Background: an optimization exercise with open tools, aiming at small area, a short achievable clock period and few clock cycles per item. Do not read the settings as production practice.
At most, simulation tests tie the RTL to the original design; equivalence was not proved.
The series may have gaps, and a smaller design here may also do less where the tests do not look.
The RTL of runs 2 to 6, 9 and 10 was laid out without a check of its function.

`flow/config.mk`:
```
export PLATFORM = sky130hd
export DESIGN_NAME = cordic_core
export DESIGN_NICKNAME = cordic_core
export VERILOG_FILES = /design/flow/design.v
export SDC_FILE = /design/flow/constraint.sdc
export NUM_CORES = 4
export LEC_CHECK = 0
export CAP_MARGIN = 20
export CORE_MARGIN = 2
export CORE_UTILIZATION = 40
export SLEW_MARGIN = 20
```
`flow/design.v`:
```
module cordic_core (
    input wire clk,               
    input wire rst,               
    input wire start,             
    input wire [15:0] angle,      
    output reg [15:0] sin_out,    
    output reg [15:0] cos_out,    
    output reg busy               
);
    localparam PI_OVER_2      = 16'd16384;   
    localparam PI             = 16'd32768;   
    localparam THREE_PI_OVER_2 = 16'd49152;  
    localparam X_INIT         = 16'sd9951;   
    reg signed [15:0] x, y, z;    
    reg signed [15:0] angle_accum;  
    reg [3:0] iter;               
    reg [1:0] Q_reg;              
    reg [1:0] Q;                  
    reg [15:0] theta_prime;       
    always @(*) begin
        if (angle < PI_OVER_2) begin
            Q = 2'd0;
            theta_prime = angle;
        end else if (angle < PI) begin
            Q = 2'd1;
            theta_prime = angle - PI_OVER_2;
        end else if (angle < THREE_PI_OVER_2) begin
            Q = 2'd2;
            theta_prime = angle - PI;
        end else begin
            Q = 2'd3;
            theta_prime = angle - THREE_PI_OVER_2;
        end
    end
    reg [15:0] atan_val;
    always @(*) begin
        case (iter)
            4'd0:  atan_val = 16'd8192;   
            4'd1:  atan_val = 16'd4836;   
            4'd2:  atan_val = 16'd2555;   
            4'd3:  atan_val = 16'd1297;   
            4'd4:  atan_val = 16'd651;    
            4'd5:  atan_val = 16'd326;    
            4'd6:  atan_val = 16'd163;    
            4'd7:  atan_val = 16'd81;     
            4'd8:  atan_val = 16'd41;     
            4'd9:  atan_val = 16'd20;     
            4'd10: atan_val = 16'd10;     
            4'd11: atan_val = 16'd5;      
            4'd12: atan_val = 16'd3;      
            4'd13: atan_val = 16'd1;      
            4'd14: atan_val = 16'd1;      
            4'd15: atan_val = 16'd0;      
            default: atan_val = 16'd0;
        endcase
    end
    always @(posedge clk or posedge rst) begin
        if (rst) begin
            busy <= 0;
            sin_out <= 0;
            cos_out <= 0;
            x <= 0;
            y <= 0;
            z <= 0;
            iter <= 0;
            Q_reg <= 0;
            angle_accum <= 0;
        end else begin
            if (start && !busy) begin
                busy <= 1;
                iter <= 0;
                Q_reg <= Q;
                x <= X_INIT;       
                y <= 16'sd0;
                z <= theta_prime;  
                angle_accum <= 0;  
            end else if (busy) begin
                if (iter < 16) begin
                    if (z >= 0) begin
                        x <= x - (y >>> iter);
                        y <= y + (x >>> iter);
                        z <= z - atan_val;
                    end else begin
                        x <= x + (y >>> iter);
                        y <= y - (x >>> iter);
                        z <= z + atan_val;
                    end
                    angle_accum <= angle_accum + (z >= 0 ? atan_val : -atan_val);
                    iter <= iter + 1;
                end
                if (iter == 15) begin
                    busy <= 0;
                    case (Q_reg)
                        2'd0: begin   
                            sin_out <= y;
                            cos_out <= x;
                        end
                        2'd1: begin   
                            sin_out <= x;
                            cos_out <= -y;
                        end
                        2'd2: begin   
                            sin_out <= -y;
                            cos_out <= -x;
                        end
                        2'd3: begin   
                            sin_out <= -x;
                            cos_out <= y;
                        end
                    endcase
                end
            end
        end
    end
endmodule
```
`flow/constraint.sdc`:
```
create_clock -name core_clock -period 5.0 [get_ports {clk}]
set_input_delay 1.0000 -clock core_clock [delete_from_list [all_inputs] [get_ports {clk}]]
set_output_delay 1.0000 -clock core_clock [all_outputs]
set_load 0.01 [all_outputs]
```
`flow/run.sh`:
```
#!/bin/bash
# synth_recipe.tcl (not shown) runs the flow's synth.tcl, then flattens the netlist and writes it again
# the make line also repeats each setting of config.mk as NAME=value (left out here)
make -C /OpenROAD-flow-scripts/flow DESIGN_CONFIG=/design/flow/config.mk WORK_HOME=/design/flow/orfs CLKGATE_MAP_FILE= SYNTH_SCRIPT=/design/flow/synth_recipe.tcl finish
```
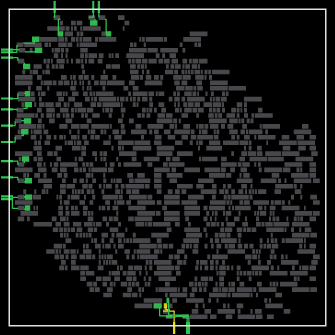
**Above:** run 1 (nets reached from selected ports).
Drawn at 2 px/um.
rst -> yellow  # bits 1, direction input, edge bottom, end cells 1, buffers 1, wire 15.7 um
angle -> green  # bits 16, direction input, edge 11 left, 3 top, 2 bottom, end cells 16, buffers 16, wire 168 um

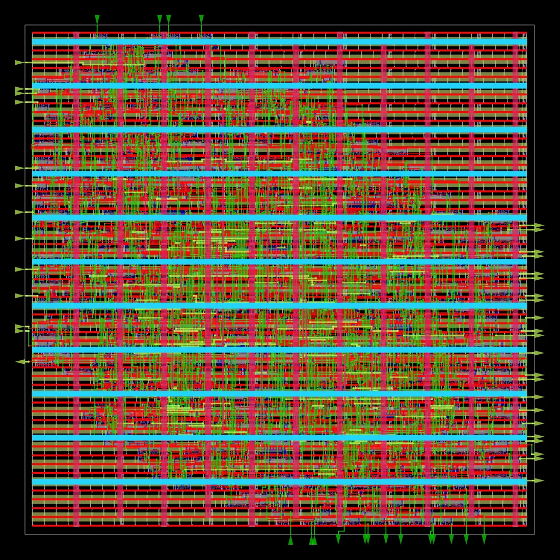
**Above:** run 1 (full-chip view from the flow's report step).
number of non-filler instances in the completed layout: 1470
Die X: 157 um
final routed wirelength across all metal layers: 26500 um

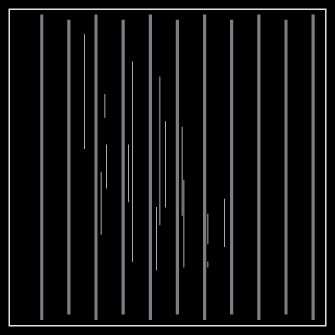
**Above:** run 1 (met4 routing).
Drawn at 2 px/um. Supply wires on this layer in grey.
longest straight run = 100 um
nets with wire on the layer = 10
number of vias after detailed routing: 8510

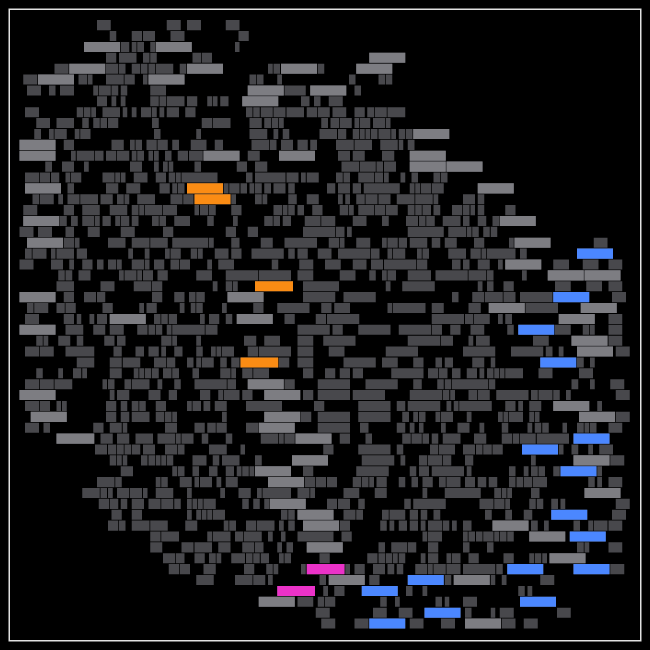
**Above:** run 1 (register map, names as in the netlist).
Drawn at 4 px/um.
Q_reg -> magenta  # flops 2
iter -> orange  # flops 4
cos_out -> blue  # flops 16
not coloured = 65

run 1: synth_stat cells (5+ instances only):
master    instances  area, sq um
or3_1            16          100
a21o_1           20          150
o211ai_1         15          113
buf_2             6         30.0
a21boi_0          6         45.0
mux2i_1          31          310
ha_1             59          738
o21a_1            8         60.1
a21oi_1          71          355
clkbuf_1         69          259
nor2_1           48          180
nand2_1         146          548
o22ai_1           7         43.8
a211oi_1         10         75.1
nor2b_1          15         93.8
o21ai_0         109          546
nor3_1           32          160
nand4_1           5         31.3
inv_1            34          128
o31ai_1          11         82.6
a31oi_1           8         50.1
dfrtp_1          87         2180
xor2_1           30          263
mux2_2           22          248
and3_1            7         43.8
o21ai_1           6         30.0
a221o_1           6         60.1
or2_2             7         43.8
xnor2_1          44          385
nand2b_1         14         87.6
nand3_1          25          125
mux4_2           49         1100
buf_1            16         60.1
run 1: cell families after synthesis:
group,Yosys count,synth area share [%]
AO/OA/AOI/OAI,320,21.3
XOR/XNOR,74,6.88
adder cells (fa/ha/maj),62,8.47
buffers and inverters,129,5.31
flip-flops,87,23.1
multiplexers,105,18.0
AND/OR/NAND/NOR,340,17.0
run 1: cell type report:
cell class / count / area (sq um)
fillers: 2333 / 12500
multi-input cells: 901 / 6770
flip-flops and latches: 87 / 2180
repair buffers: 111 / 968
well taps: 319 / 399
clock buffers: 9 / 225
inverters: 36 / 136
clock inverters: 7 / 72.6
run 1: cells in the final DEF (no fill, tap or decap), drive strengths merged, types with 9 or more instances in the layout:
cell type,netlist,routed
o31ai,12,12
nand3,25,25
or3,18,18
o21ai,115,115
nand2,146,146
buf,23,60
dfrtp,87,87
xnor2,44,44
xor2,30,30
clkdlybuf4s50,0,51
nand2b,14,14
mux2,25,25
mux2i,31,31
a21o,20,20
or2,12,12
ha,59,59
a211oi,10,10
clkbuf,70,9
o211ai,15,15
nor2b,15,15
inv,35,39
a21oi,71,71
nor2,48,48
nor3,32,32
mux4,49,49
run 1: path summary, 6_finish.rpt:
check | startpoint | cells after the start | to
setup reg to reg | iter[0]$_DFFE_PP0P_ | 16 | x[15]$_DFFE_PP0P_
hold / removal | cos_out[2]$_DFFE_PP0P_ | 2 | cos_out[2]$_DFFE_PP0P_
max in group asynchronous | rst | 3 | x[4]$_DFFE_PP0P_
setup / recovery | iter[0]$_DFFE_PP0P_ | 16 | x[15]$_DFFE_PP0P_
min in group asynchronous | rst | 2 | y[8]$_DFFE_PP0P_
hold reg to reg | cos_out[2]$_DFFE_PP0P_ | 2 | cos_out[2]$_DFFE_PP0P_
run 1: per-stage QoR:
| step | TNS [ns] | instances |
|---|---|---|
| after floorplan | 0 | 1117 |
| after global placement | 0 | 1454 |
| after detailed placement | 0 | 1454 |
| after CTS | 0 | 1470 |
| after global routing | -0.0323 | 1470 |
| final | 0 | 1470 |
run 1: worst max-delay path, stage by stage (launching register included):
cell and delay (ns):
dfrtp_2 0.51, mux4_2 0.59, mux4_2 0.49, or2_1 0.27, or3_4 0.39, or2_1 0.27, o31ai_2 0.21, xnor2_1 0.11
ha_1 0.33, and3_1 0.21, a221o_1 0.30, a21oi_1 0.19, nor2b_1 0.08, a311oi_2 0.27, o21ai_1 0.13, xnor2_1 0.13
a21o_1 0.17
run 1: routing by layer:
metal	track usage (%)	up-vias	wire (um)
met3	2.78	30	1170
li1	-	4147	-
met5	0	-	0
met2	36.1	228	12400
met1	31.4	4105	12500
met4	6.23	0	527
run 1: what timing repair did:
action	in CTS	in global routing
hold endpoints to repair	0	0
resized for setup	0	8
endpoints found under the setup margin	0	8
==> run summary, run 1 <==
The most used flip-flop cell after synthesis is dfrtp_1. Cell at the root of the clock tree: clkbuf_16. The final max-slew violation count came out at 0. Counting along the longest clock path gives a buffer depth of 2.

CTS sink count: 87. The logs give 0.249 ns for the worst-case setup margin in the final layout and 5 for the number of iterations in the first detailed-routing pass. The number of nets in the final layout came out at 1227. The number of nets in the synthesized netlist is 1198.

For this configuration, the core starts out at a cell density of 40.5%. Of the available clock period, the critical path in the final layout requires 95.0%. Register-to-register setup slack: 0.25 ns.

TritonCTS built the clock tree. The total routing usage reported by global routing was 22.3%. The kind of critical path is reg2reg.

For the pin with the worst max-slew slack, the measured transition is 0.951 ns. The average footprint of a synthesized cell was 8.43 sq um; the post-route DRC violation count was 0. Full die area: 0.0248 sq mm. The total inserted antenna cells was 0; the number of routed nets with antenna violations was 0.

Setup repair after global routing could not meet its margin everywhere. In this run the worst path has a maximum fanout of 8. For the worst setup path, the data required time is 5.26 ns. STA classifies the critical path endpoint as a register. The area inside the core boundary is 0.0233 sq mm, and the via density per instance is 5.79. The detailed-placement wirelength estimate came out at 20000 um.

The tools report the cell area after technology mapping as 0.00942 sq mm. Cell area after placement: 0.0104 sq mm. The logs give 0.0108 sq mm for the post-route standard cell area excluding fillers and 0 for the number of hold-repair buffers added at the cts stage.

The count of flip-flops with a built-in enable after synthesis is 0, and the number of antenna violations at the first check in global routing is 0. Relative to the synthesized area, the layout overhead comes to 14.1%. The number of hold-slack violations in the final timing report is 0.

The largest net degree at the start of global routing was 66. Cells fill 46.2% of the core in the end. The number of global-route vias before repair is 7934, and the port buffer count is 51. After clock tree synthesis, the clock-pin slew on the worst setup and hold paths is 0.08 ns.

Reported max-cap violation count: 0. In this run the tightest slew margin relative to its limit is 36.6%. The run gives 0.37 ns as the clock insertion delay at the later pin of the skew report. STA classifies the critical path startpoint as a register. Data arrives at the worst endpoint at 5.01 ns. Worst min-delay path category: reg2reg. The tightest hold path in the finished design has a slack of 0.478 ns. Counting flops and latches in the post-synthesis netlist gives 87.

The initialized floorplan defines 56 standard-cell rows. The tools report the unique cell type count in the Yosys netlist as 72. The weighted congestion at the end of routability-driven global placement came out at 0.926. The logs give 1 for the yosys synthesis warning count and 0.210 GHz for the highest achievable clock rate. The tools report the sequential cell area fraction in the yosys report as 23.1%. The run finished with no timing, DRC or antenna violations.

The global-route wire length before repair was 43600 um. In the final routed layout, each cell accounts on average for 18.0 um. The logs give 0.0140 ns for the clock tree skew after final layout and 0.106 ns for the worst slack after detailed placement. The fraction of layout cells with a size suffix above 1 was 14.9%; the number of levels in the clock H-tree was 3.

The number of I/O pins came out at 52. The total overflow left after global routing is 0. The run gives 9 as the number of buffers created by CTS. For the post-synthesis instance total, the log shows 1117.
Testbench counts for the RTL of run 1, summed over its fixed seeds: cycles 81,608, items 4,800.
**Run 1: placed cells, one colour a class**

Drawn at 4 px/um.
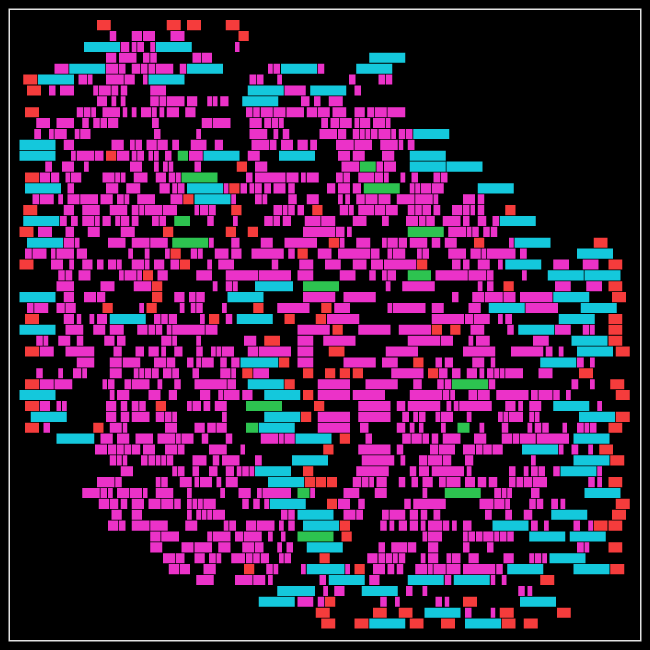

==> run 1 -> run 2 <==
==> flow/design.v (replaced) <==
module cordic_core (
    input  wire        clk,
    input  wire        rst,
    input  wire        start,
    input  wire [15:0] angle,
    output wire [15:0] sin_out,
    output wire [15:0] cos_out,
    output reg         busy
);
    reg  [15:0] u, v;       
    reg  [13:0] z;          
    reg  [3:0]  i;          
    reg  [1:0]  q;          
    assign sin_out = u;
    assign cos_out = v;
    wire swp = q[0];           
    wire pu  = q[1];           
    wire pv  = q[1] ^ q[0];    
    wire last = (i == 4'd14);
    wire        acc   = start & ~busy;
    wire [13:0] z1    = {~angle[13], angle[12:0]};       
    wire [13:0] zin   = busy ? z : z1;
    wire [3:0]  ia    = busy ? i : 4'd1;
    reg  [13:0] atan;
    always @(*) begin
        case (ia)
            4'd1:  atan = 14'd4836;
            4'd2:  atan = 14'd2555;
            4'd3:  atan = 14'd1297;
            4'd4:  atan = 14'd651;
            4'd5:  atan = 14'd326;
            4'd6:  atan = 14'd163;
            4'd7:  atan = 14'd81;
            4'd8:  atan = 14'd41;
            4'd9:  atan = 14'd20;
            4'd10: atan = 14'd10;
            4'd11: atan = 14'd5;
            4'd12: atan = 14'd3;
            4'd13: atan = 14'd1;
            4'd14: atan = 14'd1;
            default: atan = 14'd0;
        endcase
    end
    wire        dz   = ~zin[13];                         
    wire [13:0] znxt = dz ? zin - atan : zin + atan;
    wire        d    = ~z[13];
    wire [15:0] su   = $signed(u) >>> i;
    wire [15:0] sv   = $signed(v) >>> i;
    wire        subu = ~(swp ^ d) ^ pu;
    wire        subv = (swp ^ d) ^ pv;
    wire [15:0] opu0 = sv ^ {16{pv ^ subu}};
    wire [15:0] opv0 = su ^ {16{pu ^ subv}};
    wire        fixu = last & pu & subu;
    wire        fixv = last & pv & subv;
    wire [15:0] opu  = fixu ? {14'd0, ~opu0[1], opu0[0]} : opu0;
    wire [15:0] opv  = fixv ? {14'd0, ~opv0[1], opv0[0]} : opv0;
    wire        ciu  = fixu ? 1'b0 : (subu | (last & pu));
    wire        civ  = fixv ? 1'b0 : (subv | (last & pv));
    wire [15:0] unxt = u + opu + {15'd0, ciu};
    wire [15:0] vnxt = v + opv + {15'd0, civ};
    wire        qa0 = angle[14], qa1 = angle[15];
    wire [15:0] xa  = angle[13] ? 16'd4976  : 16'd14926;
    wire [15:0] ya  = angle[13] ? 16'd14926 : 16'd4976;
    wire [15:0] uini = (qa0 ? xa : ya) ^ {16{qa1}};
    wire [15:0] vini = (qa0 ? ya : xa) ^ {16{qa1 ^ qa0}};
    always @(posedge clk or posedge rst) begin
        if (rst) begin
            busy <= 1'b0;
            i    <= 4'd0;
            q    <= 2'd0;
        end else if (acc) begin
            busy <= 1'b1;
            i    <= 4'd2;
            q    <= angle[15:14];
        end else if (busy) begin
            i    <= i + 4'd1;
            if (last) busy <= 1'b0;
        end
    end
    always @(posedge clk) begin
        if (acc) begin
            u <= uini;
            v <= vini;
            z <= znxt;
        end else if (busy) begin
            u <= unxt;
            v <= vnxt;
            z <= znxt;
        end
    end
endmodule
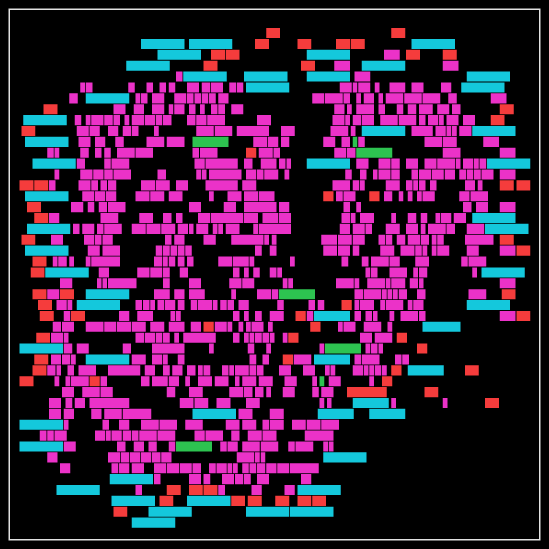
**Above:** run 2 (placed cells, one colour a class).
Drawn at 4 px/um.
other buffers and delay cells -> red  # cells 66
clock drivers and dummy loads -> green  # cells 7
all other logic -> magenta  # cells 642
flip-flops -> cyan  # cells 53

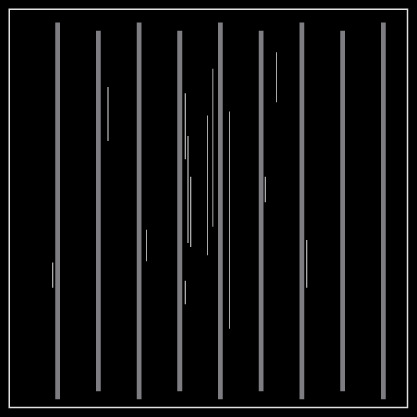
**Above:** run 2 (met4 routing).
Drawn at 3 px/um. Supply wires on this layer in grey.
share of all routed wire = 1.8%
main direction = vertical

==> run summary, run 2 <==
The flow ran to the end and the layout has no timing, DRC or antenna violations. In the layout the commonest cells are 58 x nand2_1, 58 x o21ai_0, 56 x a21oi_1, 56 x ha_1, 53 x mux2i_1. Number of nets in the final layout: 848 (-31%). The sequential cell area fraction in the yosys report was 23.7% (+0.55 points). The number of global-route vias before repair is 5922 (-25%). The number of I/O pins is 52 (unchanged).

The setup TNS after final layout was 0 ns (unchanged); the die extent in x was 132 um (-16%). TritonCTS built the clock tree. For the highest achievable clock rate, the log shows 0.223 GHz (+5.9%).

The number of hold-repair buffers added at the cts stage is 0 (unchanged), and the layout-stage area growth over the synthesis result is 13.0%. Traced cell by cell, the critical path runs through inv_2, nor2_1, inv_1, ha_1, mux2i_1, o21ai_0, nand2_1, ha_1, nand2_1, o21ai_0, fa_1, a211oi_1, o21bai_1, a2111oi_2, o31ai_1, a21oi_1, xnor2_1. The logs give 0.00658 sq mm (-30%) for the cell area after technology mapping and 984 (-33%) for the final cell count without fillers. Worst relative slew slack: 45.4% (+8.8 points). The leftover overflow at the end of global routing was 0 (unchanged); the unique cell type count in the Yosys netlist was 67 (-6.9%). The detailed-placement wirelength estimate came out at 14000 um (-30%). The number of iterations in the first detailed-routing pass is 5 (unchanged), and the yosys synthesis warning count is 1 (unchanged). The logs give 18300 um (-31%) for the total wire length and 0 (unchanged) for the number of routed nets with antenna violations. The biggest cell delay along the critical path is 0.52 ns (-0.07 ns), and the largest buffer count on any clock path is 2 (unchanged). The number of hold-slack violations in the final timing report is 0 (unchanged).

The top cell type by total area after synthesis is edfxtp_1. The critical path in this run is classified as reg2reg. The measured slew at the worst slew-check pin was 0.817 ns (-0.134 ns). The share of the clock period used by the worst path is 89.7% (-5.3 points), and the fraction of layout cells with a size suffix above 1 is 9.64% (-5.3 points).

The worst setup path is captured at a register. The logic depth of the worst path, buffers included came out at 17 (+1). The routed length per placed instance is 18.6 um (+2.8%).

The run gives 53 (-39%) as the CTS sink count. Setup repair after global routing left no endpoint under its margin. The number of placed instances, taps included was 977 (-33%); the global-route wire length before repair was 29800 um (-32%). The run gives 0 (unchanged) as the total inserted antenna cells. The library cell contributing the largest single delay on the critical path was dfrtp_1.

In the post-synthesis netlist, the biggest area contributors are edfxtp_1 21%, ha_1 11%, mux2i_1 8.1%. The tools report the cell at the root of the clock tree as clkbuf_16. The run gives 34 (-48%) as the largest net degree at the start of global routing. The full die area is 0.0175 sq mm (-29%), and the placement row count is 46 (-18%). The run gives 5 (-4) as the number of buffers created by CTS. Final max-slew violation count: 0 (unchanged). The weighted congestion at the end of routability-driven global placement was 0.941 (+1.6%); the area inside the core boundary was 0.0160 sq mm (-31%). The total via count after detailed routing was 5817 (-32%); the count of flip-flops with a built-in enable after synthesis was 46 (+46).

The post-route DRC violation count is 0 (unchanged), and the clock insertion delay at the later pin of the skew report is 0.31 ns (-0.06 ns). The path depth of the worst reg2reg path is 17 (+1). Port buffer count: 51 (unchanged). The tools report the number of antenna violations at the first check in global routing as 0 (unchanged). The dominant delay contributor by cell family on the critical path is compound AO/OA/AOI/OAI gates. The total routing usage reported by global routing was 20.9% (-1.4 points).

The worst-case hold slack came out at 0.507 ns (+0.0297 ns). The starting utilization of the core area is 41.1% (+0.62 points). The most frequently used flop master after synthesis is edfxtp_1. The number of levels in the clock H-tree is 2 (-1). Sorting the synthesized cells by how often they occur yields 58 x nand2_1, 58 x o21ai_0, 56 x a21oi_1, 56 x ha_1, 53 x mux2i_1.

The reported max-cap violation count is 0 (unchanged).
[run 2: changes by cell type after synthesis, moves of 10 or more]
cell,previous run,this run
nand2_1,146,58
edfxtp_1,0,46
dfrtp_1,87,7
o21ai_0,109,58
nand3_1,25,15
a21oi_1,71,56
mux4_2,49,11
mux2i_1,31,53
nor3_1,32,8
o211ai_1,15,5
inv_1,34,18
clkbuf_1,69,16
[run 2: per-layer routing]
metal,global-route usage (%),vias up,share of wire (%)
li1,-,2802,-
met1,27.0,2822,46
met2,36.2,164,48
met3,3.19,29,4.2
met4,6.15,0,1.8
met5,0,-,0
[run 2: kinds of logic after synthesis]
logic type	after synthesis	synth area share, %
compound gates	212	20.7
xor+xnor	70	9.32
fa+ha+maj	61	12.2
buf+inv	64	4.13
flops	53	23.7
mux	87	15.8
simple gates	191	14.3
[run 2: per-stage QoR]
stage | area (sq um) | setup slack, ns | util (%)
detailed placement | 7300 | 0.606 | 45.6
global route | 7440 | 0.170 | 46.5
floorplan | 6580 | 0.715 | -
global placement | 7280 | 0.686 | 45.5
finish | 7440 | 0.514 | 46.5
CTS | 7440 | 0.579 | 46.5
[run 2: path summary, 6_finish.rpt]
path	to	slack, ns	from
hold / removal	q[0]$_DFFE_PP0P_	0.51	q[0]$_DFFE_PP0P_
max in group asynchronous	i[0]$_DFFE_PP0P_	3.82	rst
hold reg to reg	q[0]$_DFFE_PP0P_	0.51	q[0]$_DFFE_PP0P_
min in group asynchronous	i[2]$_DFFE_PP0P_	0.94	rst
setup reg to reg	z[12]$_DFFE_PP_	0.51	busy$_DFF_PP0_
setup / recovery	z[12]$_DFFE_PP_	0.51	busy$_DFF_PP0_
[run 2: worst min-delay path, cell delays in order, from the launching register on]
cell	delay, ns
dfrtp_1	0.36
nand2_1	0.06
nand2_1	0.06
[run 2: area by class of cell]
class,instances,area [sq um]
Fill cell,1578,8560
Multi-Input combinational cell,621,4750
Sequential cell,53,1560
Timing Repair Buffer,66,643
Tap cell,216,270
Clock buffer,6,129
Inverter,21,78.8
Clock inverter,1,3.75
**Run 2: nets reached from selected ports**

Drawn at 3 px/um.
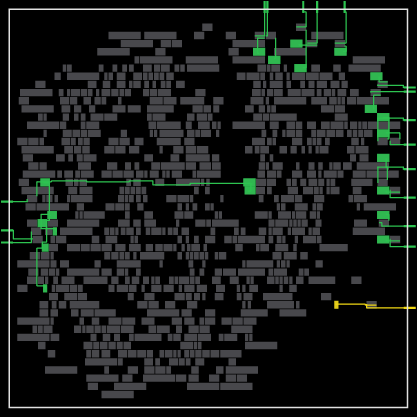

==> run 2 -> run 3 <==
==> flow/design.v (replaced) <==
module cordic_core (
    input  wire        clk,
    input  wire        rst,
    input  wire        start,
    input  wire [15:0] angle,
    output wire [15:0] sin_out,
    output wire [15:0] cos_out,
    output reg         busy
);
    reg  [15:0] u, v;        
    reg  [12:0] z;           
    reg  [3:0]  i;           
    reg  [1:0]  q;           
    assign sin_out = u;
    assign cos_out = v;
    wire acc  = start & ~busy;
    wire swp  = q[0];           
    wire pu   = q[1];           
    wire pv   = q[1] ^ q[0];    
    wire last = (i == 4'd14);
    wire [13:0] th = angle[13:0];
    reg d1;
    reg d2;
    always @(*) begin
        d1 = (th >= 14'd8192);
        case ({d1})
            1'b0: d2 = (th >= 14'd3356);
            1'b1: d2 = (th >= 14'd13028);
            default: d2 = 1'b0;
        endcase
    end
    reg [15:0] x0, y0;
    reg [12:0] c0;
    always @(*) begin
        case ({d1,d2})
            2'b00: begin x0 = 16'd16170; y0 = 16'd1245; c0 = 13'd801; end
            2'b01: begin x0 = 16'd13682; y0 = 16'd8707; c0 = 13'd5911; end
            2'b10: begin x0 = 16'd8707; y0 = 16'd13682; c0 = 13'd2281; end
            2'b11: begin x0 = 16'd1245; y0 = 16'd16170; c0 = 13'd7391; end
            default: begin x0 = 16'd0; y0 = 16'd0; c0 = 13'd0; end
        endcase
    end
    wire [15:0] uini = (angle[14] ? x0 : y0) ^ {16{angle[15]}};
    wire [15:0] vini = (angle[14] ? y0 : x0) ^ {16{angle[15] ^ angle[14]}};
    reg [12:0] at;
    always @(*) begin
        case (i)
            4'd3: at = 13'd1297;
            4'd4: at = 13'd651;
            4'd5: at = 13'd326;
            4'd6: at = 13'd163;
            4'd7: at = 13'd81;
            4'd8: at = 13'd41;
            4'd9: at = 13'd20;
            4'd10: at = 13'd10;
            4'd11: at = 13'd5;
            4'd12: at = 13'd3;
            4'd13: at = 13'd1;
            4'd14: at = 13'd1;
            default: at = 13'd0;
        endcase
    end
    wire        d    = ~z[12];
    wire        zsub = busy ? d : 1'b1;
    wire [12:0] za   = busy ? z : angle[12:0];
    wire [12:0] zb   = busy ? at : c0;
    wire [12:0] znxt = za + (zb ^ {13{zsub}}) + {12'd0, zsub};
    wire [15:0] su   = $signed(u) >>> i;
    wire [15:0] sv   = $signed(v) >>> i;
    wire        subu = ~(swp ^ d) ^ pu;
    wire        subv = (swp ^ d) ^ pv;
    wire [15:0] opu0 = sv ^ {16{pv ^ subu}};
    wire [15:0] opv0 = su ^ {16{pu ^ subv}};
    wire        fixu = last & pu & subu;
    wire        fixv = last & pv & subv;
    wire [15:0] opu  = fixu ? {14'd0, ~opu0[1], opu0[0]} : opu0;
    wire [15:0] opv  = fixv ? {14'd0, ~opv0[1], opv0[0]} : opv0;
    wire        ciu  = ~fixu & (subu | (last & pu));
    wire        civ  = ~fixv & (subv | (last & pv));
    wire [15:0] unxt = u + opu + {15'd0, ciu};
    wire [15:0] vnxt = v + opv + {15'd0, civ};
    always @(posedge clk or posedge rst) begin
        if (rst)
            busy <= 1'b0;
        else
            busy <= acc | (busy & ~last);
    end
    always @(posedge clk) begin
        i <= busy ? i + 4'd1 : 4'd3;
        z <= znxt;
        if (!busy) q <= angle[15:14];
        if (acc) begin
            u <= uini;
            v <= vini;
        end else if (busy) begin
            u <= unxt;
            v <= vnxt;
        end
    end
endmodule
--- a/flow/config.mk
+++ b/flow/config.mk
@@ -5,6 +5,7 @@
 export SDC_FILE = /design/flow/constraint.sdc
 export NUM_CORES = 4
 export LEC_CHECK = 0
+export ABC_AREA = 1
 export CAP_MARGIN = 20
 export CORE_MARGIN = 2
 export CORE_UTILIZATION = 40
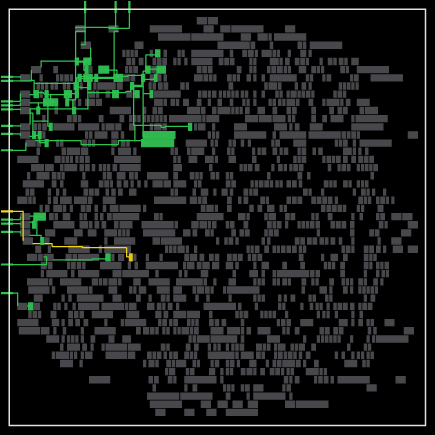
**Above:** run 3 (nets reached from selected ports).
Drawn at 3 px/um.
angle -> green  # bits 16, direction input, edge 13 left, 3 top, end cells 47, buffers 16, wire 556 um
rst -> yellow  # bits 1, direction input, edge left, end cells 1, buffers 1, wire 50.4 um

==> run summary, run 3 <==
TritonCTS built the clock tree. The count of flip-flops with a built-in enable after synthesis is 34 (-26%). The most instantiated library cell after synthesis is nand2_1. The largest net degree at the start of global routing is 53 (+56%).

The setup TNS after final layout is 0 ns (unchanged). The post-route DRC violation count came out at 0 (unchanged). The run gives 1270 as the net count of the mapped netlist. The library cell contributing the largest single delay on the critical path was inv_1. The fraction of layout cells with a size suffix above 1 came out at 4.55% (-5.1 points).

Routed length per placed instance: 15.6 um (-16%). The post-cts repair resize count is 0. The vertical die dimension is 138 um, and the total via count after detailed routing is 7801 (+34%). STA puts the critical path data arrival time at 3.66 ns. The total inserted antenna cells is 0 (unchanged). The highest achievable clock rate is 0.281 GHz (+26%). The logs give 2 (unchanged) for the largest buffer count on any clock path and 0 (unchanged) for the number of hold-repair buffers added at the cts stage.

The async set or reset register ratio after synthesis was 1.59%; the leftover overflow at the end of global routing was 0 (unchanged). For this run, the leading register cell type out of synthesis is edfxtp_1. The logs give 3 (+1) for the number of levels in the clock H-tree and 0.0178 sq mm (+12%) for the area inside the core boundary.

The tools report the detailed-placement wirelength estimate as 17800 um (+27%). The total wire length came out at 22800 um (+25%). Share of the clock period used by the worst path: 71.1% (-19 points). Summed over all instances, the cell type with the most area after synthesis is nand2_1.

The tools report the cell at the root of the clock tree as clkbuf_16. The port buffer count works out to 51 (unchanged). The tools report the area of the multi-input gates as 0.00491 sq mm (+3.3%).

The sequential cell area fraction in the yosys report was 22.3% (-1.4 points); the clock transition time at the flip-flop clock pins of the worst setup and hold paths was 0.06 ns. The largest registers in the layout are u: 16 flops, v: 16 flops, z: 13 flops. The top-area cell type share of the netlist area is 21.5%, and the measured slew at the worst slew-check pin is 1.02 ns (+0.204 ns). The cell area after technology mapping is 0.00721 sq mm (+9.5%). The kind of critical path was reg2reg. Dividing the detail-routed via count by the number of cells gives 5.35.

The logs give 0 (unchanged) for the number of antenna violations at the first check in global routing and 0.00864 ns for the clock tree skew after final layout. The run finished with no timing, DRC or antenna violations. The worst-case hold slack came out at 0.477 ns (-0.0300 ns).

The starting utilization of the core area is 40.4% (-0.73 points). Setup repair after global routing left no endpoint under its margin. The area used by sequential logic in the layout was 0.00161 sq mm (+3.2%); the die extent in x was 138 um (+4.5%).

In this run the worst hold path is classified as reg2reg. The library cell used most frequently in the layout, excluding fill and tap cells, is nand2_1. The clock insertion delay at the later pin of the skew report came out at 0.36 ns (+0.05 ns). The run gives 0.0191 sq mm (+9.2%) as the full die area. Worst-case setup margin in the final layout: 1.44 ns (+0.929 ns). Counting instances in the post-synthesis netlist gives the leading cell types as 413 x nand2_1, 182 x nand3_1, 107 x inv_1. Once the clock tree was built, the setup fixing pass inserted 0 buffers. The global-route wire length before repair is 36300 um (+22%). The yosys synthesis warning count came out at 1 (unchanged). The run gives 0 (unchanged) as the final max-slew violation count.

The number of hold-slack violations in the final timing report came out at 0 (unchanged). Number of nets in the final layout: 1296 (+53%). Walking the worst path, the cells encountered are inv_1, buf_4, o211ai_1, o211ai_1, nand3_1, nand3_1, nand2_1, fa_1, inv_1, fa_1, nand3_1, nand2_1, nand2_1, nand2_1, nand3_1, nand2_1, nand2_1, nand3_1, nand2_1. The run gives 0 (unchanged) as the number of routed nets with antenna violations. The final-layout fill cell count was 1894 (+20%); the largest fanout of any net on the critical path was 24. The post-synthesis instance total is 1199. The biggest cell delay along the critical path was 0.60 ns (+0.08 ns); the weighted congestion at the end of routability-driven global placement was 0.909 (-3.4%). The run gives 63 (+19%) as the CTS sink count. Setup violations remaining at the end of the flow were counted as 0.

The run gives 6946 (+17%) as the number of global-route vias before repair. The average instance in the mapped netlist occupies 6.01 sq um. The detailed router finished its first iteration with 663 violations.

The logs give 0 (unchanged) for the reported max-cap violation count and 49 (+6.5%) for the placement row count. The logs give 1.09 ns (+0.486 ns) for the worst slack after detailed placement and 9 (+4) for the number of buffers created by CTS. STA classifies the critical path endpoint as a register.

The launching element type of the critical path was a register. In the layout the commonest cells are 413 x nand2_1, 182 x nand3_1, 107 x inv_1. Worst relative slew slack: 31.2% (-14 points). The unique cell type count in the Yosys netlist was 42 (-37%). For the finished layout, the period the worst path requires is 3.56 ns. The logs give 5 (unchanged) for the number of iterations in the first detailed-routing pass and 5.10 ns for the data required time of the worst path.

The most used cell along the critical path is nand2_1. The run gives 23.7% (+2.8 points) as the total routing usage reported by global routing. By area the synthesized netlist is led by nand2_1 22%, edfxtp_1 14%, nand3_1 13%. Relative to the synthesized area, the layout overhead comes to 13.2%.

The synthesized design contains 63 register bits.
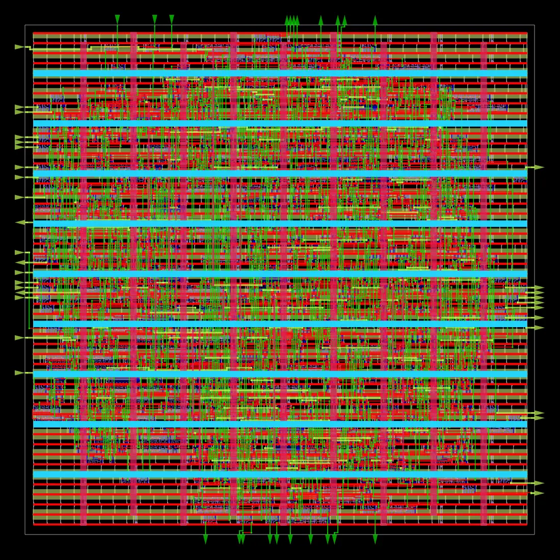
**Above:** run 3 (full-chip view from the flow's report step).
IO Pins: 52
end-of-flow core utilization: 45.7%

[run 3: cells by family (layout without fill, tap and decap cells)]
| family | count (synthesis) | after routing | share of synthesized area (%) |
|---|---|---|---|
| DFF | 63 | 63 | 22.3 |
| and+or+nand+nor | 724 | 724 | 42.5 |
| xor gates and xnor gates | 22 | 22 | 2.67 |
| adders and majority gates | 52 | 52 | 9.55 |
| AOI/OAI and AO/OA | 175 | 175 | 13.4 |
| buffers and inverters | 163 | 194 | 9.57 |
[run 3: path summary, 6_finish.rpt]
kind	endpoint	slack (ns)	cells after the start	startpoint
max	u[14]$_DFFE_PP_	1.44	19	i[1]$_SDFF_PN1_
min	z[0]$_DFF_P_	0.48	2	z[0]$_DFF_P_
max reg2reg	u[14]$_DFFE_PP_	1.44	19	i[1]$_SDFF_PN1_
min reg2reg	z[0]$_DFF_P_	0.48	2	z[0]$_DFF_P_
max in group asynchronous	busy$_DFF_PP0_	4.07	2	rst
min in group asynchronous	busy$_DFF_PP0_	0.83	2	rst
[run 3: layout make-up]
class,instances,area share [%]
Tap cell,229,3.51
Inverter,114,5.25
Multi-Input combinational cell,973,60.2
Timing Repair Buffer,64,7.46
Sequential cell,63,19.7
Clock buffer,11,3.37
Clock inverter,5,0.506
[run 3: per-layer routing]
metal  GRT usage, %  share of wire, %
met5              0                 0
met1           32.1                46
met4           7.52               2.6
met2           38.8                46
met3           3.91               5.0
[run 3: critical path, delay by kind of cell (launching register included)]
| kind | cells | cell delay, ns |
|---|---|---|
| buffers and inverters | 3 | 0.99 |
| adders and majority gates | 2 | 0.66 |
| and+or+nand+nor | 12 | 1.11 |
| AOI/OAI and AO/OA | 2 | 0.21 |
| DFF | 1 | 0.31 |
[run 3: through the flow]
stage | instances | instance area [sq um] | util (%)
2_1_floorplan | 1199 | 7210 | -
3_3_place_gp | 1443 | 7840 | 43.9
3_5_place_dp | 1443 | 7840 | 43.9
4_1_cts | 1459 | 8160 | 45.7
5_1_grt | 1459 | 8160 | 45.7
6_report | 1459 | 8160 | 45.7
**Run 3: register map, names as in the netlist**

Drawn at 4 px/um.
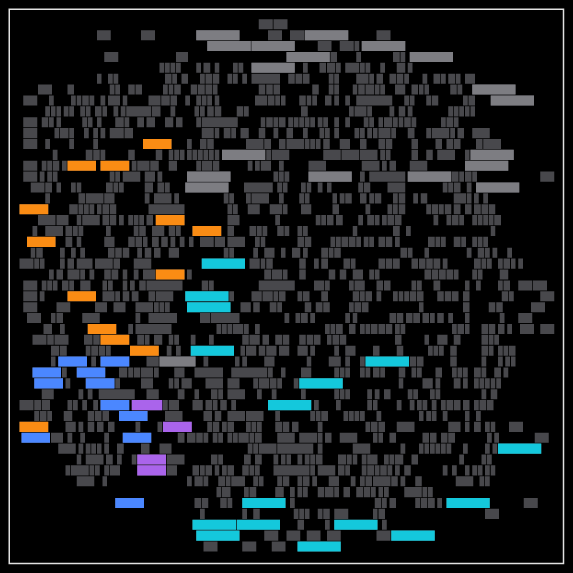

==> run 3 -> run 4 <==
--- a/flow/design.v
+++ b/flow/design.v
@@ -10,6 +10,7 @@
     reg  [15:0] u, v;        
     reg  [12:0] z;           
     reg  [3:0]  i;           
+    reg  [3:0]  iu;          
     reg  [1:0]  q;           
     assign sin_out = u;
     assign cos_out = v;
@@ -65,7 +66,7 @@
     wire [12:0] za   = busy ? z : angle[12:0];
     wire [12:0] zb   = busy ? at : c0;
     wire [12:0] znxt = za + (zb ^ {13{zsub}}) + {12'd0, zsub};
-    wire [15:0] su   = $signed(u) >>> i;
+    wire [15:0] su   = $signed(u) >>> iu;
     wire [15:0] sv   = $signed(v) >>> i;
     wire        subu = ~(swp ^ d) ^ pu;
     wire        subv = (swp ^ d) ^ pv;
@@ -87,6 +88,7 @@
     end
     always @(posedge clk) begin
         i <= busy ? i + 4'd1 : 4'd3;
+        iu <= busy ? iu + 4'd1 : 4'd3;
         z <= znxt;
         if (!busy) q <= angle[15:14];
         if (acc) begin
--- a/flow/config.mk
+++ b/flow/config.mk
@@ -9,4 +9,6 @@
 export CAP_MARGIN = 20
 export CORE_MARGIN = 2
 export CORE_UTILIZATION = 40
+export CTS_BUF_LIST = sky130_fd_sc_hd__clkbuf_8
+export SETUP_SLACK_MARGIN = 2.1
 export SLEW_MARGIN = 20
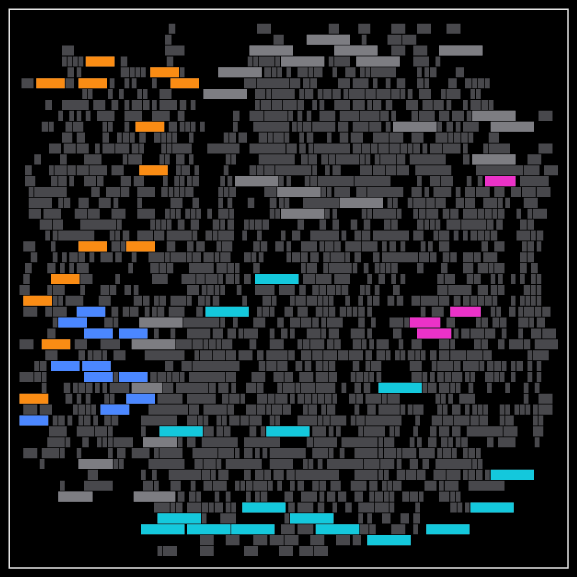
**Above:** run 4 (register map, names as in the netlist).
Drawn at 4 px/um.
at -> blue  # flops 11
iu -> magenta  # flops 4, where middle right
v -> cyan  # flops 16
z -> orange  # flops 13
sequential cell area share: 16.3%
end-of-flow core utilization: 58.6%

==> run summary, run 4 <==
The flow ran to the end and the layout has no timing, DRC or antenna violations. The logs give 0 (unchanged) for the final setup violation count and 583 (-12%) for the DRC marker count from the first detailed-route iteration. The detailed-placement wirelength estimate is 18500 um (+4.0%), and the fraction of layout cells with a size suffix above 1 is 32.2% (+28 points).

The count of flip-flops with a built-in enable after synthesis came out at 34 (unchanged). The number of global-route vias before repair is 7749 (+12%), and the final-layout fill cell count is 1727 (-8.8%). The average footprint of a synthesized cell is 6.00 sq um (-0.23%).

The most frequently used flop master after synthesis was edfxtp_1. The layout-stage area growth over the synthesis result was 43.6%; the CTS sink count was 67 (+6.3%). The largest buffer count on any clock path was 2 (unchanged). TritonCTS built the clock tree. Net count of the mapped netlist: 1294 (+1.9%).

The port buffer count is 51 (unchanged), and the share of the clock period used by the worst path is 58.1% (-13 points). The logs give 0 (unchanged) for the leftover overflow at the end of global routing and 0.0105 sq mm (+29%) for the post-route standard cell area excluding fillers. For the number of buffers created by CTS, the log shows 9 (unchanged). The tools report the number of I/O pins as 52 (unchanged). Walking the worst path, the cells encountered are buf_12, clkinvlp_4, buf_6, buf_6, o211ai_1, nand3_1, nand3_2, nand2_2, xor2_1, buf_4, fa_2, nand3_2, nand2_4, nand2_2, nand2_4, nand2_2, nand2_2, nor2_2, o21ai_1. The library cells used most frequently in the layout, excluding fill and tap cells, are 341 x nand2_1, 147 x nand3_1, 88 x inv_1. Yosys attributes the largest share of cell area to nand2_1 21%, edfxtp_1 14%, nand3_1 13%.

The number of hold-slack violations in the final timing report was 0 (unchanged); the weighted congestion at the end of routability-driven global placement was 0.934 (+2.7%). The worst setup path is captured at a register. The async set or reset register ratio after synthesis is 1.49% (-0.095 points). Setup repair after global routing could not meet its margin everywhere.

The tools report the largest net degree at the start of global routing as 52 (-1.9%). Number of routed nets with antenna violations: 0 (unchanged). The area of the multi-input gates was 0.00644 sq mm (+31%). For the number of nets in the final layout, the log shows 1410 (+8.8%). For the setup TNS after final layout, the log shows 0 ns (unchanged). Vertical die dimension: 139 um (+0.81%). The run gives 3.02 ns (-0.64 ns) as the data arrival time of the critical path.

The run gives 25.5% (+1.8 points) as the total routing usage reported by global routing. For the post-synthesis instance total, the log shows 1222 (+1.9%). Counting stages on the worst path, the most repeated cell is nand2_2. The logs give 0.344 GHz (+22%) for the highest achievable clock rate and 0.0194 sq mm (+1.6%) for the full die area.

The die extent in x came out at 139 um (+0.81%).
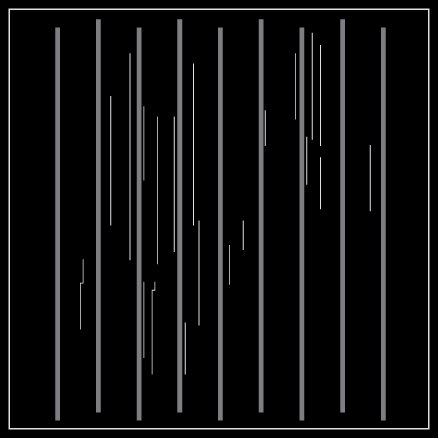
**Above:** run 4 (met4 routing).
Drawn at 3 px/um. Supply wires on this layer in grey.
nets with wire on the layer = 18
longest straight run = 68.7 um
wire length on this layer = 595 um
main direction = vertical
share of all routed wire = 2.3%
final routed wirelength across all metal layers: 26400 um
number of vias after detailed routing: 8585

[run 4: cell count changes in the layout (fill, tap and decap cells not counted), sizes merged, moves of 5 or more]
cell / previous run / this run
clkdlybuf4s50: 51 / 39
nand2: 416 / 421
buf: 13 / 97
clkinvlp: 0 / 9
clkbuf: 11 / 20
nor2: 92 / 98
nand3: 184 / 191
[run 4: logic make-up (layout without fill, tap and decap cells)]
group | after synthesis | after routing | share of synthesized area, %
AO/OA/AOI/OAI | 168 | 168 | 12.5
XOR/XNOR | 25 | 25 | 2.99
adder cells (fa/ha/maj) | 53 | 53 | 9.56
buffers and inverters | 165 | 286 | 9.03
flip-flops | 67 | 67 | 23.0
AND/OR/NAND/NOR | 744 | 744 | 42.9
[run 4: metrics by stage]
step                      hold slack, ns  util [%]  std cells
after floorplan                    0.446         -       1222
after global placement             0.467      44.5       1464
after detailed placement           0.491      44.5       1464
after CTS                          0.505      51.5       1533
after global routing               0.541      58.6       1572
final                              0.491      58.6       1572
[run 4: worst paths after layout]
path                            slack, ns             start  cells after the start             end
worst min register to register       0.49      z[0]$_DFF_P_                      2    z[0]$_DFF_P_
worst max register to register       2.09  iu[0]$_SDFF_PN1_                     19  v[8]$_DFFE_PP_
worst min-delay path                 0.49      z[0]$_DFF_P_                      2    z[0]$_DFF_P_
worst max-delay path                 2.09  iu[0]$_SDFF_PN1_                     19  v[8]$_DFFE_PP_
max in group asynchronous            4.14               rst                      2  busy$_DFF_PP0_
min in group asynchronous            0.76               rst                      2  busy$_DFF_PP0_
[run 4: cell type report]
type,instances,share of cell area (%)
multi-input combinational,990,61.2
sequential,67,16.3
timing repair buffer,150,13.1
inverter,119,4.72
tap,229,2.72
clock buffer,10,1.31
clock inverter,6,0.678
timing repair inverter,1,0.0713
[run 4: timing repair]
item                                    4_1_cts  5_1_grt
pin swaps                                    58      107
endpoints found under the hold margin         0        0
cloned                                        4        0
endpoints found under the setup margin       43       37
gates resized for setup                     172      267
buffers inserted                             49       39
[run 4: per-layer routing]
metal / track usage, % / share of wire (%) / routed length [um] / vias to the layer above
met5: 0 / 0 / 0 / -
li1: - / - / - / 4275
met3: 4.13 / 5.7 / 1500 / 43
met4: 8.13 / 2.3 / 594 / 0
met2: 42.5 / 49 / 12800 / 271
met1: 33.9 / 43 / 11500 / 3996
[run 4: critical path, delay by kind of cell, from the launching register on]
| kind | cells | cell delay [ns] |
|---|---|---|
| buffers and inverters | 5 | 0.71 |
| DFF | 1 | 0.36 |
| xor gates and xnor gates | 1 | 0.14 |
| AOI/OAI and AO/OA | 2 | 0.23 |
| and+or+nand+nor | 10 | 0.83 |
| adders and majority gates | 1 | 0.37 |
**Run 4: placed cells, one colour a class**

Drawn at 4 px/um.
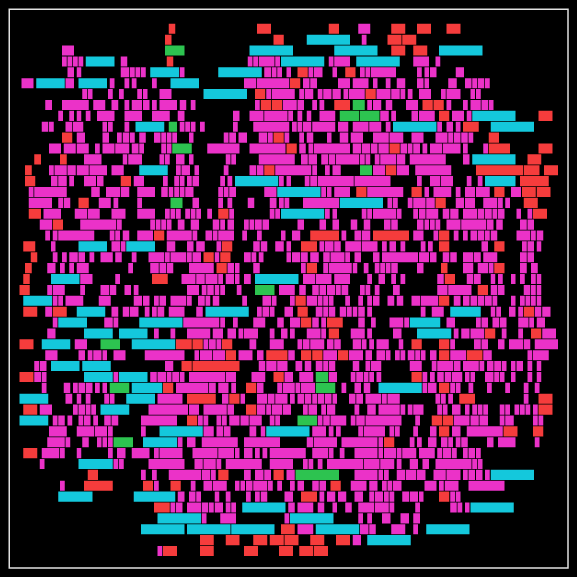

==> run 4 -> run 5 <==
--- a/flow/config.mk
+++ b/flow/config.mk
@@ -10,5 +10,5 @@
 export CORE_MARGIN = 2
 export CORE_UTILIZATION = 40
 export CTS_BUF_LIST = sky130_fd_sc_hd__clkbuf_8
-export SETUP_SLACK_MARGIN = 2.1
+export SETUP_SLACK_MARGIN = 1.5
 export SLEW_MARGIN = 20
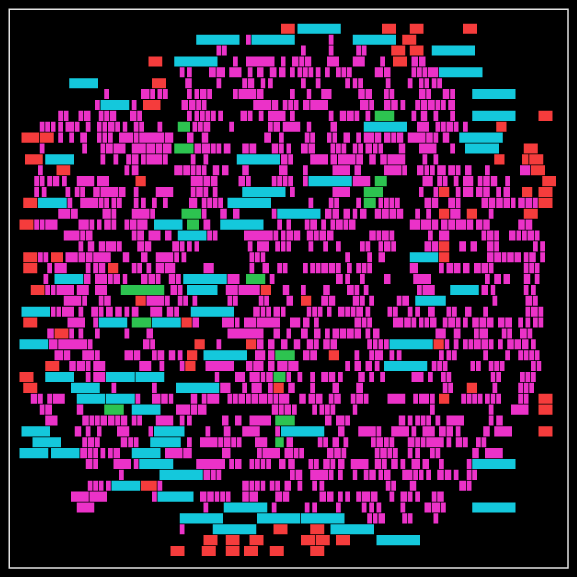
**Above:** run 5 (placed cells, one colour a class).
Drawn at 4 px/um.
flip-flops -> cyan  # cells 67
other buffers and delay cells -> red  # cells 76
all other logic -> magenta  # cells 1110
clock drivers and dummy loads -> green  # cells 16
Core Footprint: 0.0180 sq mm
end-of-flow core utilization: 46.9%
sequential cell area share: 20.2%
cell row count: 49

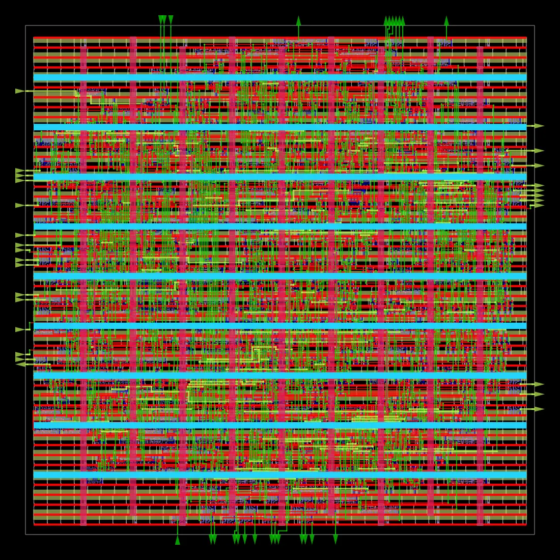
**Above:** run 5 (full-chip view from the flow's report step).
y dimension of the die: 139 um
Die X: 139 um
post-route cell area: 0.00842 sq mm

==> run summary, run 5 <==
The worst-case hold slack was 0.503 ns (+0.0118 ns); the setup TNS after final layout was 0 ns (unchanged). The tools report the number of placed instances, taps included as 1463 (-0.068%). In the layout the commonest cells are 419 x nand2_1, 187 x nand3_1, 107 x inv_1.

The logs give 23.9% (-1.6 points) for the total routing usage reported by global routing and 7206 (-7.0%) for the number of global-route vias before repair. The logs give 0 (unchanged) for the number of routed nets with antenna violations and 0 for the post-route DRC violation count. The DRC marker count from the first detailed-route iteration was 648 (+11%); the net count of the mapped netlist was 1294 (unchanged). Setup repair after global routing could not meet its margin everywhere.

The count of flip-flops with a built-in enable after synthesis was 34 (unchanged); the post-synthesis instance total was 1222 (unchanged). The number of hold-slack violations in the final timing report came out at 0 (unchanged). By area the synthesized netlist is led by nand2_1 21%, edfxtp_1 14%, nand3_1 13%. The largest buffer count on any clock path was 2 (unchanged); the layout-stage area growth over the synthesis result was 14.9%. The weighted congestion at the end of routability-driven global placement came out at 0.923 (-1.1%). The critical path goes through clkdlybuf4s50_1, nand2_1, nor2_1, nand3_2, nand3_4, nand2_2, inv_1, nor2_2, inv_2, o21ai_0, ha_1, a21oi_2, o21ai_1, o21bai_2, nand2_1, nand2_1, nand2_1, nand2_1. The tools report the full die area as 0.0194 sq mm (unchanged). The data arrival time of the critical path was 3.60 ns (+0.58 ns); the port buffer count was 51 (unchanged). The tools report the CTS sink count as 67 (unchanged). In this run, synthesis produced a sequential element count of 67. The final-layout fill cell count is 1907 (+10%), and the total wire length is 23400 um (-11%).

The tools report the number of buffers created by CTS as 9 (unchanged). The flow ran to the end and the layout has no timing, DRC or antenna violations. The total via count after detailed routing is 8087 (-5.8%). The share of the clock period used by the worst path came out at 66.3% (+8.2 points). The detailed-placement wirelength estimate was 18000 um (-2.5%).

TritonCTS built the clock tree. The fraction of layout cells with a size suffix above 1 was 7.25% (-25 points).

The final setup violation count was 0 (unchanged). The area of the multi-input gates is 0.00504 sq mm (-22%). Most frequently used flop master after synthesis: edfxtp_1. Number of I/O pins: 52 (unchanged). The tools report the largest net degree at the start of global routing as 54 (+3.8%). The most used cell along the critical path was nand2_1. Number of nets in the final layout: 1336 (-5.2%). The worst setup path is captured at a register.

The leftover overflow at the end of global routing came out at 0 (unchanged). For the final cell count without fillers, the log shows 1498 (-4.7%).
==> run 5: cell counts after synthesis <==
No cell type changed its count.
==> run 5: cell type report <==
cell class | count | share of cell area [%]
flip-flops and latches | 67 | 20.2
clock buffers | 9 | 1.47
inverters | 119 | 5.60
multi-input cells | 990 | 59.9
clock inverters | 7 | 0.951
well taps | 229 | 3.40
repair inverters | 1 | 0.0892
repair buffers | 76 | 8.38
==> run 5: worst max-delay path, delay by kind of cell <==
family,cells,cell delay [ns]
AND/OR/NAND/NOR,10,0.86
adder cells (fa/ha/maj),1,0.38
buffers and inverters,3,0.73
AO/OA/AOI/OAI,4,0.61
==> run 5: through the flow <==
step	cell area (sq um)	util [%]
floorplan	7330	-
global placement	7960	44.3
detailed placement	7960	44.3
CTS	8180	45.6
global route	8420	46.9
finish	8420	46.9
==> run 5: kinds of logic after synthesis <==
logic type	count (synthesis)	synth area share [%]
AND/OR/NAND/NOR	744	42.9
buffers and inverters	165	9.03
AO/OA/AOI/OAI	168	12.5
adder cells (fa/ha/maj)	53	9.56
XOR/XNOR	25	2.99
flip-flops	67	23.0
==> run 5: worst paths after layout <==
path                                 start              end  slack, ns  depth (start not counted)
max reg2reg                i[0]$_SDFF_PN1_  v[15]$_DFFE_PP_       1.71                         21
max                               angle[8]     z[7]$_DFF_P_       1.68                         18
min in group asynchronous              rst   busy$_DFF_PP0_       0.76                          2
min                           z[0]$_DFF_P_     z[0]$_DFF_P_       0.50                          2
min reg2reg                   z[0]$_DFF_P_     z[0]$_DFF_P_       0.50                          2
max in group asynchronous              rst   busy$_DFF_PP0_       4.15                          2
==> run 5: what timing repair did <==
action                     CTS  global route
cloned                       0             1
pin swaps                    0             7
gates resized for setup      9            37
setup endpoints to repair   21            32
setup buffers                1            17
==> run 5: layer usage <==
layer	share of wire, %	wire length (um)	vias up	GRT usage [%]
li1	-	-	4125	-
met1	45	10600	3689	33.2
met2	47	11000	246	39.8
met3	5.9	1380	27	2.96
met4	1.5	340	0	5.53
met5	0	0	-	0
**Run 5: met4 routing**

Drawn at 3 px/um. Supply wires on this layer in grey.
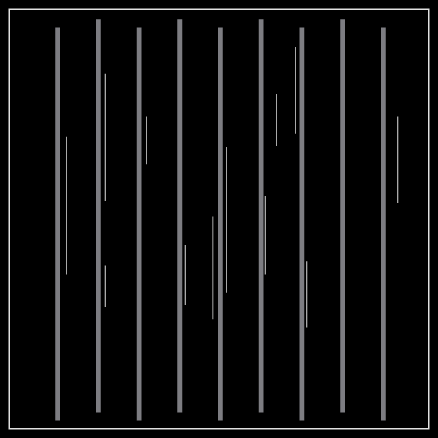

==> run 5 -> run 6 <==
==> flow/design.v (replaced) <==
module cordic_core (
    input  wire        clk,
    input  wire        rst,
    input  wire        start,
    input  wire [15:0] angle,
    output wire [15:0] sin_out,
    output wire [15:0] cos_out,
    output reg         busy
);
    reg  [15:0] u, v;        
    reg  [11:0] z;           
    reg  [3:0]  i;           
    reg  [1:0]  q;           
    assign sin_out = u;
    assign cos_out = v;
    wire acc  = start & ~busy;
    wire swp  = q[0];           
    wire pu   = q[1];           
    wire pv   = q[1] ^ q[0];    
    wire last = (i == 4'd14);
    wire [13:0] th = angle[13:0];
    reg d1;
    reg d2;
    reg d3;
    always @(*) begin
        d1 = (th >= 14'd8192);
        case ({d1})
            1'b0: d2 = (th >= 14'd3356);
            1'b1: d2 = (th >= 14'd13028);
            default: d2 = 1'b0;
        endcase
        case ({d1,d2})
            2'b00: d3 = (th >= 14'd801);
            2'b01: d3 = (th >= 14'd5911);
            2'b10: d3 = (th >= 14'd10473);
            2'b11: d3 = (th >= 14'd15583);
            default: d3 = 1'b0;
        endcase
    end
    reg [15:0] x0, y0;
    reg [11:0] c0;
    always @(*) begin
        case ({d1,d2,d3})
            3'b000: begin x0 = 16'd16325; y0 = 16'd64760; c0 = 12'd3600; end
            3'b001: begin x0 = 16'd16015; y0 = 16'd3266; c0 = 12'd2098; end
            3'b010: begin x0 = 16'd14770; y0 = 16'd6997; c0 = 12'd518; end
            3'b011: begin x0 = 16'd12594; y0 = 16'd10417; c0 = 12'd3112; end
            3'b100: begin x0 = 16'd10417; y0 = 16'd12594; c0 = 12'd984; end
            3'b101: begin x0 = 16'd6997; y0 = 16'd14770; c0 = 12'd3578; end
            3'b110: begin x0 = 16'd3266; y0 = 16'd16015; c0 = 12'd1998; end
            3'b111: begin x0 = 16'd64760; y0 = 16'd16325; c0 = 12'd496; end
            default: begin x0 = 16'd0; y0 = 16'd0; c0 = 12'd0; end
        endcase
    end
    wire [15:0] uini = (angle[14] ? x0 : y0) ^ {16{angle[15]}};
    wire [15:0] vini = (angle[14] ? y0 : x0) ^ {16{angle[15] ^ angle[14]}};
    reg [11:0] at;
    always @(*) begin
        case (i)
            4'd4: at = 12'd651;
            4'd5: at = 12'd326;
            4'd6: at = 12'd163;
            4'd7: at = 12'd81;
            4'd8: at = 12'd41;
            4'd9: at = 12'd20;
            4'd10: at = 12'd10;
            4'd11: at = 12'd5;
            4'd12: at = 12'd3;
            4'd13: at = 12'd1;
            4'd14: at = 12'd1;
            default: at = 12'd0;
        endcase
    end
    wire        d    = ~z[11];
    wire        zsub = busy ? d : 1'b1;
    wire [11:0] za   = busy ? z : angle[11:0];
    wire [11:0] zb   = busy ? at : c0;
    wire [11:0] znxt = za + (zb ^ {12{zsub}}) + {11'd0, zsub};
    wire [15:0] su   = $signed(u) >>> i;
    wire [15:0] sv   = $signed(v) >>> i;
    wire        subu = ~(swp ^ d) ^ pu;
    wire        subv = (swp ^ d) ^ pv;
    wire [15:0] opu0 = sv ^ {16{pv ^ subu}};
    wire [15:0] opv0 = su ^ {16{pu ^ subv}};
    wire        fixu = last & pu & subu;
    wire        fixv = last & pv & subv;
    wire [15:0] opu  = fixu ? {14'd0, ~opu0[1], opu0[0]} : opu0;
    wire [15:0] opv  = fixv ? {14'd0, ~opv0[1], opv0[0]} : opv0;
    wire        ciu  = ~fixu & (subu | (last & pu));
    wire        civ  = ~fixv & (subv | (last & pv));
    wire [15:0] unxt = u + opu + {15'd0, ciu};
    wire [15:0] vnxt = v + opv + {15'd0, civ};
    always @(posedge clk or posedge rst) begin
        if (rst)
            busy <= 1'b0;
        else
            busy <= acc | (busy & ~last);
    end
    always @(posedge clk) begin
        i <= busy ? i + 4'd1 : 4'd4;
        z <= znxt;
        if (!busy) q <= angle[15:14];
        if (acc) begin
            u <= uini;
            v <= vini;
        end else if (busy) begin
            u <= unxt;
            v <= vnxt;
        end
    end
endmodule
--- a/flow/config.mk
+++ b/flow/config.mk
@@ -9,6 +9,4 @@
 export CAP_MARGIN = 20
 export CORE_MARGIN = 2
 export CORE_UTILIZATION = 40
-export CTS_BUF_LIST = sky130_fd_sc_hd__clkbuf_8
-export SETUP_SLACK_MARGIN = 1.5
 export SLEW_MARGIN = 20
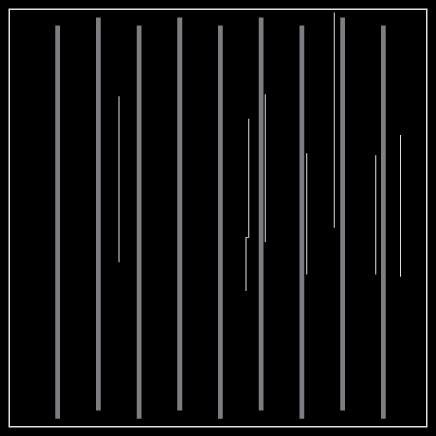
**Above:** run 6 (met4 routing).
Drawn at 3 px/um. Supply wires on this layer in grey.
final routed wirelength across all metal layers: 21900 um
number of vias after detailed routing: 7370

==> run summary, run 6 <==
The flow ran to the end and the layout has no timing, DRC or antenna violations. Path depth of the worst reg2reg path: 22 (+4.8%). The fraction of layout cells with a size suffix above 1 came out at 7.26% (+0.010 points). The weighted congestion at the end of routability-driven global placement is 0.952 (+3.2%), and the leftover overflow at the end of global routing is 0 (unchanged). The vertical die dimension is 139 um (-0.46%). The placement row count came out at 49 (unchanged).

The run gives 0 (unchanged) as the number of hold-slack violations in the final timing report. By count the netlist is led by 276 x nand2_1, 150 x o21ai_0, 101 x inv_1. The count of flip-flops with a built-in enable after synthesis was 34 (unchanged).

TritonCTS built the clock tree. The endpoint identified for the worst register-to-register timing path is u[12]$_DFFE_PP_. By area the synthesized netlist is led by nand2_1 14%, edfxtp_1 14%, o21ai_0 10%.

Number of routed nets with antenna violations: 0 (unchanged). The post-route DRC violation count came out at 0 (unchanged). The layout-stage area growth over the synthesis result is 14.3%, and the final setup violation count is 0 (unchanged). For the final database, setup skew stands at 0.0152 ns.

Setup repair after global routing left no endpoint under its margin. The most critical setup path has its endpoint at z[10]$_DFF_P_. Full die area: 0.0192 sq mm (-0.91%). The run gives 0 (-1) as the post-CTS setup buffer count.

For the largest net degree at the start of global routing, the log shows 52 (-3.7%). The DRC marker count from the first detailed-route iteration is 576 (-11%), and the area inside the core boundary is 0.0179 sq mm (-0.34%). The logic depth of the worst path, buffers included is 28 (+10). The tools report the number of I/O pins as 52 (unchanged). The sum of buffers and inverters on the critical path is 4 (+1), and the CTS sink count is 61 (-9.0%).

The register-to-register setup slack is 0.87 ns (-0.84 ns), and the die extent in x is 139 um (-0.46%). The kind of cell with the highest combined delay along the critical path is simple AND/OR/NAND/NOR gates. The logs give 0.00500 sq mm (-0.89%) for the area of the multi-input gates and 1910 (+0.16%) for the final-layout fill cell count. The logs give 9 (unchanged) for the number of buffers created by CTS and 0 ns (unchanged) for the setup TNS after final layout. The launch point of the critical path is angle[5]. The tools report the critical path endpoint category as a register. The data arrival time of the critical path is 4.87 ns (+1.27 ns), and the net count of the mapped netlist is 1201 (-7.2%). Most used cell along the critical path: nand2_1.

The detailed-placement wirelength estimate came out at 17100 um (-5.0%). The total routing usage reported by global routing was 23.2% (-0.73 points); the end-of-flow core utilization was 46.3% (-0.55 points). The share of the clock period used by the worst path came out at 92.9% (+27 points).

The launch point of the worst reg-to-reg path is i[0]$_SDFF_PN0_. The synthesized flop and latch total was 61 (-9.0%). The most frequently used flop master after synthesis is edfxtp_1.
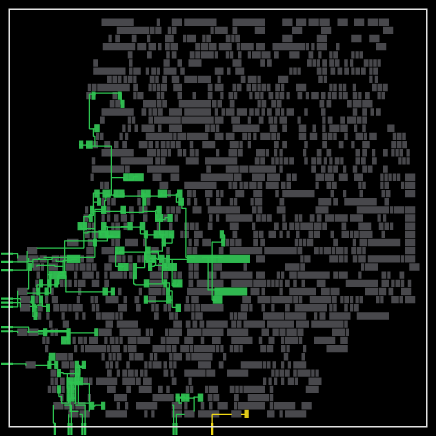
**Above:** run 6 (nets reached from selected ports).
Drawn at 3 px/um.
port bufs: 51

[run 6: cell types whose count changed in the layout (fill, tap and decap cells not counted), sizes merged, moves of 6 or more]
| cell | delta |
|---|---|
| a21oi | +12 |
| inv | -7 |
| o21ai | +104 |
| ha | +8 |
| nand2 | -137 |
| nor2 | -8 |
| mux2i | +9 |
| nand3 | -125 |
| nand4 | -10 |
| dfxtp | -6 |
| clkinvlp | -6 |
| xor2 | +34 |
[run 6: per-stage QoR]
stage / cell area (sq um) / setup WS (ns) / cells / hold slack [ns]
after floorplan: 7260 / 0.627 / 1121 / 0.536
after global placement: 7980 / 0.156 / 1370 / 0.553
after detailed placement: 7980 / 0.0231 / 1370 / 0.561
after CTS: 8290 / 0.372 / 1386 / 0.572
after global routing: 8290 / 0.00212 / 1386 / 0.625
final: 8290 / 0.353 / 1386 / 0.564
[run 6: cells by family (layout without fill, tap and decap cells)]
kind of cell	count (synthesis)	after routing	synth area share [%]
AO/OA/AOI/OAI	297	297	22.0
multiplexers	9	9	1.24
XOR/XNOR	64	64	7.98
flip-flops	61	61	21.6
AND/OR/NAND/NOR	462	462	26.5
buffers and inverters	167	203	9.62
adder cells (fa/ha/maj)	61	61	11.0
[run 6: area by class of cell]
| cell class | count | area share, % |
|---|---|---|
| timing repair buffer | 75 | 8.48 |
| multi-input combinational | 893 | 60.3 |
| sequential | 61 | 18.9 |
| tap | 229 | 3.46 |
| clock inverter | 4 | 0.422 |
| inverter | 112 | 5.10 |
| clock buffer | 12 | 3.35 |
[run 6: worst min-delay path by stage]
stage	startpoint	end	depth (start not counted)
global route	z[0]$_DFF_P_	z[0]$_DFF_P_	4
global placement	i[0]$_SDFF_PN0_	i[0]$_SDFF_PN0_	1
floorplan	z[0]$_DFF_P_	z[0]$_DFF_P_	4
finish	z[0]$_DFF_P_	z[0]$_DFF_P_	4
CTS	z[0]$_DFF_P_	z[0]$_DFF_P_	4
detailed placement	i[0]$_SDFF_PN0_	i[0]$_SDFF_PN0_	1
[run 6: timing repair]
action	in CTS	in global routing
gates resized for setup	0	1
endpoints found under the setup margin	0	1
hold buffers	0	0
[run 6: layer usage]
layer | vias to the layer above | share of wire, % | global-route usage (%)
li1 | 3792 | - | -
met1 | 3393 | 49 | 33.6
met2 | 167 | 45 | 37.0
met3 | 18 | 5.2 | 2.11
met4 | 0 | 1.6 | 6.43
met5 | - | 0 | 0
[run 6: worst min-delay path, cell delays in order, from the launching register on]
cell and delay [ns]:
dfxtp_1 0.31, nand2_1 0.06, nand3_1 0.06, o21ai_0 0.07, inv_1 0.04
**Run 6: full-chip view from the flow's report step**

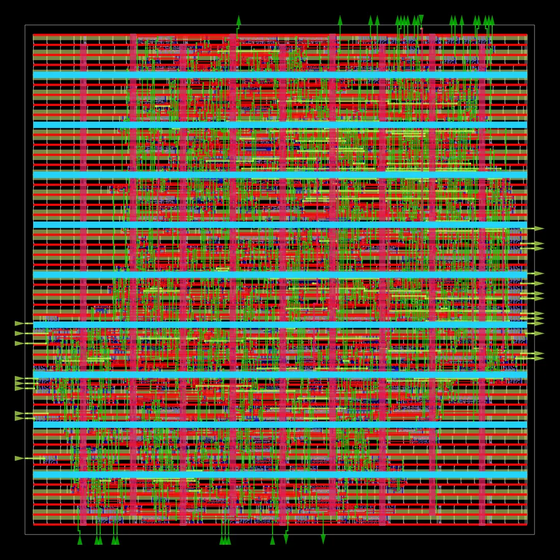

==> run 6 -> run 7 <==
==> flow/design.v (replaced) <==
module cordic_core (
    input  wire        clk,
    input  wire        rst,
    input  wire        start,
    input  wire [15:0] angle,
    output wire [15:0] sin_out,
    output wire [15:0] cos_out,
    output reg         busy
);
    reg  [15:0] u, v;        
    reg  [12:0] z;           
    reg  [3:0]  j;           
    reg  [3:0]  ju;          
    reg         pu, pv;      
    reg         lpu, lpv;    
    assign sin_out = u;
    assign cos_out = v;
    wire acc = start & ~busy;
    wire [13:0] th = angle[13:0];
    wire        d1 = th[13];
    wire        d2 = d1 ? (th >= 14'd13028) : (th >= 14'd3356);
    reg  [15:0] x3, y3;
    reg  [12:0] c3;          
    always @(*) begin
        case ({d1, d2})
            2'b00: begin x3 = 16'd16170; y3 = 16'd1245;  c3 = 13'd801;  end
            2'b01: begin x3 = 16'd13682; y3 = 16'd8707;  c3 = 13'd5911; end
            2'b10: begin x3 = 16'd8707;  y3 = 16'd13682; c3 = 13'd2281; end
            default: begin x3 = 16'd1245; y3 = 16'd16170; c3 = 13'd7391; end
        endcase
    end
    wire [15:0] uini = (angle[14] ? x3 : y3) ^ {16{angle[15]}};
    wire [15:0] vini = (angle[14] ? y3 : x3) ^ {16{angle[15] ^ angle[14]}};
    wire [12:0] at =
        (j == 4'd0)  ? 13'd1297 :
        (j == 4'd1)  ? 13'd651 :
        (j == 4'd2)  ? 13'd326 :
        (j == 4'd3)  ? 13'd163 :
        (j == 4'd4)  ? 13'd81 :
        (j == 4'd5)  ? 13'd41 :
        (j == 4'd6)  ? 13'd20 :
        (j == 4'd7)  ? 13'd10 :
        (j == 4'd8)  ? 13'd5 :
        (j == 4'd9)  ? 13'd3 :
        (j == 4'd10) ? 13'd1 :
        (j == 4'd11) ? 13'd1 : 13'd0;
    wire        d    = ~z[12];                  
    wire        zsub = ~busy | d;
    wire [12:0] za   = busy ? z : angle[12:0];
    wire [12:0] zb   = (busy ? at : c3) ^ {13{zsub}};
    wire [12:0] znxt;
    zadd ZADD (.a(za), .b(zb), .c(zsub), .y(znxt));
    wire        subu = d ^ ~pv;
    wire        subv = d ^ pu;
    wire        mu   = busy ? ~d : v[15];
    wire        mv   = busy ? d : u[15];
    wire        fixu = lpu & subu;
    wire        fixv = lpv & subv;
    wire        ciu  = busy & (subu ^ lpu);
    wire        civ  = busy & (subv ^ lpv);
    wire        fu   = fixu ? ~d : v[15];
    wire        fv   = fixv ? d : u[15];
    wire [12:0] sv1 = j[0] ? {fu, v[15:4]} : v[15:3];
    wire [12:0] sv2 = j[1] ? {{2{fu}}, sv1[12:2]} : sv1;
    wire [12:0] sv3 = j[2] ? {{4{fu}}, sv2[12:4]} : sv2;
    wire [12:0] sv4 = j[3] ? {{8{fu}}, sv3[12:8]} : sv3;
    wire [12:0] su1 = ju[0] ? {fv, u[15:4]} : u[15:3];
    wire [12:0] su2 = ju[1] ? {{2{fv}}, su1[12:2]} : su1;
    wire [12:0] su3 = ju[2] ? {{4{fv}}, su2[12:4]} : su2;
    wire [12:0] su4 = ju[3] ? {{8{fv}}, su3[12:8]} : su3;
    wire [15:0] opu = ({{3{fu}}, sv4} ^ {16{mu}}) ^ {14'd0, fixu, 1'b0};
    wire [15:0] opv = ({{3{fv}}, su4} ^ {16{mv}}) ^ {14'd0, fixv, 1'b0};
    wire [15:0] unxt, vnxt;
    uvadd UADD (.a(u), .b(opu), .c(ciu), .y(unxt));
    uvadd VADD (.a(v), .b(opv), .c(civ), .y(vnxt));
    wire lastn = busy & (j == 4'd10);           
    always @(posedge clk or posedge rst) begin
        if (rst)
            busy <= 1'b0;
        else
            busy <= acc | (busy & (j != 4'd11));
    end
    always @(posedge clk) begin
        j   <= busy ? j + 4'd1 : (acc ? 4'd0 : 4'd12);
        ju  <= busy ? ju + 4'd1 : (acc ? 4'd0 : 4'd12);
        lpu <= lastn & pu;
        lpv <= lastn & pv;
        z   <= znxt;
        if (!busy) begin
            pu <= angle[15];
            pv <= angle[15] ^ angle[14];
        end
        u <= acc ? uini : unxt;
        v <= acc ? vini : vnxt;
    end
endmodule
module uvadd(input [15:0] a, input [15:0] b, input c, output [15:0] y);
  assign y = a + b + {15'd0, c};
endmodule
module zadd(input [12:0] a, input [12:0] b, input c, output [12:0] y);
  assign y = a + b + {12'd0, c};
endmodule
--- a/flow/config.mk
+++ b/flow/config.mk
@@ -5,8 +5,10 @@
 export SDC_FILE = /design/flow/constraint.sdc
 export NUM_CORES = 4
 export LEC_CHECK = 0
-export ABC_AREA = 1
+export ABC_AREA = 0
 export CAP_MARGIN = 20
 export CORE_MARGIN = 2
 export CORE_UTILIZATION = 40
+export CTS_BUF_LIST = sky130_fd_sc_hd__clkbuf_8
+export SETUP_SLACK_MARGIN = 1.5
 export SLEW_MARGIN = 20
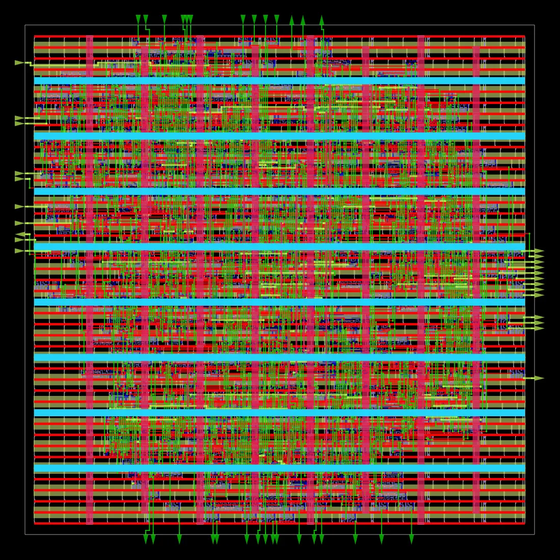
**Above:** run 7 (full-chip view from the flow's report step).
y dimension of the die: 125 um
cell row count: 44

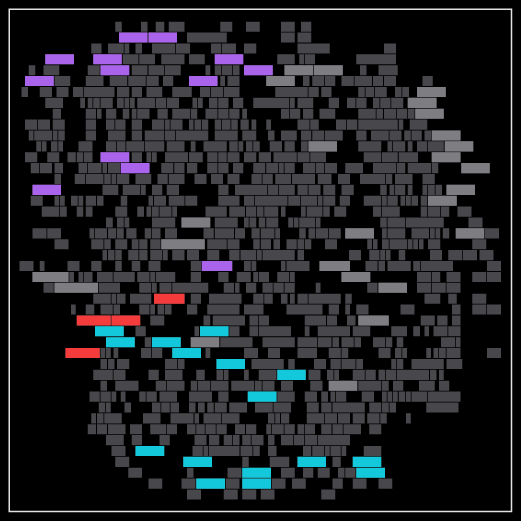
**Above:** run 7 (register map, names as in the netlist).
Drawn at 4 px/um.
v -> cyan  # flops 16
z -> purple  # flops 13
j -> red  # flops 4
not coloured = 25

==> run summary, run 7 <==
The final-layout fill cell count is 1319 (-31%), and the via density per instance is 5.67. The tool flagged a number of max-cap violations equal to 0. The run gives 0 as the final max-slew violation count.

The tools report the yosys synthesis warning count as 1. Highest metal layer used by the detailed router: met4. The signal on the critical path passes through xor2_1, ha_2, mux2_4, mux4_2, mux4_2, xnor2_2, ha_4, a21o_1, a21o_1, a2111oi_4, o21bai_1, o31ai_2, buf_4, buf_6, xnor2_2, nand2_1, o21ai_1. The DRC marker count from the first detailed-route iteration came out at 452 (-22%). Of all cell types, the one taking the most synthesized area is dfxtp_1.

The largest net degree at the start of global routing came out at 44 (-15%). The average footprint of a synthesized cell was 8.34 sq um; the wire length on met1 was 8050 um (-24%). For the final setup violation count, the log shows 0 (unchanged). The tools report the area of the multi-input gates as 0.00492 sq mm (-1.6%). The largest buffer count on any clock path was 2; the largest fanout of any net on the critical path was 3. CTS placed an instance of clkbuf_8 at the clock tree root. 0 antenna diodes ended up in the layout. The sum of buffers and inverters on the critical path came out at 2 (-2). The cell area after technology mapping came out at 0.00588 sq mm.

The async set or reset register ratio after synthesis is 1.72%, and the port buffer count is 51 (unchanged). Setup repair after global routing could not meet its margin everywhere. The number of levels in the clock H-tree is 3.

The run gives 9 (unchanged) as the number of buffers created by CTS. The weighted congestion at the end of routability-driven global placement is 0.856 (-10%). After layout, the minimum clock period comes to 4.30 ns.

The die extent in x is 125 um (-9.7%), and the data arrival time of the critical path is 4.60 ns (-0.27 ns). The logs give 0.511 ns (-0.0526 ns) for the worst-case hold slack and 20.2% for the sequential cell area fraction in the yosys report. The starting utilization of the core area is 40.7%. The detailed-placement wirelength estimate is 12700 um (-26%), and the share of the clock period used by the worst path is 86.1% (-6.9 points).

For the final cell count without fillers, the log shows 1006 (-27%). Across the whole layout, storage elements account for 0.00120 sq mm. The run gives 0.0141 ns (-0.00104 ns) as the clock tree skew after final layout. By count the netlist is led by 61 x o21ai_0, 59 x nand2_1, 57 x a21oi_1.

Clock-pin slew was measured on the worst setup and hold paths at 0.07 ns. Clock insertion delay at the later pin of the skew report: 0.38 ns. The highest achievable clock rate is 0.232 GHz. Total routing usage reported by global routing: 23.0% (-0.18 points). Among all cell types in the netlist, the one instantiated most often is o21ai_0. Synthesized flop and latch total: 58 (-4.9%). Compared with the post-synthesis result, the final layout area differs by 33.1%.

The run gives 18300 um (-16%) as the total wire length. The critical path endpoint category was a register. The run gives 0 (unchanged) as the number of hold-slack violations in the final timing report.

The run finished with no timing, DRC or antenna violations. For the data required time of the worst path, the log shows 5.29 ns. STA classifies the critical path startpoint as a register.

The total via count after detailed routing was 5705 (-23%). The unique cell type count in the Yosys netlist came out at 68. The biggest cell delay along the critical path was 0.51 ns; the net count of the mapped netlist was 775 (-35%).

The first global-routing pass estimated 28800 um of wire. Dividing the detail-routed wire length by the instance count gives 18.2 um. Post-route DRC violation count: 0 (unchanged). The tools report the number of global-route vias before repair as 5592. The tools report the area inside the core boundary as 0.0144 sq mm (-19%). The tools report the full die area as 0.0157 sq mm (-19%). Routed wire length on met2: 9080 um (-6.8%).

The dominant delay contributor by cell family on the critical path was multiplexers. The run gives 0 (unchanged) as the number of routed nets with antenna violations. The most common cell after layout, fill and taps aside is buf_4. The largest registers in the layout are u: 16 flops, v: 16 flops, z: 13 flops. The kind of critical path is reg2reg.

The slowest stage of the critical path belongs to the cell mux4_2. The cell count after synthesis came out at 705. The worst min-delay path category is reg2reg. The wire length on met3 was 619 um (-45%); the number of placed instances, taps included was 912 (-33%). The logs give 52 (unchanged) for the number of I/O pins and 0 ns (unchanged) for the setup TNS after final layout. The count of flip-flops with a built-in enable after synthesis was 2 (-94%). The top-area cell type share of the netlist area came out at 18.7%.

For the worst relative slew slack, the log shows 38.2%. TritonCTS built the clock tree. CTS sink count: 58 (-4.9%).

The most used flip-flop cell after synthesis is dfxtp_1. The logs give 0 (unchanged) for the number of hold-repair buffers added at the cts stage and 0 for the number of antenna violations at the first check in global routing. The top cell types in the final layout, fill and taps aside, are 84 x buf_4, 58 x nand2_1, 49 x dfxtp_1.

The leftover overflow at the end of global routing is 0 (unchanged). Yosys attributes the largest share of cell area to dfxtp_1 19%, ha_1 9.8%, xnor2_1 8.0%. For this run, the detailed router's first-pass iteration total came to 5. The measured slew at the worst slew-check pin came out at 0.925 ns. The fraction of layout cells with a size suffix above 1 works out to 29.2% (+22 points). The number of nets in the final layout came out at 889.
Testbench counts for the RTL of run 7, summed over its fixed seeds: cycles 62,408, items 4,800.
## run 7: cell type report
type | instances | area share, %
multi-input cells | 583 | 62.9
repair buffers | 145 | 15.7
flip-flops and latches | 58 | 15.3
well taps | 184 | 2.94
clock buffers | 11 | 1.94
inverters | 22 | 1.09
clock inverters | 3 | 0.144
## run 7: cells by family after synthesis
logic type	synth area share [%]
compound gates	21.7
xor+xnor	13.1
fa+ha+maj	11.5
buf+inv	4.36
flops	20.2
mux	14.4
simple gates	14.7
## run 7: stage by stage
step                utilization [%]  worst slack, ns  cell area [sq um]
finish                         54.2            0.696               7820
global placement               46.2            0.616               6660
CTS                            51.5            0.868               7430
global route                   54.2            0.446               7820
detailed placement             46.2            0.510               6660
floorplan                         -            0.682               6000
## run 7: timing repair
action                     4_1_cts  5_1_grt
setup endpoints to repair       31       34
buffers inserted                53       27
gates resized for setup         79       49
pin swaps                       61       53
## run 7: final timing paths
kind                              endpoint  slack [ns]       startpoint  cells after the start
max                          u[10]$_DFF_P_        0.70     pv$_DFFE_PN_                     17
min                        j[0]$_SDFF_PN0_        0.51  j[0]$_SDFF_PN0_                      1
max reg2reg                  u[10]$_DFF_P_        0.70     pv$_DFFE_PN_                     17
min reg2reg                j[0]$_SDFF_PN0_        0.51  j[0]$_SDFF_PN0_                      1
max in group asynchronous   busy$_DFF_PP0_        4.16              rst                      2
min in group asynchronous   busy$_DFF_PP0_        0.75              rst                      2
## run 7: per-layer routing
metal / up-vias / GRT usage, %
met2: 133 / 38.0
met4: 0 / 10.1
li1: 2778 / -
met1: 2758 / 29.6
met5: - / 0
met3: 36 / 3.94
**Run 7: signal routing as the flow saved it**

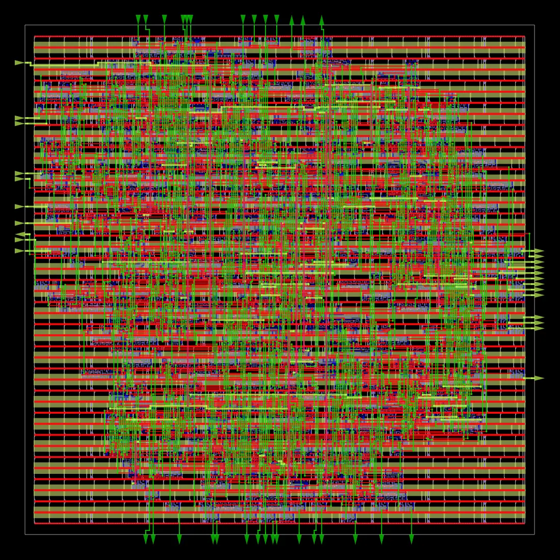

==> run 7 -> run 8 <==
--- a/flow/config.mk
+++ b/flow/config.mk
@@ -5,7 +5,7 @@
 export SDC_FILE = /design/flow/constraint.sdc
 export NUM_CORES = 4
 export LEC_CHECK = 0
-export ABC_AREA = 0
+export ABC_AREA = 1
 export CAP_MARGIN = 20
 export CORE_MARGIN = 2
 export CORE_UTILIZATION = 40
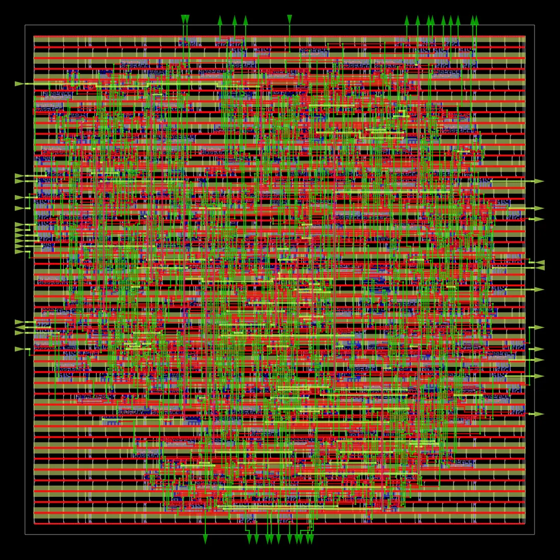
**Above:** run 8 (signal routing as the flow saved it).
wire length on met2: 8720 um
final routed wirelength across all metal layers: 19000 um
drt wl/cell: 15.3 um
met3 wire length: 920 um

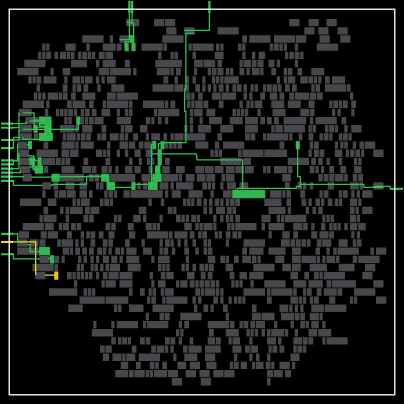
**Above:** run 8 (nets reached from selected ports).
Drawn at 3 px/um.
rst -> yellow  # bits 1, direction input, edge left, end cells 1, buffers 1, wire 22.5 um
angle -> green  # bits 16, direction input, edge 12 left, 3 top, 1 right, end cells 33, buffers 16, wire 491 um

==> run summary, run 8 <==
Yosys attributes the largest share of cell area to dfxtp_1 18%, nand2_1 17%, ha_1 9.4%. The number of hold-repair buffers added at the cts stage came out at 0 (unchanged). The setup path with the least slack is of type in2reg. The data arrival time of the critical path was 3.62 ns (-0.98 ns). Launching element type of the critical path: a primary input. TritonCTS built the clock tree. dfxtp_1 takes more of the synthesized area than any other cell. The tools report the clock tree skew after final layout as 0.00988 ns (-0.00427 ns).

Critical path endpoint category: a register. The detailed-placement wirelength estimate is 15000 um (+18%). The share of the clock period used by the worst path was 67.3% (-19 points); the number of I/O pins was 52 (unchanged). The run gives 0 (unchanged) as the number of antenna violations at the first check in global routing. The tools report the post-synthesis instance total as 991 (+41%). For the number of nets in the final layout, the log shows 1115 (+25%). The tools report the setup TNS after final layout as 0 ns (unchanged).

The number of placed instances, taps included was 1204 (+32%); the worst relative slew slack was 52.8% (+15 points). The run gives 0 (unchanged) as the number of hold-slack violations in the final timing report. The full die area is 0.0164 sq mm (+4.5%), and the total routing usage reported by global routing is 23.7% (+0.70 points). The shortest period the worst path allows was 3.36 ns (-0.940 ns); the final cell count without fillers was 1238 (+23%). The logs give 2 (unchanged) for the largest buffer count on any clock path and 40.8% (about the same) for the starting utilization of the core area. The number of iterations in the first detailed-routing pass is 5 (unchanged), and the number of buffers created by CTS is 9 (unchanged).

Final max-slew violation count: 0 (unchanged). For the area inside the core boundary, the log shows 0.0151 sq mm (+4.6%). The number of routed nets with antenna violations is 0 (unchanged), and the final setup violation count is 0 (unchanged). The vertical die dimension was 128 um (+2.2%); the total inserted antenna cells was 0 (unchanged). The tools report the leftover overflow at the end of global routing as 0 (unchanged).

End-of-flow core utilization: 48.2% (-6.0 points). In the layout the commonest cells are 277 x nand2_1, 112 x inv_1, 95 x o21ai_0. The worst min-delay path category is reg2reg. The run gives 0.37 ns (about the same) as the clock insertion delay at the later pin of the skew report.

The reported max-cap violation count is 0 (unchanged). The number of levels in the clock H-tree was 3 (unchanged). The sequential cell area fraction in the yosys report is 19.3% (-0.90 points). The top-area cell type share of the netlist area came out at 17.9% (-0.83 points). The synthesized flop and latch total is 58 (unchanged), and the highest achievable clock rate is 0.297 GHz (+28%).

The cell at the root of the clock tree was clkbuf_8. Setup repair after global routing could not meet its margin everywhere. The commonest cells after synthesis are 281 x nand2_1, 117 x inv_1, 101 x o21ai_0. The layout-stage area growth over the synthesis result is 18.3%.

The DRC marker count from the first detailed-route iteration is 423 (-6.4%). The measured slew at the worst slew-check pin is 0.709 ns (-0.216 ns), and the clock transition time at the flip-flop clock pins of the worst setup and hold paths is 0.07 ns (about the same). The number of global-route vias before repair is 6008 (+7.4%), and the die extent in x is 128 um (+2.2%).

The post-route DRC violation count was 0 (unchanged); the global-route wire length before repair was 30300 um (+5.1%). The async set or reset register ratio after synthesis was 1.72% (unchanged); the weighted congestion at the end of routability-driven global placement was 0.899 (+5.0%). Most common cell after layout, fill and taps aside: nand2_1. The largest registers in the layout are u: 16 flops, v: 16 flops, z: 13 flops. The largest fanout of any net on the critical path came out at 4 (+1). The flow ran to the end and the layout has no timing, DRC or antenna violations. The unique cell type count in the Yosys netlist came out at 49 (-28%). The placement row count came out at 45 (+2.3%). The tools report the worst-case hold slack as 0.561 ns (+0.0493 ns).

In the post-synthesis netlist, the cell with the most instances is nand2_1. The largest net degree at the start of global routing is 26 (-41%).
==> run 8: cell count changes after synthesis, moves of 13 or more <==
cell	change
inv_1	+98
mux2_2	-21
clkbuf_1	-15
o21ai_0	+40
nand2_1	+222
nand3_1	+47
mux2i_1	-23
o21ai_1	+13
nor2_1	+16
mux4_2	-15
xnor2_1	-42
==> run 8: per-stage QoR <==
stage          instance area (sq um)  worst slack [ns]
2_1_floorplan                   6150              1.71
3_3_place_gp                    6760             0.962
3_5_place_dp                    6760             0.876
4_1_cts                         7020              1.51
5_1_grt                         7270              1.44
6_report                        7270              1.64
==> run 8: final timing paths <==
path / startpoint / end / slack, ns / cells after the start
setup / recovery: angle[11] / z[10]$_DFF_P_ / 1.64 / 22
setup reg to reg: pv$_DFFE_PN_ / u[15]$_DFF_P_ / 1.64 / 19
max in group asynchronous: rst / busy$_DFF_PP0_ / 4.13 / 2
hold / removal: j[0]$_SDFF_PN0_ / j[0]$_SDFF_PN0_ / 0.56 / 1
min in group asynchronous: rst / busy$_DFF_PP0_ / 0.77 / 2
hold reg to reg: j[0]$_SDFF_PN0_ / j[0]$_SDFF_PN0_ / 0.56 / 1
==> run 8: logic make-up after synthesis <==
kind of cell,Yosys count,share of synthesized area (%)
buffers and inverters,156,10.3
xor gates and xnor gates,55,7.96
AOI/OAI and AO/OA,228,20.7
and+or+nand+nor,441,30.5
DFF,58,19.3
muxes,2,0.326
adders and majority gates,51,11.0
==> run 8: repair_timing <==
item,4_1_cts,5_1_grt
buffers inserted,6,12
gates resized for setup,16,55
endpoints found under the setup margin,21,30
endpoints found under the hold margin,0,0
pin swaps,4,16
==> run 8: metal layers <==
| layer | track usage [%] | vias to the layer above | part of all wire [%] |
|---|---|---|---|
| li1 | - | 3355 | - |
| met1 | 31.0 | 2957 | 46 |
| met2 | 38.1 | 158 | 46 |
| met3 | 4.72 | 37 | 4.9 |
| met4 | 10.0 | 0 | 3.3 |
| met5 | 0 | - | 0 |
==> run 8: worst max-delay path: stages <==
cell             delay (ns)
clkdlybuf4s50_1        0.49
inv_2                  0.06
nand3_1                0.07
nor2_1                 0.04
nand2_1                0.10
nand2_2                0.08
nor2_2                 0.10
inv_1                  0.06
nand2_2                0.10
inv_1                  0.07
nand2_1                0.06
nand3_1                0.09
o21ai_2                0.10
inv_2                  0.06
fa_2                   0.39
nand3b_1               0.16
and2_4                 0.17
inv_2                  0.07
a21oi_2                0.06
nor2_1                 0.12
nor2_1                 0.05
xor2_1                 0.13
==> run 8: cell type report <==
class	instances	area, sq um
clock inverter	4	17.5
inverter	128	487
clock buffer	12	165
multi-input combinational	777	4500
fill	1594	7820
tap	188	235
sequential	58	1200
timing repair buffer	71	671
**Run 8: met4 routing**

Drawn at 3 px/um. Supply wires on this layer in grey.
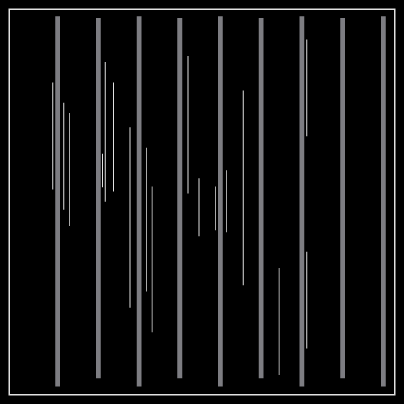

==> run 8 -> run 9 <==
--- a/flow/design.v
+++ b/flow/design.v
@@ -13,6 +13,9 @@
     reg  [3:0]  ju;          
     reg         pu, pv;      
     reg         lpu, lpv;    
+    reg         dv;          
+    reg         cu0, cu1;    
+    reg         cv0, cv1;    
     assign sin_out = u;
     assign cos_out = v;
     wire acc = start & ~busy;
@@ -50,16 +53,17 @@
     wire [12:0] zb   = (busy ? at : c3) ^ {13{zsub}};
     wire [12:0] znxt;
     zadd ZADD (.a(za), .b(zb), .c(zsub), .y(znxt));
-    wire        subu = d ^ ~pv;
-    wire        subv = d ^ pu;
-    wire        mu   = busy ? ~d : v[15];
-    wire        mv   = busy ? d : u[15];
+    wire        du   = d;                       
+    wire        subu = du ^ ~pv;
+    wire        subv = dv ^ pu;
+    wire        mu   = busy ? ~du : v[15];
+    wire        mv   = busy ? dv : u[15];
     wire        fixu = lpu & subu;
     wire        fixv = lpv & subv;
-    wire        ciu  = busy & (subu ^ lpu);
-    wire        civ  = busy & (subv ^ lpv);
-    wire        fu   = fixu ? ~d : v[15];
-    wire        fv   = fixv ? d : u[15];
+    wire        ciu  = du ? cu1 : cu0;          
+    wire        civ  = dv ? cv1 : cv0;          
+    wire        fu   = fixu ? ~du : v[15];
+    wire        fv   = fixv ? dv : u[15];
     wire [12:0] sv1 = j[0] ? {fu, v[15:4]} : v[15:3];
     wire [12:0] sv2 = j[1] ? {{2{fu}}, sv1[12:2]} : sv1;
     wire [12:0] sv3 = j[2] ? {{4{fu}}, sv2[12:4]} : sv2;
@@ -74,11 +78,16 @@
     uvadd UADD (.a(u), .b(opu), .c(ciu), .y(unxt));
     uvadd VADD (.a(v), .b(opv), .c(civ), .y(vnxt));
     wire lastn = busy & (j == 4'd10);           
+    wire busyn = acc | (busy & (j != 4'd11));
+    wire pun   = busy ? pu : angle[15];
+    wire pvn   = busy ? pv : angle[15] ^ angle[14];
+    wire ku    = ~pvn ^ (lastn & pun);           
+    wire kv    = pun ^ (lastn & pvn);            
     always @(posedge clk or posedge rst) begin
         if (rst)
             busy <= 1'b0;
         else
-            busy <= acc | (busy & (j != 4'd11));
+            busy <= busyn;
     end
     always @(posedge clk) begin
         j   <= busy ? j + 4'd1 : (acc ? 4'd0 : 4'd12);
@@ -86,10 +95,13 @@
         lpu <= lastn & pu;
         lpv <= lastn & pv;
         z   <= znxt;
-        if (!busy) begin
-            pu <= angle[15];
-            pv <= angle[15] ^ angle[14];
-        end
+        pu  <= pun;
+        pv  <= pvn;
+        dv  <= ~znxt[12];
+        cu0 <= busyn & ku;
+        cu1 <= busyn & ~ku;
+        cv0 <= busyn & kv;
+        cv1 <= busyn & ~kv;
         u <= acc ? uini : unxt;
         v <= acc ? vini : vnxt;
     end
==> flow/config.mk (replaced) <==
export PLATFORM = sky130hd
export DESIGN_NAME = cordic_core
export DESIGN_NICKNAME = cordic_core
export VERILOG_FILES = /design/flow/design.v
export SDC_FILE = /design/flow/constraint.sdc
export NUM_CORES = 4
export LEC_CHECK = 0
export CAP_MARGIN = 20
export CORE_MARGIN = 2
export CORE_UTILIZATION = 40
export SLEW_MARGIN = 20
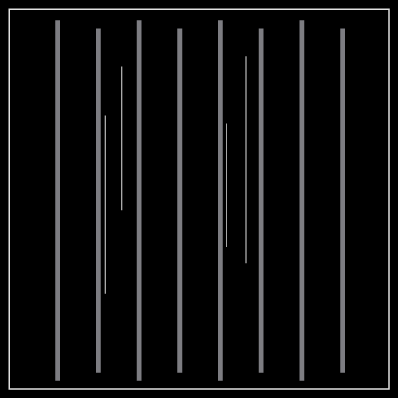
**Above:** run 9 (met4 routing).
Drawn at 3 px/um. Supply wires on this layer in grey.
main direction = vertical
nets with wire on the layer = 3
share of all routed wire = 1.4%
number of vias after detailed routing: 5421
final routed wirelength across all metal layers: 16100 um

==> run summary, run 9 <==
The global-route wire length before repair was 26400 um (-13%); the placement row count was 44 (-2.2%). The share of the clock period used by the worst path works out to 91.7% (+24 points).

Largest net degree at the start of global routing: 50 (+92%). Final setup violation count: 0 (unchanged). The run gives 9 (unchanged) as the number of buffers created by CTS. The tools report the post-CTS setup buffer count as 0 (-6). The largest family of logic cells by synthesized area is compound AO/OA/AOI/OAI gates.

The DRC marker count from the first detailed-route iteration came out at 280 (-34%). In the layout the commonest cells are 70 x a21oi_1, 62 x dfxtp_1, 59 x nor2_1. STA classifies the critical path startpoint as a register. The run gives 0 (unchanged) as the number of hold-repair buffers added at the cts stage. The sequential cell area fraction in the yosys report was 21.2% (+2.0 points); the compound-gate portion of the synthesized area was 23.4% (+2.8 points). Path depth of the worst reg2reg path: 18 (-1). The tools report the final-layout fill cell count as 1438 (-9.8%). By count the netlist is led by 70 x a21oi_1, 62 x dfxtp_1, 59 x nor2_1. The synthesized flop and latch total is 63 (+8.6%).

Setup repair after global routing left no endpoint under its margin. The flow ran to the end and the layout has no timing, DRC or antenna violations. For the leftover overflow at the end of global routing, the log shows 0 (unchanged). The tools report the number of nets in the final layout as 845 (-24%). The tools report the number of antenna violations at the first check in global routing as 0 (unchanged). The post-route DRC violation count came out at 0 (unchanged). Kind of critical path: reg2reg. The largest buffer count on any clock path was 2 (unchanged). The number of global-route vias before repair is 5219 (-13%), and the layout-stage area growth over the synthesis result is 17.0%. The xor and xnor area share after synthesis is 13.7% (+5.7 points). The number of levels in the clock H-tree is 3 (unchanged), and the data arrival time of the critical path is 4.78 ns (+1.16 ns).

The starting utilization of the core area is 41.0% (+0.27 points). The depth of the worst hold-timing path works out to 1 (unchanged). The number of iterations in the first detailed-routing pass is 5 (unchanged), and the async set or reset register ratio after synthesis is 1.59% (-0.14 points). Sorting the synthesized cells by area gives the leading types as dfxtp_1 21%, ha_1 9.2%, xnor2_1 7.2%. TritonCTS built the clock tree. The number of I/O pins is 52 (unchanged). The top cell type by total area after synthesis was dfxtp_1. The run gives 31.5% (-21 points) as the worst relative slew slack. The tree is rooted in a clkbuf_16. The run gives 0 (unchanged) as the total inserted antenna cells. For the detailed-placement wirelength estimate, the log shows 12600 um (-16%).

The area inside the core boundary is 0.0145 sq mm (-3.7%), and the die extent in x is 126 um (-1.5%).
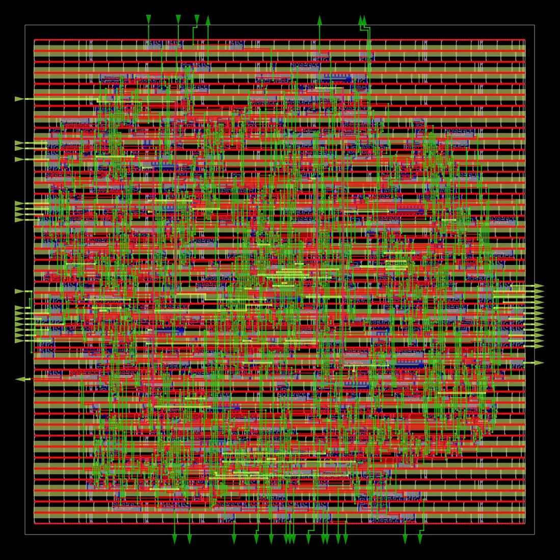
**Above:** run 9 (signal routing as the flow saved it).
Max Used Layer: met4
routed length on met1: 7730 um
drt wl/cell: 16.6 um

-- run 9: cell types whose count changed after synthesis, sizes merged, moves of 10 or more --
cell,change
a211oi,+11
a21o,+17
clkbuf,+16
inv,-103
mux2,+22
mux2i,+22
mux4,+10
nand2,-237
nand3,-56
nor2b,+15
o21a,+13
o21ai,-63
xnor2,+36
-- run 9: how the worst max path moves through the flow --
stage	start	to	slack, ns
floorplan	j[0]$_SDFF_PN0_	u[14]$_DFF_P_	0.91
global placement	angle[3]	z[11]$_DFF_P_	0.24
detailed placement	angle[4]	z[11]$_DFF_P_	0.12
CTS	pv$_DFF_P_	u[14]$_DFF_P_	0.39
global route	pv$_DFF_P_	u[14]$_DFF_P_	0.03
finish	pv$_DFF_P_	u[14]$_DFF_P_	0.41
-- run 9: area by class of cell --
type                       count  area (sq um)  share of cell area (%)
multi-input combinational    612          4460                    64.0
clock buffer                  10           239                    3.43
inverter                      25          93.8                    1.35
clock inverter                 6          60.1                   0.861
tap                          184           230                    3.30
timing repair buffer          66           623                    8.93
sequential                    63          1270                    18.2
-- run 9: logic make-up (layout without fill, tap and decap cells) --
| logic type | after synthesis | in the layout |
|---|---|---|
| mux | 56 | 56 |
| xor+xnor | 93 | 93 |
| compound gates | 227 | 227 |
| fa+ha+maj | 49 | 49 |
| flops | 63 | 63 |
| buf+inv | 63 | 107 |
| simple gates | 187 | 187 |
-- run 9: through the flow --
stage / setup WS [ns] / util (%) / instances / cell area (sq um) / hold WS (ns)
6_report: 0.413 / 48.0 / 966 / 6970 / 0.548
5_1_grt: 0.0304 / 48.0 / 966 / 6970 / 0.573
4_1_cts: 0.391 / 48.0 / 966 / 6970 / 0.545
3_5_place_dp: 0.124 / 45.9 / 950 / 6680 / 0.534
3_3_place_gp: 0.243 / 45.9 / 950 / 6680 / 0.525
2_1_floorplan: 0.913 / - / 738 / 5960 / 0.475
-- run 9: critical path, cell delays in order, from the launching register on --
cell,delay (ns)
dfxtp_1,0.40
inv_2,0.05
a21o_1,0.17
a21oi_1,0.45
nor2_1,0.10
a21oi_1,0.12
o21ai_0,0.11
a21oi_1,0.26
xor2_1,0.13
fa_1,0.49
fa_1,0.43
a21o_1,0.20
a21oi_1,0.23
o21bai_1,0.12
a211oi_1,0.41
o31ai_1,0.18
o31ai_1,0.33
and3_1,0.21
o31ai_1,0.07
-- run 9: routing by layer --
metal  vias to the layer above  GRT usage, %  part of all wire (%)
met5                         -             0                     0
met4                         0          5.75                   1.3
met3                        13          3.27                   3.9
met2                       113          34.3                    47
met1                      2575          27.3                    48
li1                       2720             -                     -
**Run 9: register map, names as in the netlist**

Drawn at 4 px/um.
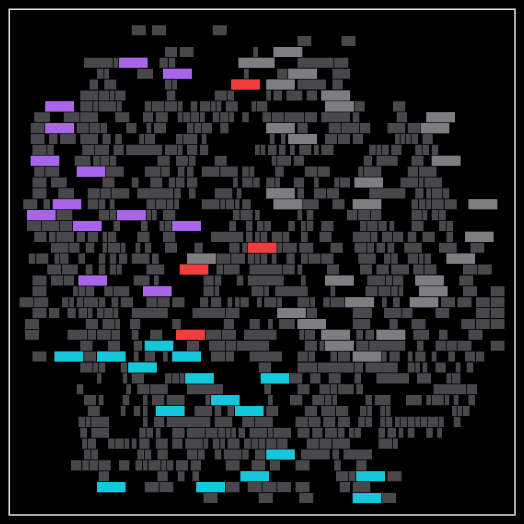

==> run 10: too many edits to list; what changed since run 9 <==
flow/design.v: 114 -> 183 lines; modules unchanged: 0
  cordic_core: edited, 108 -> 96 lines
  uvadd: edited, 3 -> 55 lines
  zadd: edited, 3 -> 32 lines
==> module cordic_core as of run 10 <==
module cordic_core (
    input  wire        clk,
    input  wire        rst,
    input  wire        start,
    input  wire [15:0] angle,
    output wire [15:0] sin_out,
    output wire [15:0] cos_out,
    output reg         busy
);
    reg  [15:0] u, v;        
    reg  [12:0] z;           
    reg  [3:0]  j;           
    reg  [3:0]  ju;          
    reg         pu, pv;      
    reg         lpu, lpv;    
    assign sin_out = u;
    assign cos_out = v;
    wire acc = start & ~busy;
    wire [13:0] th = angle[13:0];
    wire        d1 = th[13];
    wire        d2 = d1 ? (th >= 14'd13028) : (th >= 14'd3356);
    reg  [15:0] x3, y3;
    reg  [12:0] c3;          
    always @(*) begin
        case ({d1, d2})
            2'b00: begin x3 = 16'd16170; y3 = 16'd1245;  c3 = 13'd801;  end
            2'b01: begin x3 = 16'd13682; y3 = 16'd8707;  c3 = 13'd5911; end
            2'b10: begin x3 = 16'd8707;  y3 = 16'd13682; c3 = 13'd2281; end
            default: begin x3 = 16'd1245; y3 = 16'd16170; c3 = 13'd7391; end
        endcase
    end
    wire [15:0] uini = (angle[14] ? x3 : y3) ^ {16{angle[15]}};
    wire [15:0] vini = (angle[14] ? y3 : x3) ^ {16{angle[15] ^ angle[14]}};
    wire [12:0] at =
        (j == 4'd0)  ? 13'd1297 :
        (j == 4'd1)  ? 13'd651 :
        (j == 4'd2)  ? 13'd326 :
        (j == 4'd3)  ? 13'd163 :
        (j == 4'd4)  ? 13'd81 :
        (j == 4'd5)  ? 13'd41 :
        (j == 4'd6)  ? 13'd20 :
        (j == 4'd7)  ? 13'd10 :
        (j == 4'd8)  ? 13'd5 :
        (j == 4'd9)  ? 13'd3 :
        (j == 4'd10) ? 13'd1 :
        (j == 4'd11) ? 13'd1 : 13'd0;
    wire        d    = ~z[12];                  
    wire        zsub = ~busy | d;
    wire [12:0] za   = busy ? z : angle[12:0];
    wire [12:0] zb   = (busy ? at : c3) ^ {13{zsub}};
    wire [12:0] znxt;
    zadd ZADD (.a(za), .b(zb), .c(zsub), .y(znxt));
    wire        subu = d ^ ~pv;
    wire        subv = d ^ pu;
    wire        mu   = busy ? ~d : v[15];
    wire        mv   = busy ? d : u[15];
    wire        fixu = lpu & subu;
    wire        fixv = lpv & subv;
    wire        ciu  = busy & (subu ^ lpu);
    wire        civ  = busy & (subv ^ lpv);
    wire        fu   = fixu ? ~d : v[15];
    wire        fv   = fixv ? d : u[15];
    wire [12:0] sv1 = j[0] ? {fu, v[15:4]} : v[15:3];
    wire [12:0] sv2 = j[1] ? {{2{fu}}, sv1[12:2]} : sv1;
    wire [12:0] sv3 = j[2] ? {{4{fu}}, sv2[12:4]} : sv2;
    wire [12:0] sv4 = j[3] ? {{8{fu}}, sv3[12:8]} : sv3;
    wire [12:0] su1 = ju[0] ? {fv, u[15:4]} : u[15:3];
    wire [12:0] su2 = ju[1] ? {{2{fv}}, su1[12:2]} : su1;
    wire [12:0] su3 = ju[2] ? {{4{fv}}, su2[12:4]} : su2;
    wire [12:0] su4 = ju[3] ? {{8{fv}}, su3[12:8]} : su3;
    wire [15:0] opu = ({{3{fu}}, sv4} ^ {16{mu}}) ^ {14'd0, fixu, 1'b0};
    wire [15:0] opv = ({{3{fv}}, su4} ^ {16{mv}}) ^ {14'd0, fixv, 1'b0};
    wire [15:0] unxt, vnxt;
    uvadd UADD (.a(u), .b(opu), .c(ciu), .y(unxt));
    uvadd VADD (.a(v), .b(opv), .c(civ), .y(vnxt));
    wire lastn = busy & (j == 4'd10);           
    always @(posedge clk or posedge rst) begin
        if (rst)
            busy <= 1'b0;
        else
            busy <= acc | (busy & (j != 4'd11));
    end
    always @(posedge clk) begin
        j   <= busy ? j + 4'd1 : (acc ? 4'd0 : 4'd12);
        ju  <= busy ? ju + 4'd1 : (acc ? 4'd0 : 4'd12);
        lpu <= lastn & pu;
        lpv <= lastn & pv;
        z   <= znxt;
        if (!busy) begin
            pu <= angle[15];
            pv <= angle[15] ^ angle[14];
        end
        u <= acc ? uini : unxt;
        v <= acc ? vini : vnxt;
    end
endmodule
--- a/flow/config.mk
+++ b/flow/config.mk
@@ -6,6 +6,9 @@
 export NUM_CORES = 4
 export LEC_CHECK = 0
+export ABC_AREA = 1
 export CAP_MARGIN = 20
 export CORE_MARGIN = 2
 export CORE_UTILIZATION = 40
+export CTS_BUF_LIST = sky130_fd_sc_hd__clkbuf_8
+export SETUP_SLACK_MARGIN = 1.5
 export SLEW_MARGIN = 20
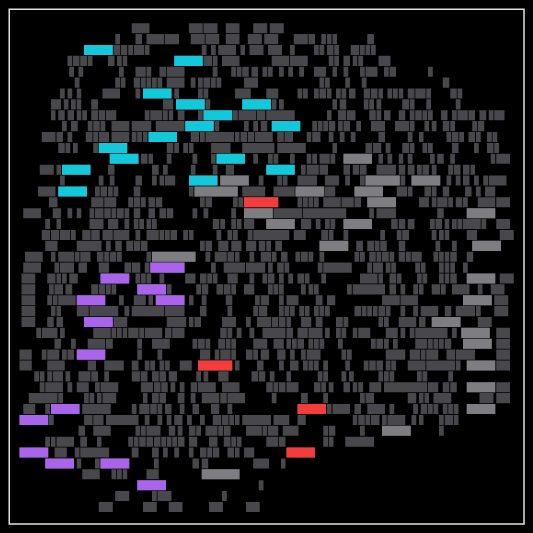
**Above:** run 10 (register map, names as in the netlist).
Drawn at 4 px/um.
j -> red  # flops 4
v -> cyan  # flops 16
z -> purple  # flops 13
Register Area: 0.00120 sq mm
end-of-flow core utilization: 48.9%
sequential cell area share: 16.2%

==> run summary, run 10 <==
The number of antenna violations at the first check in global routing is 0 (unchanged), and the average footprint of a synthesized cell is 6.06 sq um. The worst-case hold slack is 0.551 ns (+0.00310 ns). Yosys synthesis warning count: 1. The tools report the global-route met1 utilization as 31.5% (+4.2 points). The flow ran to the end and the layout has no timing, DRC or antenna violations. The via density per instance was 5.08; the number of buffers created by CTS was 9 (unchanged). The tools report the launch point of the critical path as angle[4].

The tree is rooted in a clkbuf_8. The number of placed instances, taps included is 1234 (+30%). The count of flip-flops with a built-in enable after synthesis works out to 2. The final-layout fill cell count is 1608 (+12%). The worst setup path is of the in2reg kind.

The tools report the leftover overflow at the end of global routing as 0 (unchanged). The logs give 1.66 ns (+1.25 ns) for the worst-case setup margin in the final layout and 26 (-48%) for the largest net degree at the start of global routing. The logic depth of the worst path, buffers included was 19 (+1). By area the synthesized netlist is led by nand2_1 23%, dfxtp_1 18%, nand3_1 9.6%. Path depth of the worst reg2reg path: 21 (+3).

The largest fanout of any net on the critical path is 6. The met3 capacity usage during global routing came out at 4.72% (+1.4 points). The shortest period the worst path allows was 3.34 ns. The worst hold path begins at z[0]$_DFF_P_.

The most instantiated library cell after synthesis was nand2_1. The async set or reset register ratio after synthesis is 1.72% (+0.14 points). The most common cell after layout, fill and taps aside was nand2_1. Buffers placed on the I/O ports in this run total 51. Setup repair after global routing could not meet its margin everywhere.

The global-route met2 utilization was 36.3% (+2.0 points). The total wire length was 18200 um (+13%); the die extent in x was 128 um (+1.8%). DRC marker count from the first detailed-route iteration: 386 (+38%).

The worst setup path is launched from a primary input. The tools report the clock insertion delay at the later pin of the skew report as 0.36 ns. The worst slack after detailed placement is 0.762 ns (+0.638 ns). On the critical path, the stage with the largest delay is an instance of clkdlybuf4s50_1. The floorplan step set the die height to 128 um.

The depth of the worst hold-timing path is 3 (+2). The total inserted antenna cells was 0 (unchanged). The library cells used most frequently in the layout, excluding fill and tap cells, are 358 x nand2_1, 119 x inv_1, 108 x nand3_1. Final cell count without fillers: 1269 (+31%).

Critical path endpoint category: a register. The synthesized design spends more area on one cell type than any other, namely nand2_1. In the final layout, the registers with the most flip-flops are u: 16 flops, v: 16 flops, z: 13 flops.

Setup slack on the worst reg-to-reg path comes out at 1.71 ns. Max-cap violations in this run came to 0. The critical path endpoint is z[11]$_DFF_P_.

The clock transition time at the flip-flop clock pins of the worst setup and hold paths came out at 0.07 ns. The synthesized flop and latch total works out to 58 (-7.9%). For the worst relative slew slack, the log shows 59.5% (+28 points).

Derived from the worst setup path, the maximum achievable clock frequency is 0.299 GHz. For the global-route wire length before repair, the log shows 29500 um (+12%). Unique cell type count in the Yosys netlist: 39.

The clock tree skew after final layout came out at 0.00707 ns. Clock tree synthesis found a total of 58 sinks. Sequential cell area fraction in the yosys report: 19.2% (-2.1 points). Top-area cell type share of the netlist area: 22.7%. Walking the worst path, the cells encountered are clkdlybuf4s50_1, inv_1, a21oi_2, nand2_2, nand3_2, nand2_4, inv_2, nand2_2, nand3_2, nand2_1, fa_2, nand3_1, nand2_2, nand3_2, nand2_2, nand3_2, nand2_1, fa_2, xor2_1.

For the cell area after technology mapping, the log shows 0.00618 sq mm. The number of I/O pins was 52 (unchanged); the total via count after detailed routing was 6441 (+19%). The largest buffer count on any clock path came out at 2 (unchanged). The final setup violation count came out at 0 (unchanged). Adding up every negative setup slack in the final design gives 0 ns. After synthesis, the most frequently instantiated cells are 374 x nand2_1, 127 x inv_1, 118 x nand3_1.

For the number of nets in the final layout, the log shows 1155 (+37%). The run gives 3 (unchanged) as the number of levels in the clock H-tree. The min-delay analysis places its worst path in the category reg2reg.

The sum of buffers and inverters on the critical path works out to 3 (+2). TritonCTS built the clock tree. The number of iterations in the first detailed-routing pass is 5 (unchanged), and the data arrival time of the critical path is 3.59 ns (-1.19 ns). Broken down by cell family, the worst path's largest delay share belongs to simple AND/OR/NAND/NOR gates. The run gives 14200 um (+13%) as the detailed-placement wirelength estimate. The post-route DRC violation count is 0 (unchanged).

The number of global-route vias before repair is 5729 (+9.8%), and the post-synthesis instance total is 1020. Global routing used 22.8% of the available tracks. The share of the clock period used by the worst path is 66.8% (-25 points). The starting utilization of the core area was 40.8% (-0.20 points). After global routing, the most crowded layer is met2.

The biggest cell delay along the critical path is 0.46 ns (-0.03 ns). Routed length per placed instance: 14.4 um (-14%). Counting every net in the synthesized netlist gives 1098.

Compared with the post-synthesis result, the final layout area differs by 19.7%. The number of hold-repair buffers added at the cts stage is 0 (unchanged).
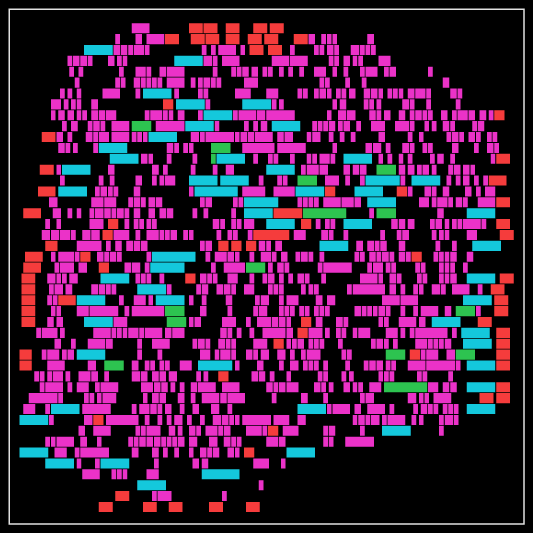
**Above:** run 10 (placed cells, one colour a class).
Drawn at 4 px/um.
cell row count: 45
Core Footprint: 0.0151 sq mm
post-route cell area: 0.00740 sq mm

## run 10: cell types whose count changed in the layout (fill, tap and decap cells not counted), moves of 15 or more
| cell | delta |
|---|---|
| xor2_1 | -23 |
| nand3_1 | +98 |
| a21oi_1 | -36 |
| nor2_1 | -17 |
| xnor2_1 | -44 |
| nand2_2 | +22 |
| inv_1 | +97 |
| mux2_2 | -22 |
| mux2i_1 | -19 |
| nand2_1 | +306 |
| inv_2 | +15 |
| a21o_1 | -15 |
## run 10: routing by layer
metal	up-vias	part of all wire [%]	routed length (um)
met5	-	0	0
met2	162	45	8300
met4	0	2.0	363
met3	26	5.1	929
met1	2896	47	8660
li1	3357	-	-
## run 10: worst min path at each step
stage | endpoint | slack [ns]
after CTS | lpu$_DFF_P_ | 0.54
after detailed placement | lpu$_DFF_P_ | 0.53
after floorplan | lpv$_DFF_P_ | 0.49
after global placement | lpu$_DFF_P_ | 0.51
after global routing | j[0]$_SDFF_PN0_ | 0.61
final | z[0]$_DFF_P_ | 0.55
## run 10: layout make-up
class                      instances  area, sq um  share of cell area [%]
timing repair buffer              76          742                    10.0
sequential                        58         1200                    16.2
clock inverter                     3         63.8                   0.862
multi-input combinational        794         4460                    60.3
clock buffer                      12          165                    2.23
tap                              188          235                    3.18
inverter                         138          531                    7.17
## run 10: kinds of logic after synthesis
group,synth area share [%]
AO/OA/AOI/OAI,11.3
XOR/XNOR,3.83
adder cells (fa/ha/maj),13.9
buffers and inverters,11.2
flip-flops,19.2
multiplexers,0.486
AND/OR/NAND/NOR,40.2
## run 10: per-stage QoR
stage	utilization, %	area (sq um)
after floorplan	-	6180
after global placement	44.9	6800
after detailed placement	44.9	6800
after CTS	47.0	7110
after global routing	48.9	7400
final	48.9	7400
## run 10: repair_timing
item,CTS,global route
cloned,0,1
setup endpoints to repair,25,23
buffers inserted,7,12
pin swaps,5,17
resized for setup,18,62
## run 10: worst min-delay path, cell delays in order (launching register included)
cell	delay, ns
dfxtp_1	0.31
mux2i_1	0.06
inv_1	0.08
xor2_1	0.06

==> screenshots <==
Signal routing as the flow saved it.
image #1
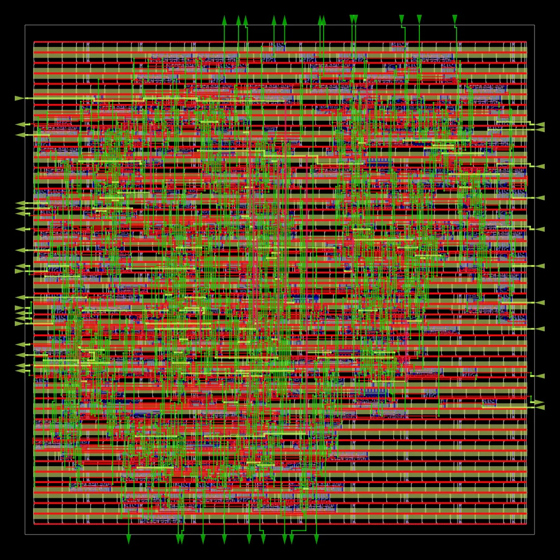
image #2
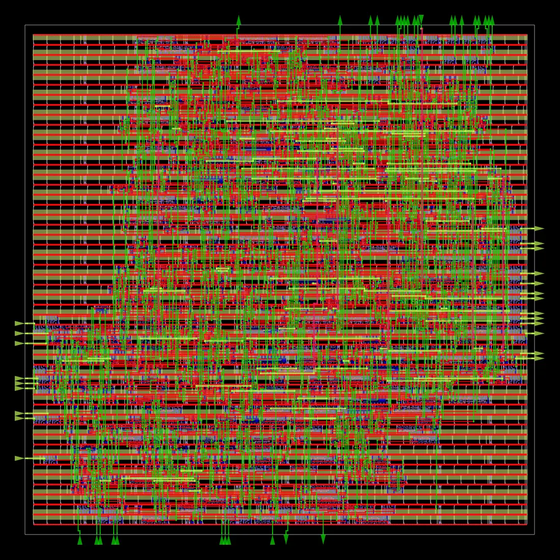
image #3
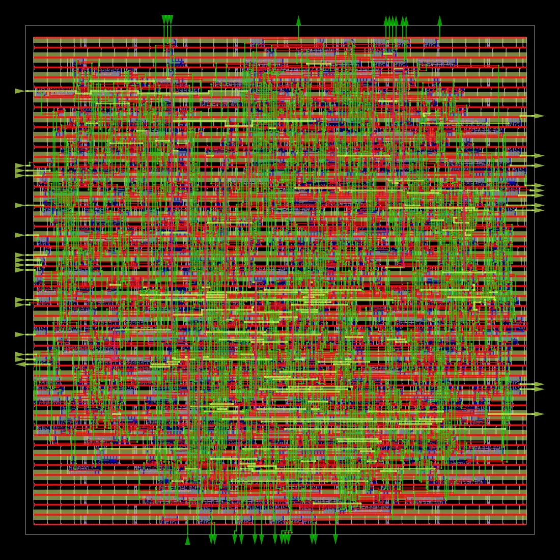
image #4
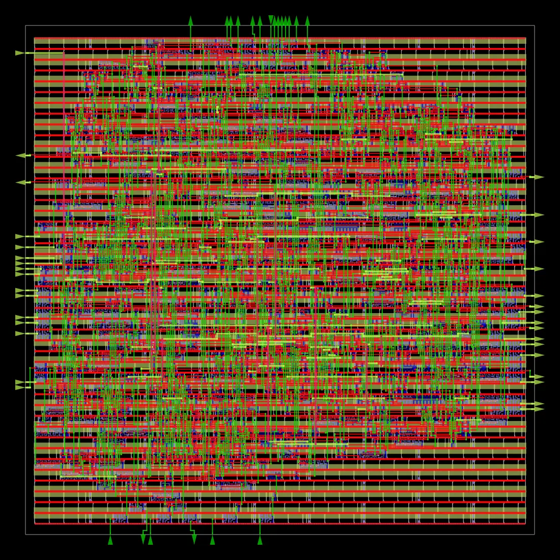
image #5
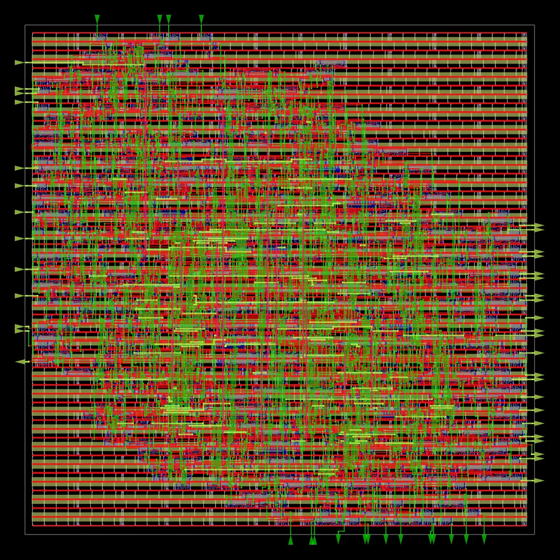
image #6
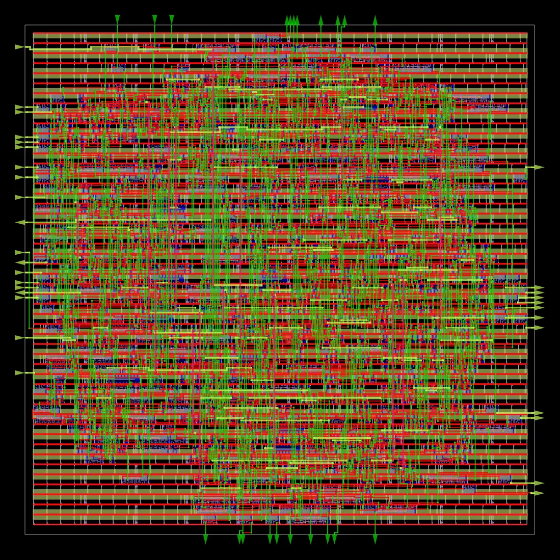
run 4: image #3
run 10: image #4
run 6: image #2
run 3: image #6
run 2: image #1
run 1: image #5


==> gallery <==
Placed cells, one colour a class.
Drawn at 4 px/um.
(a)
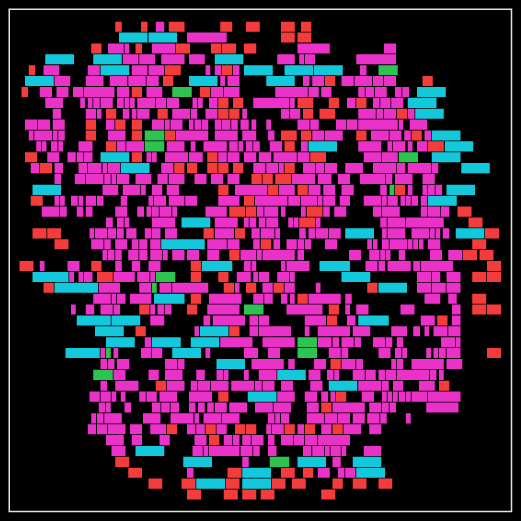
(b)
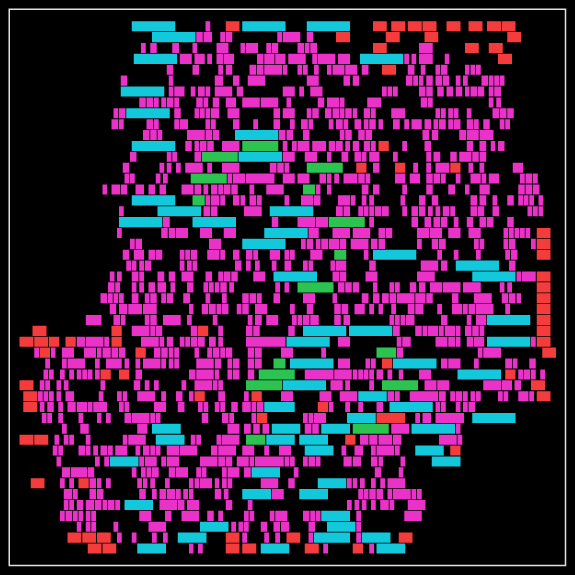
(c)
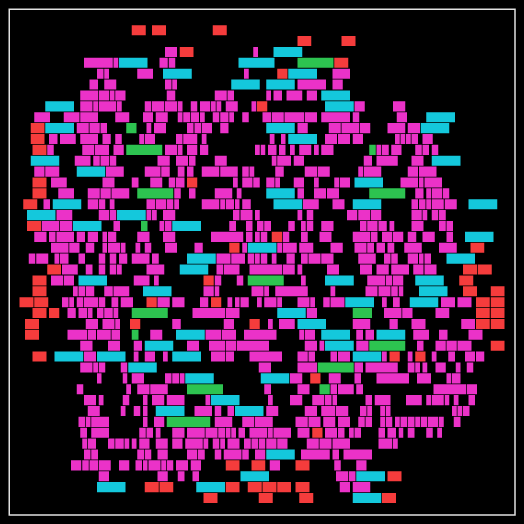
(d)
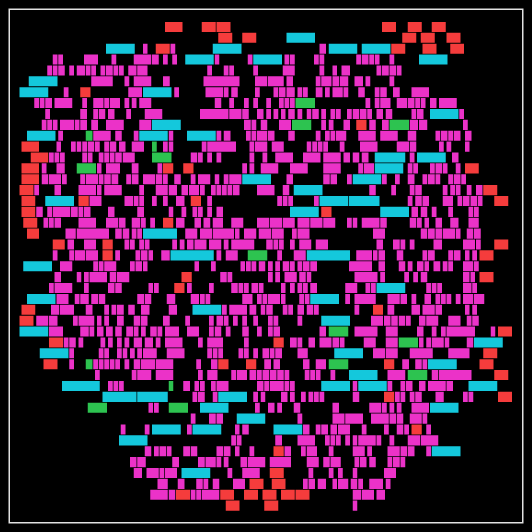
(e)
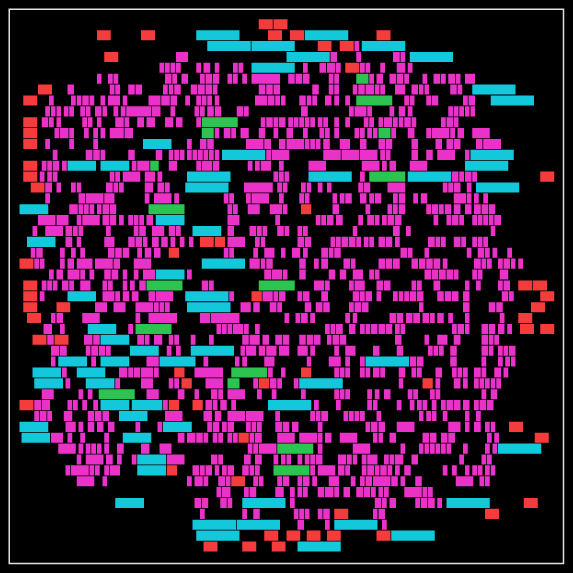
(b): run 6
(c): run 9
(a): run 7
(d): run 8
(e): run 3

## separate check: timing with driven ports
Ports are ideal in the flow. The routed layouts listed here were re-timed in OpenROAD.
Step 1, drivers: a clkbuf_16 drives clk and a buf_2 each remaining input, both assumed.
Step 2, shift: input delay + t, output delay - t, t = (earliest + latest rising clock arrival at the registers) / 2. This alone moves slack from input paths to output paths.
a / b / c = ideal / step 1 / step 2; a / b = the first two.
| run | t, ns | setup slack, ns | latest minus earliest clock arrival (ns) |
|---|---|---|---|
| run 1 | 0.410 | 0.249 / 0.249 / 0.249 | 0.014 / 0.014 |
| run 2 | 0.348 | 0.514 / 0.514 / 0.514 | 0.009 / 0.009 |
| run 3 | 0.400 | 1.443 / 1.443 / 1.094 | 0.009 / 0.009 |
| run 4 | 0.418 | 2.093 / 2.093 / 1.724 | 0.018 / 0.019 |
| run 5 | 0.410 | 1.684 / 1.689 / 1.279 | 0.019 / 0.018 |
| run 6 | 0.368 | 0.353 / 0.375 / 0.007 | 0.016 / 0.015 |
| run 7 | 0.414 | 0.696 / 0.696 / 0.696 | 0.016 / 0.016 |
| run 8 | 0.401 | 1.636 / 1.639 / 1.243 | 0.009 / 0.010 |
| run 9 | 0.381 | 0.413 / 0.413 / 0.130 | 0.007 / 0.007 |
| run 10 | 0.394 | 1.660 / 1.676 / 1.282 | 0.009 / 0.010 |
After both steps setup and hold are still met in every run listed. For run 5, which loses most, drivers alone change the setup slack by +0.005 ns; drivers and shift together by -0.405 ns.
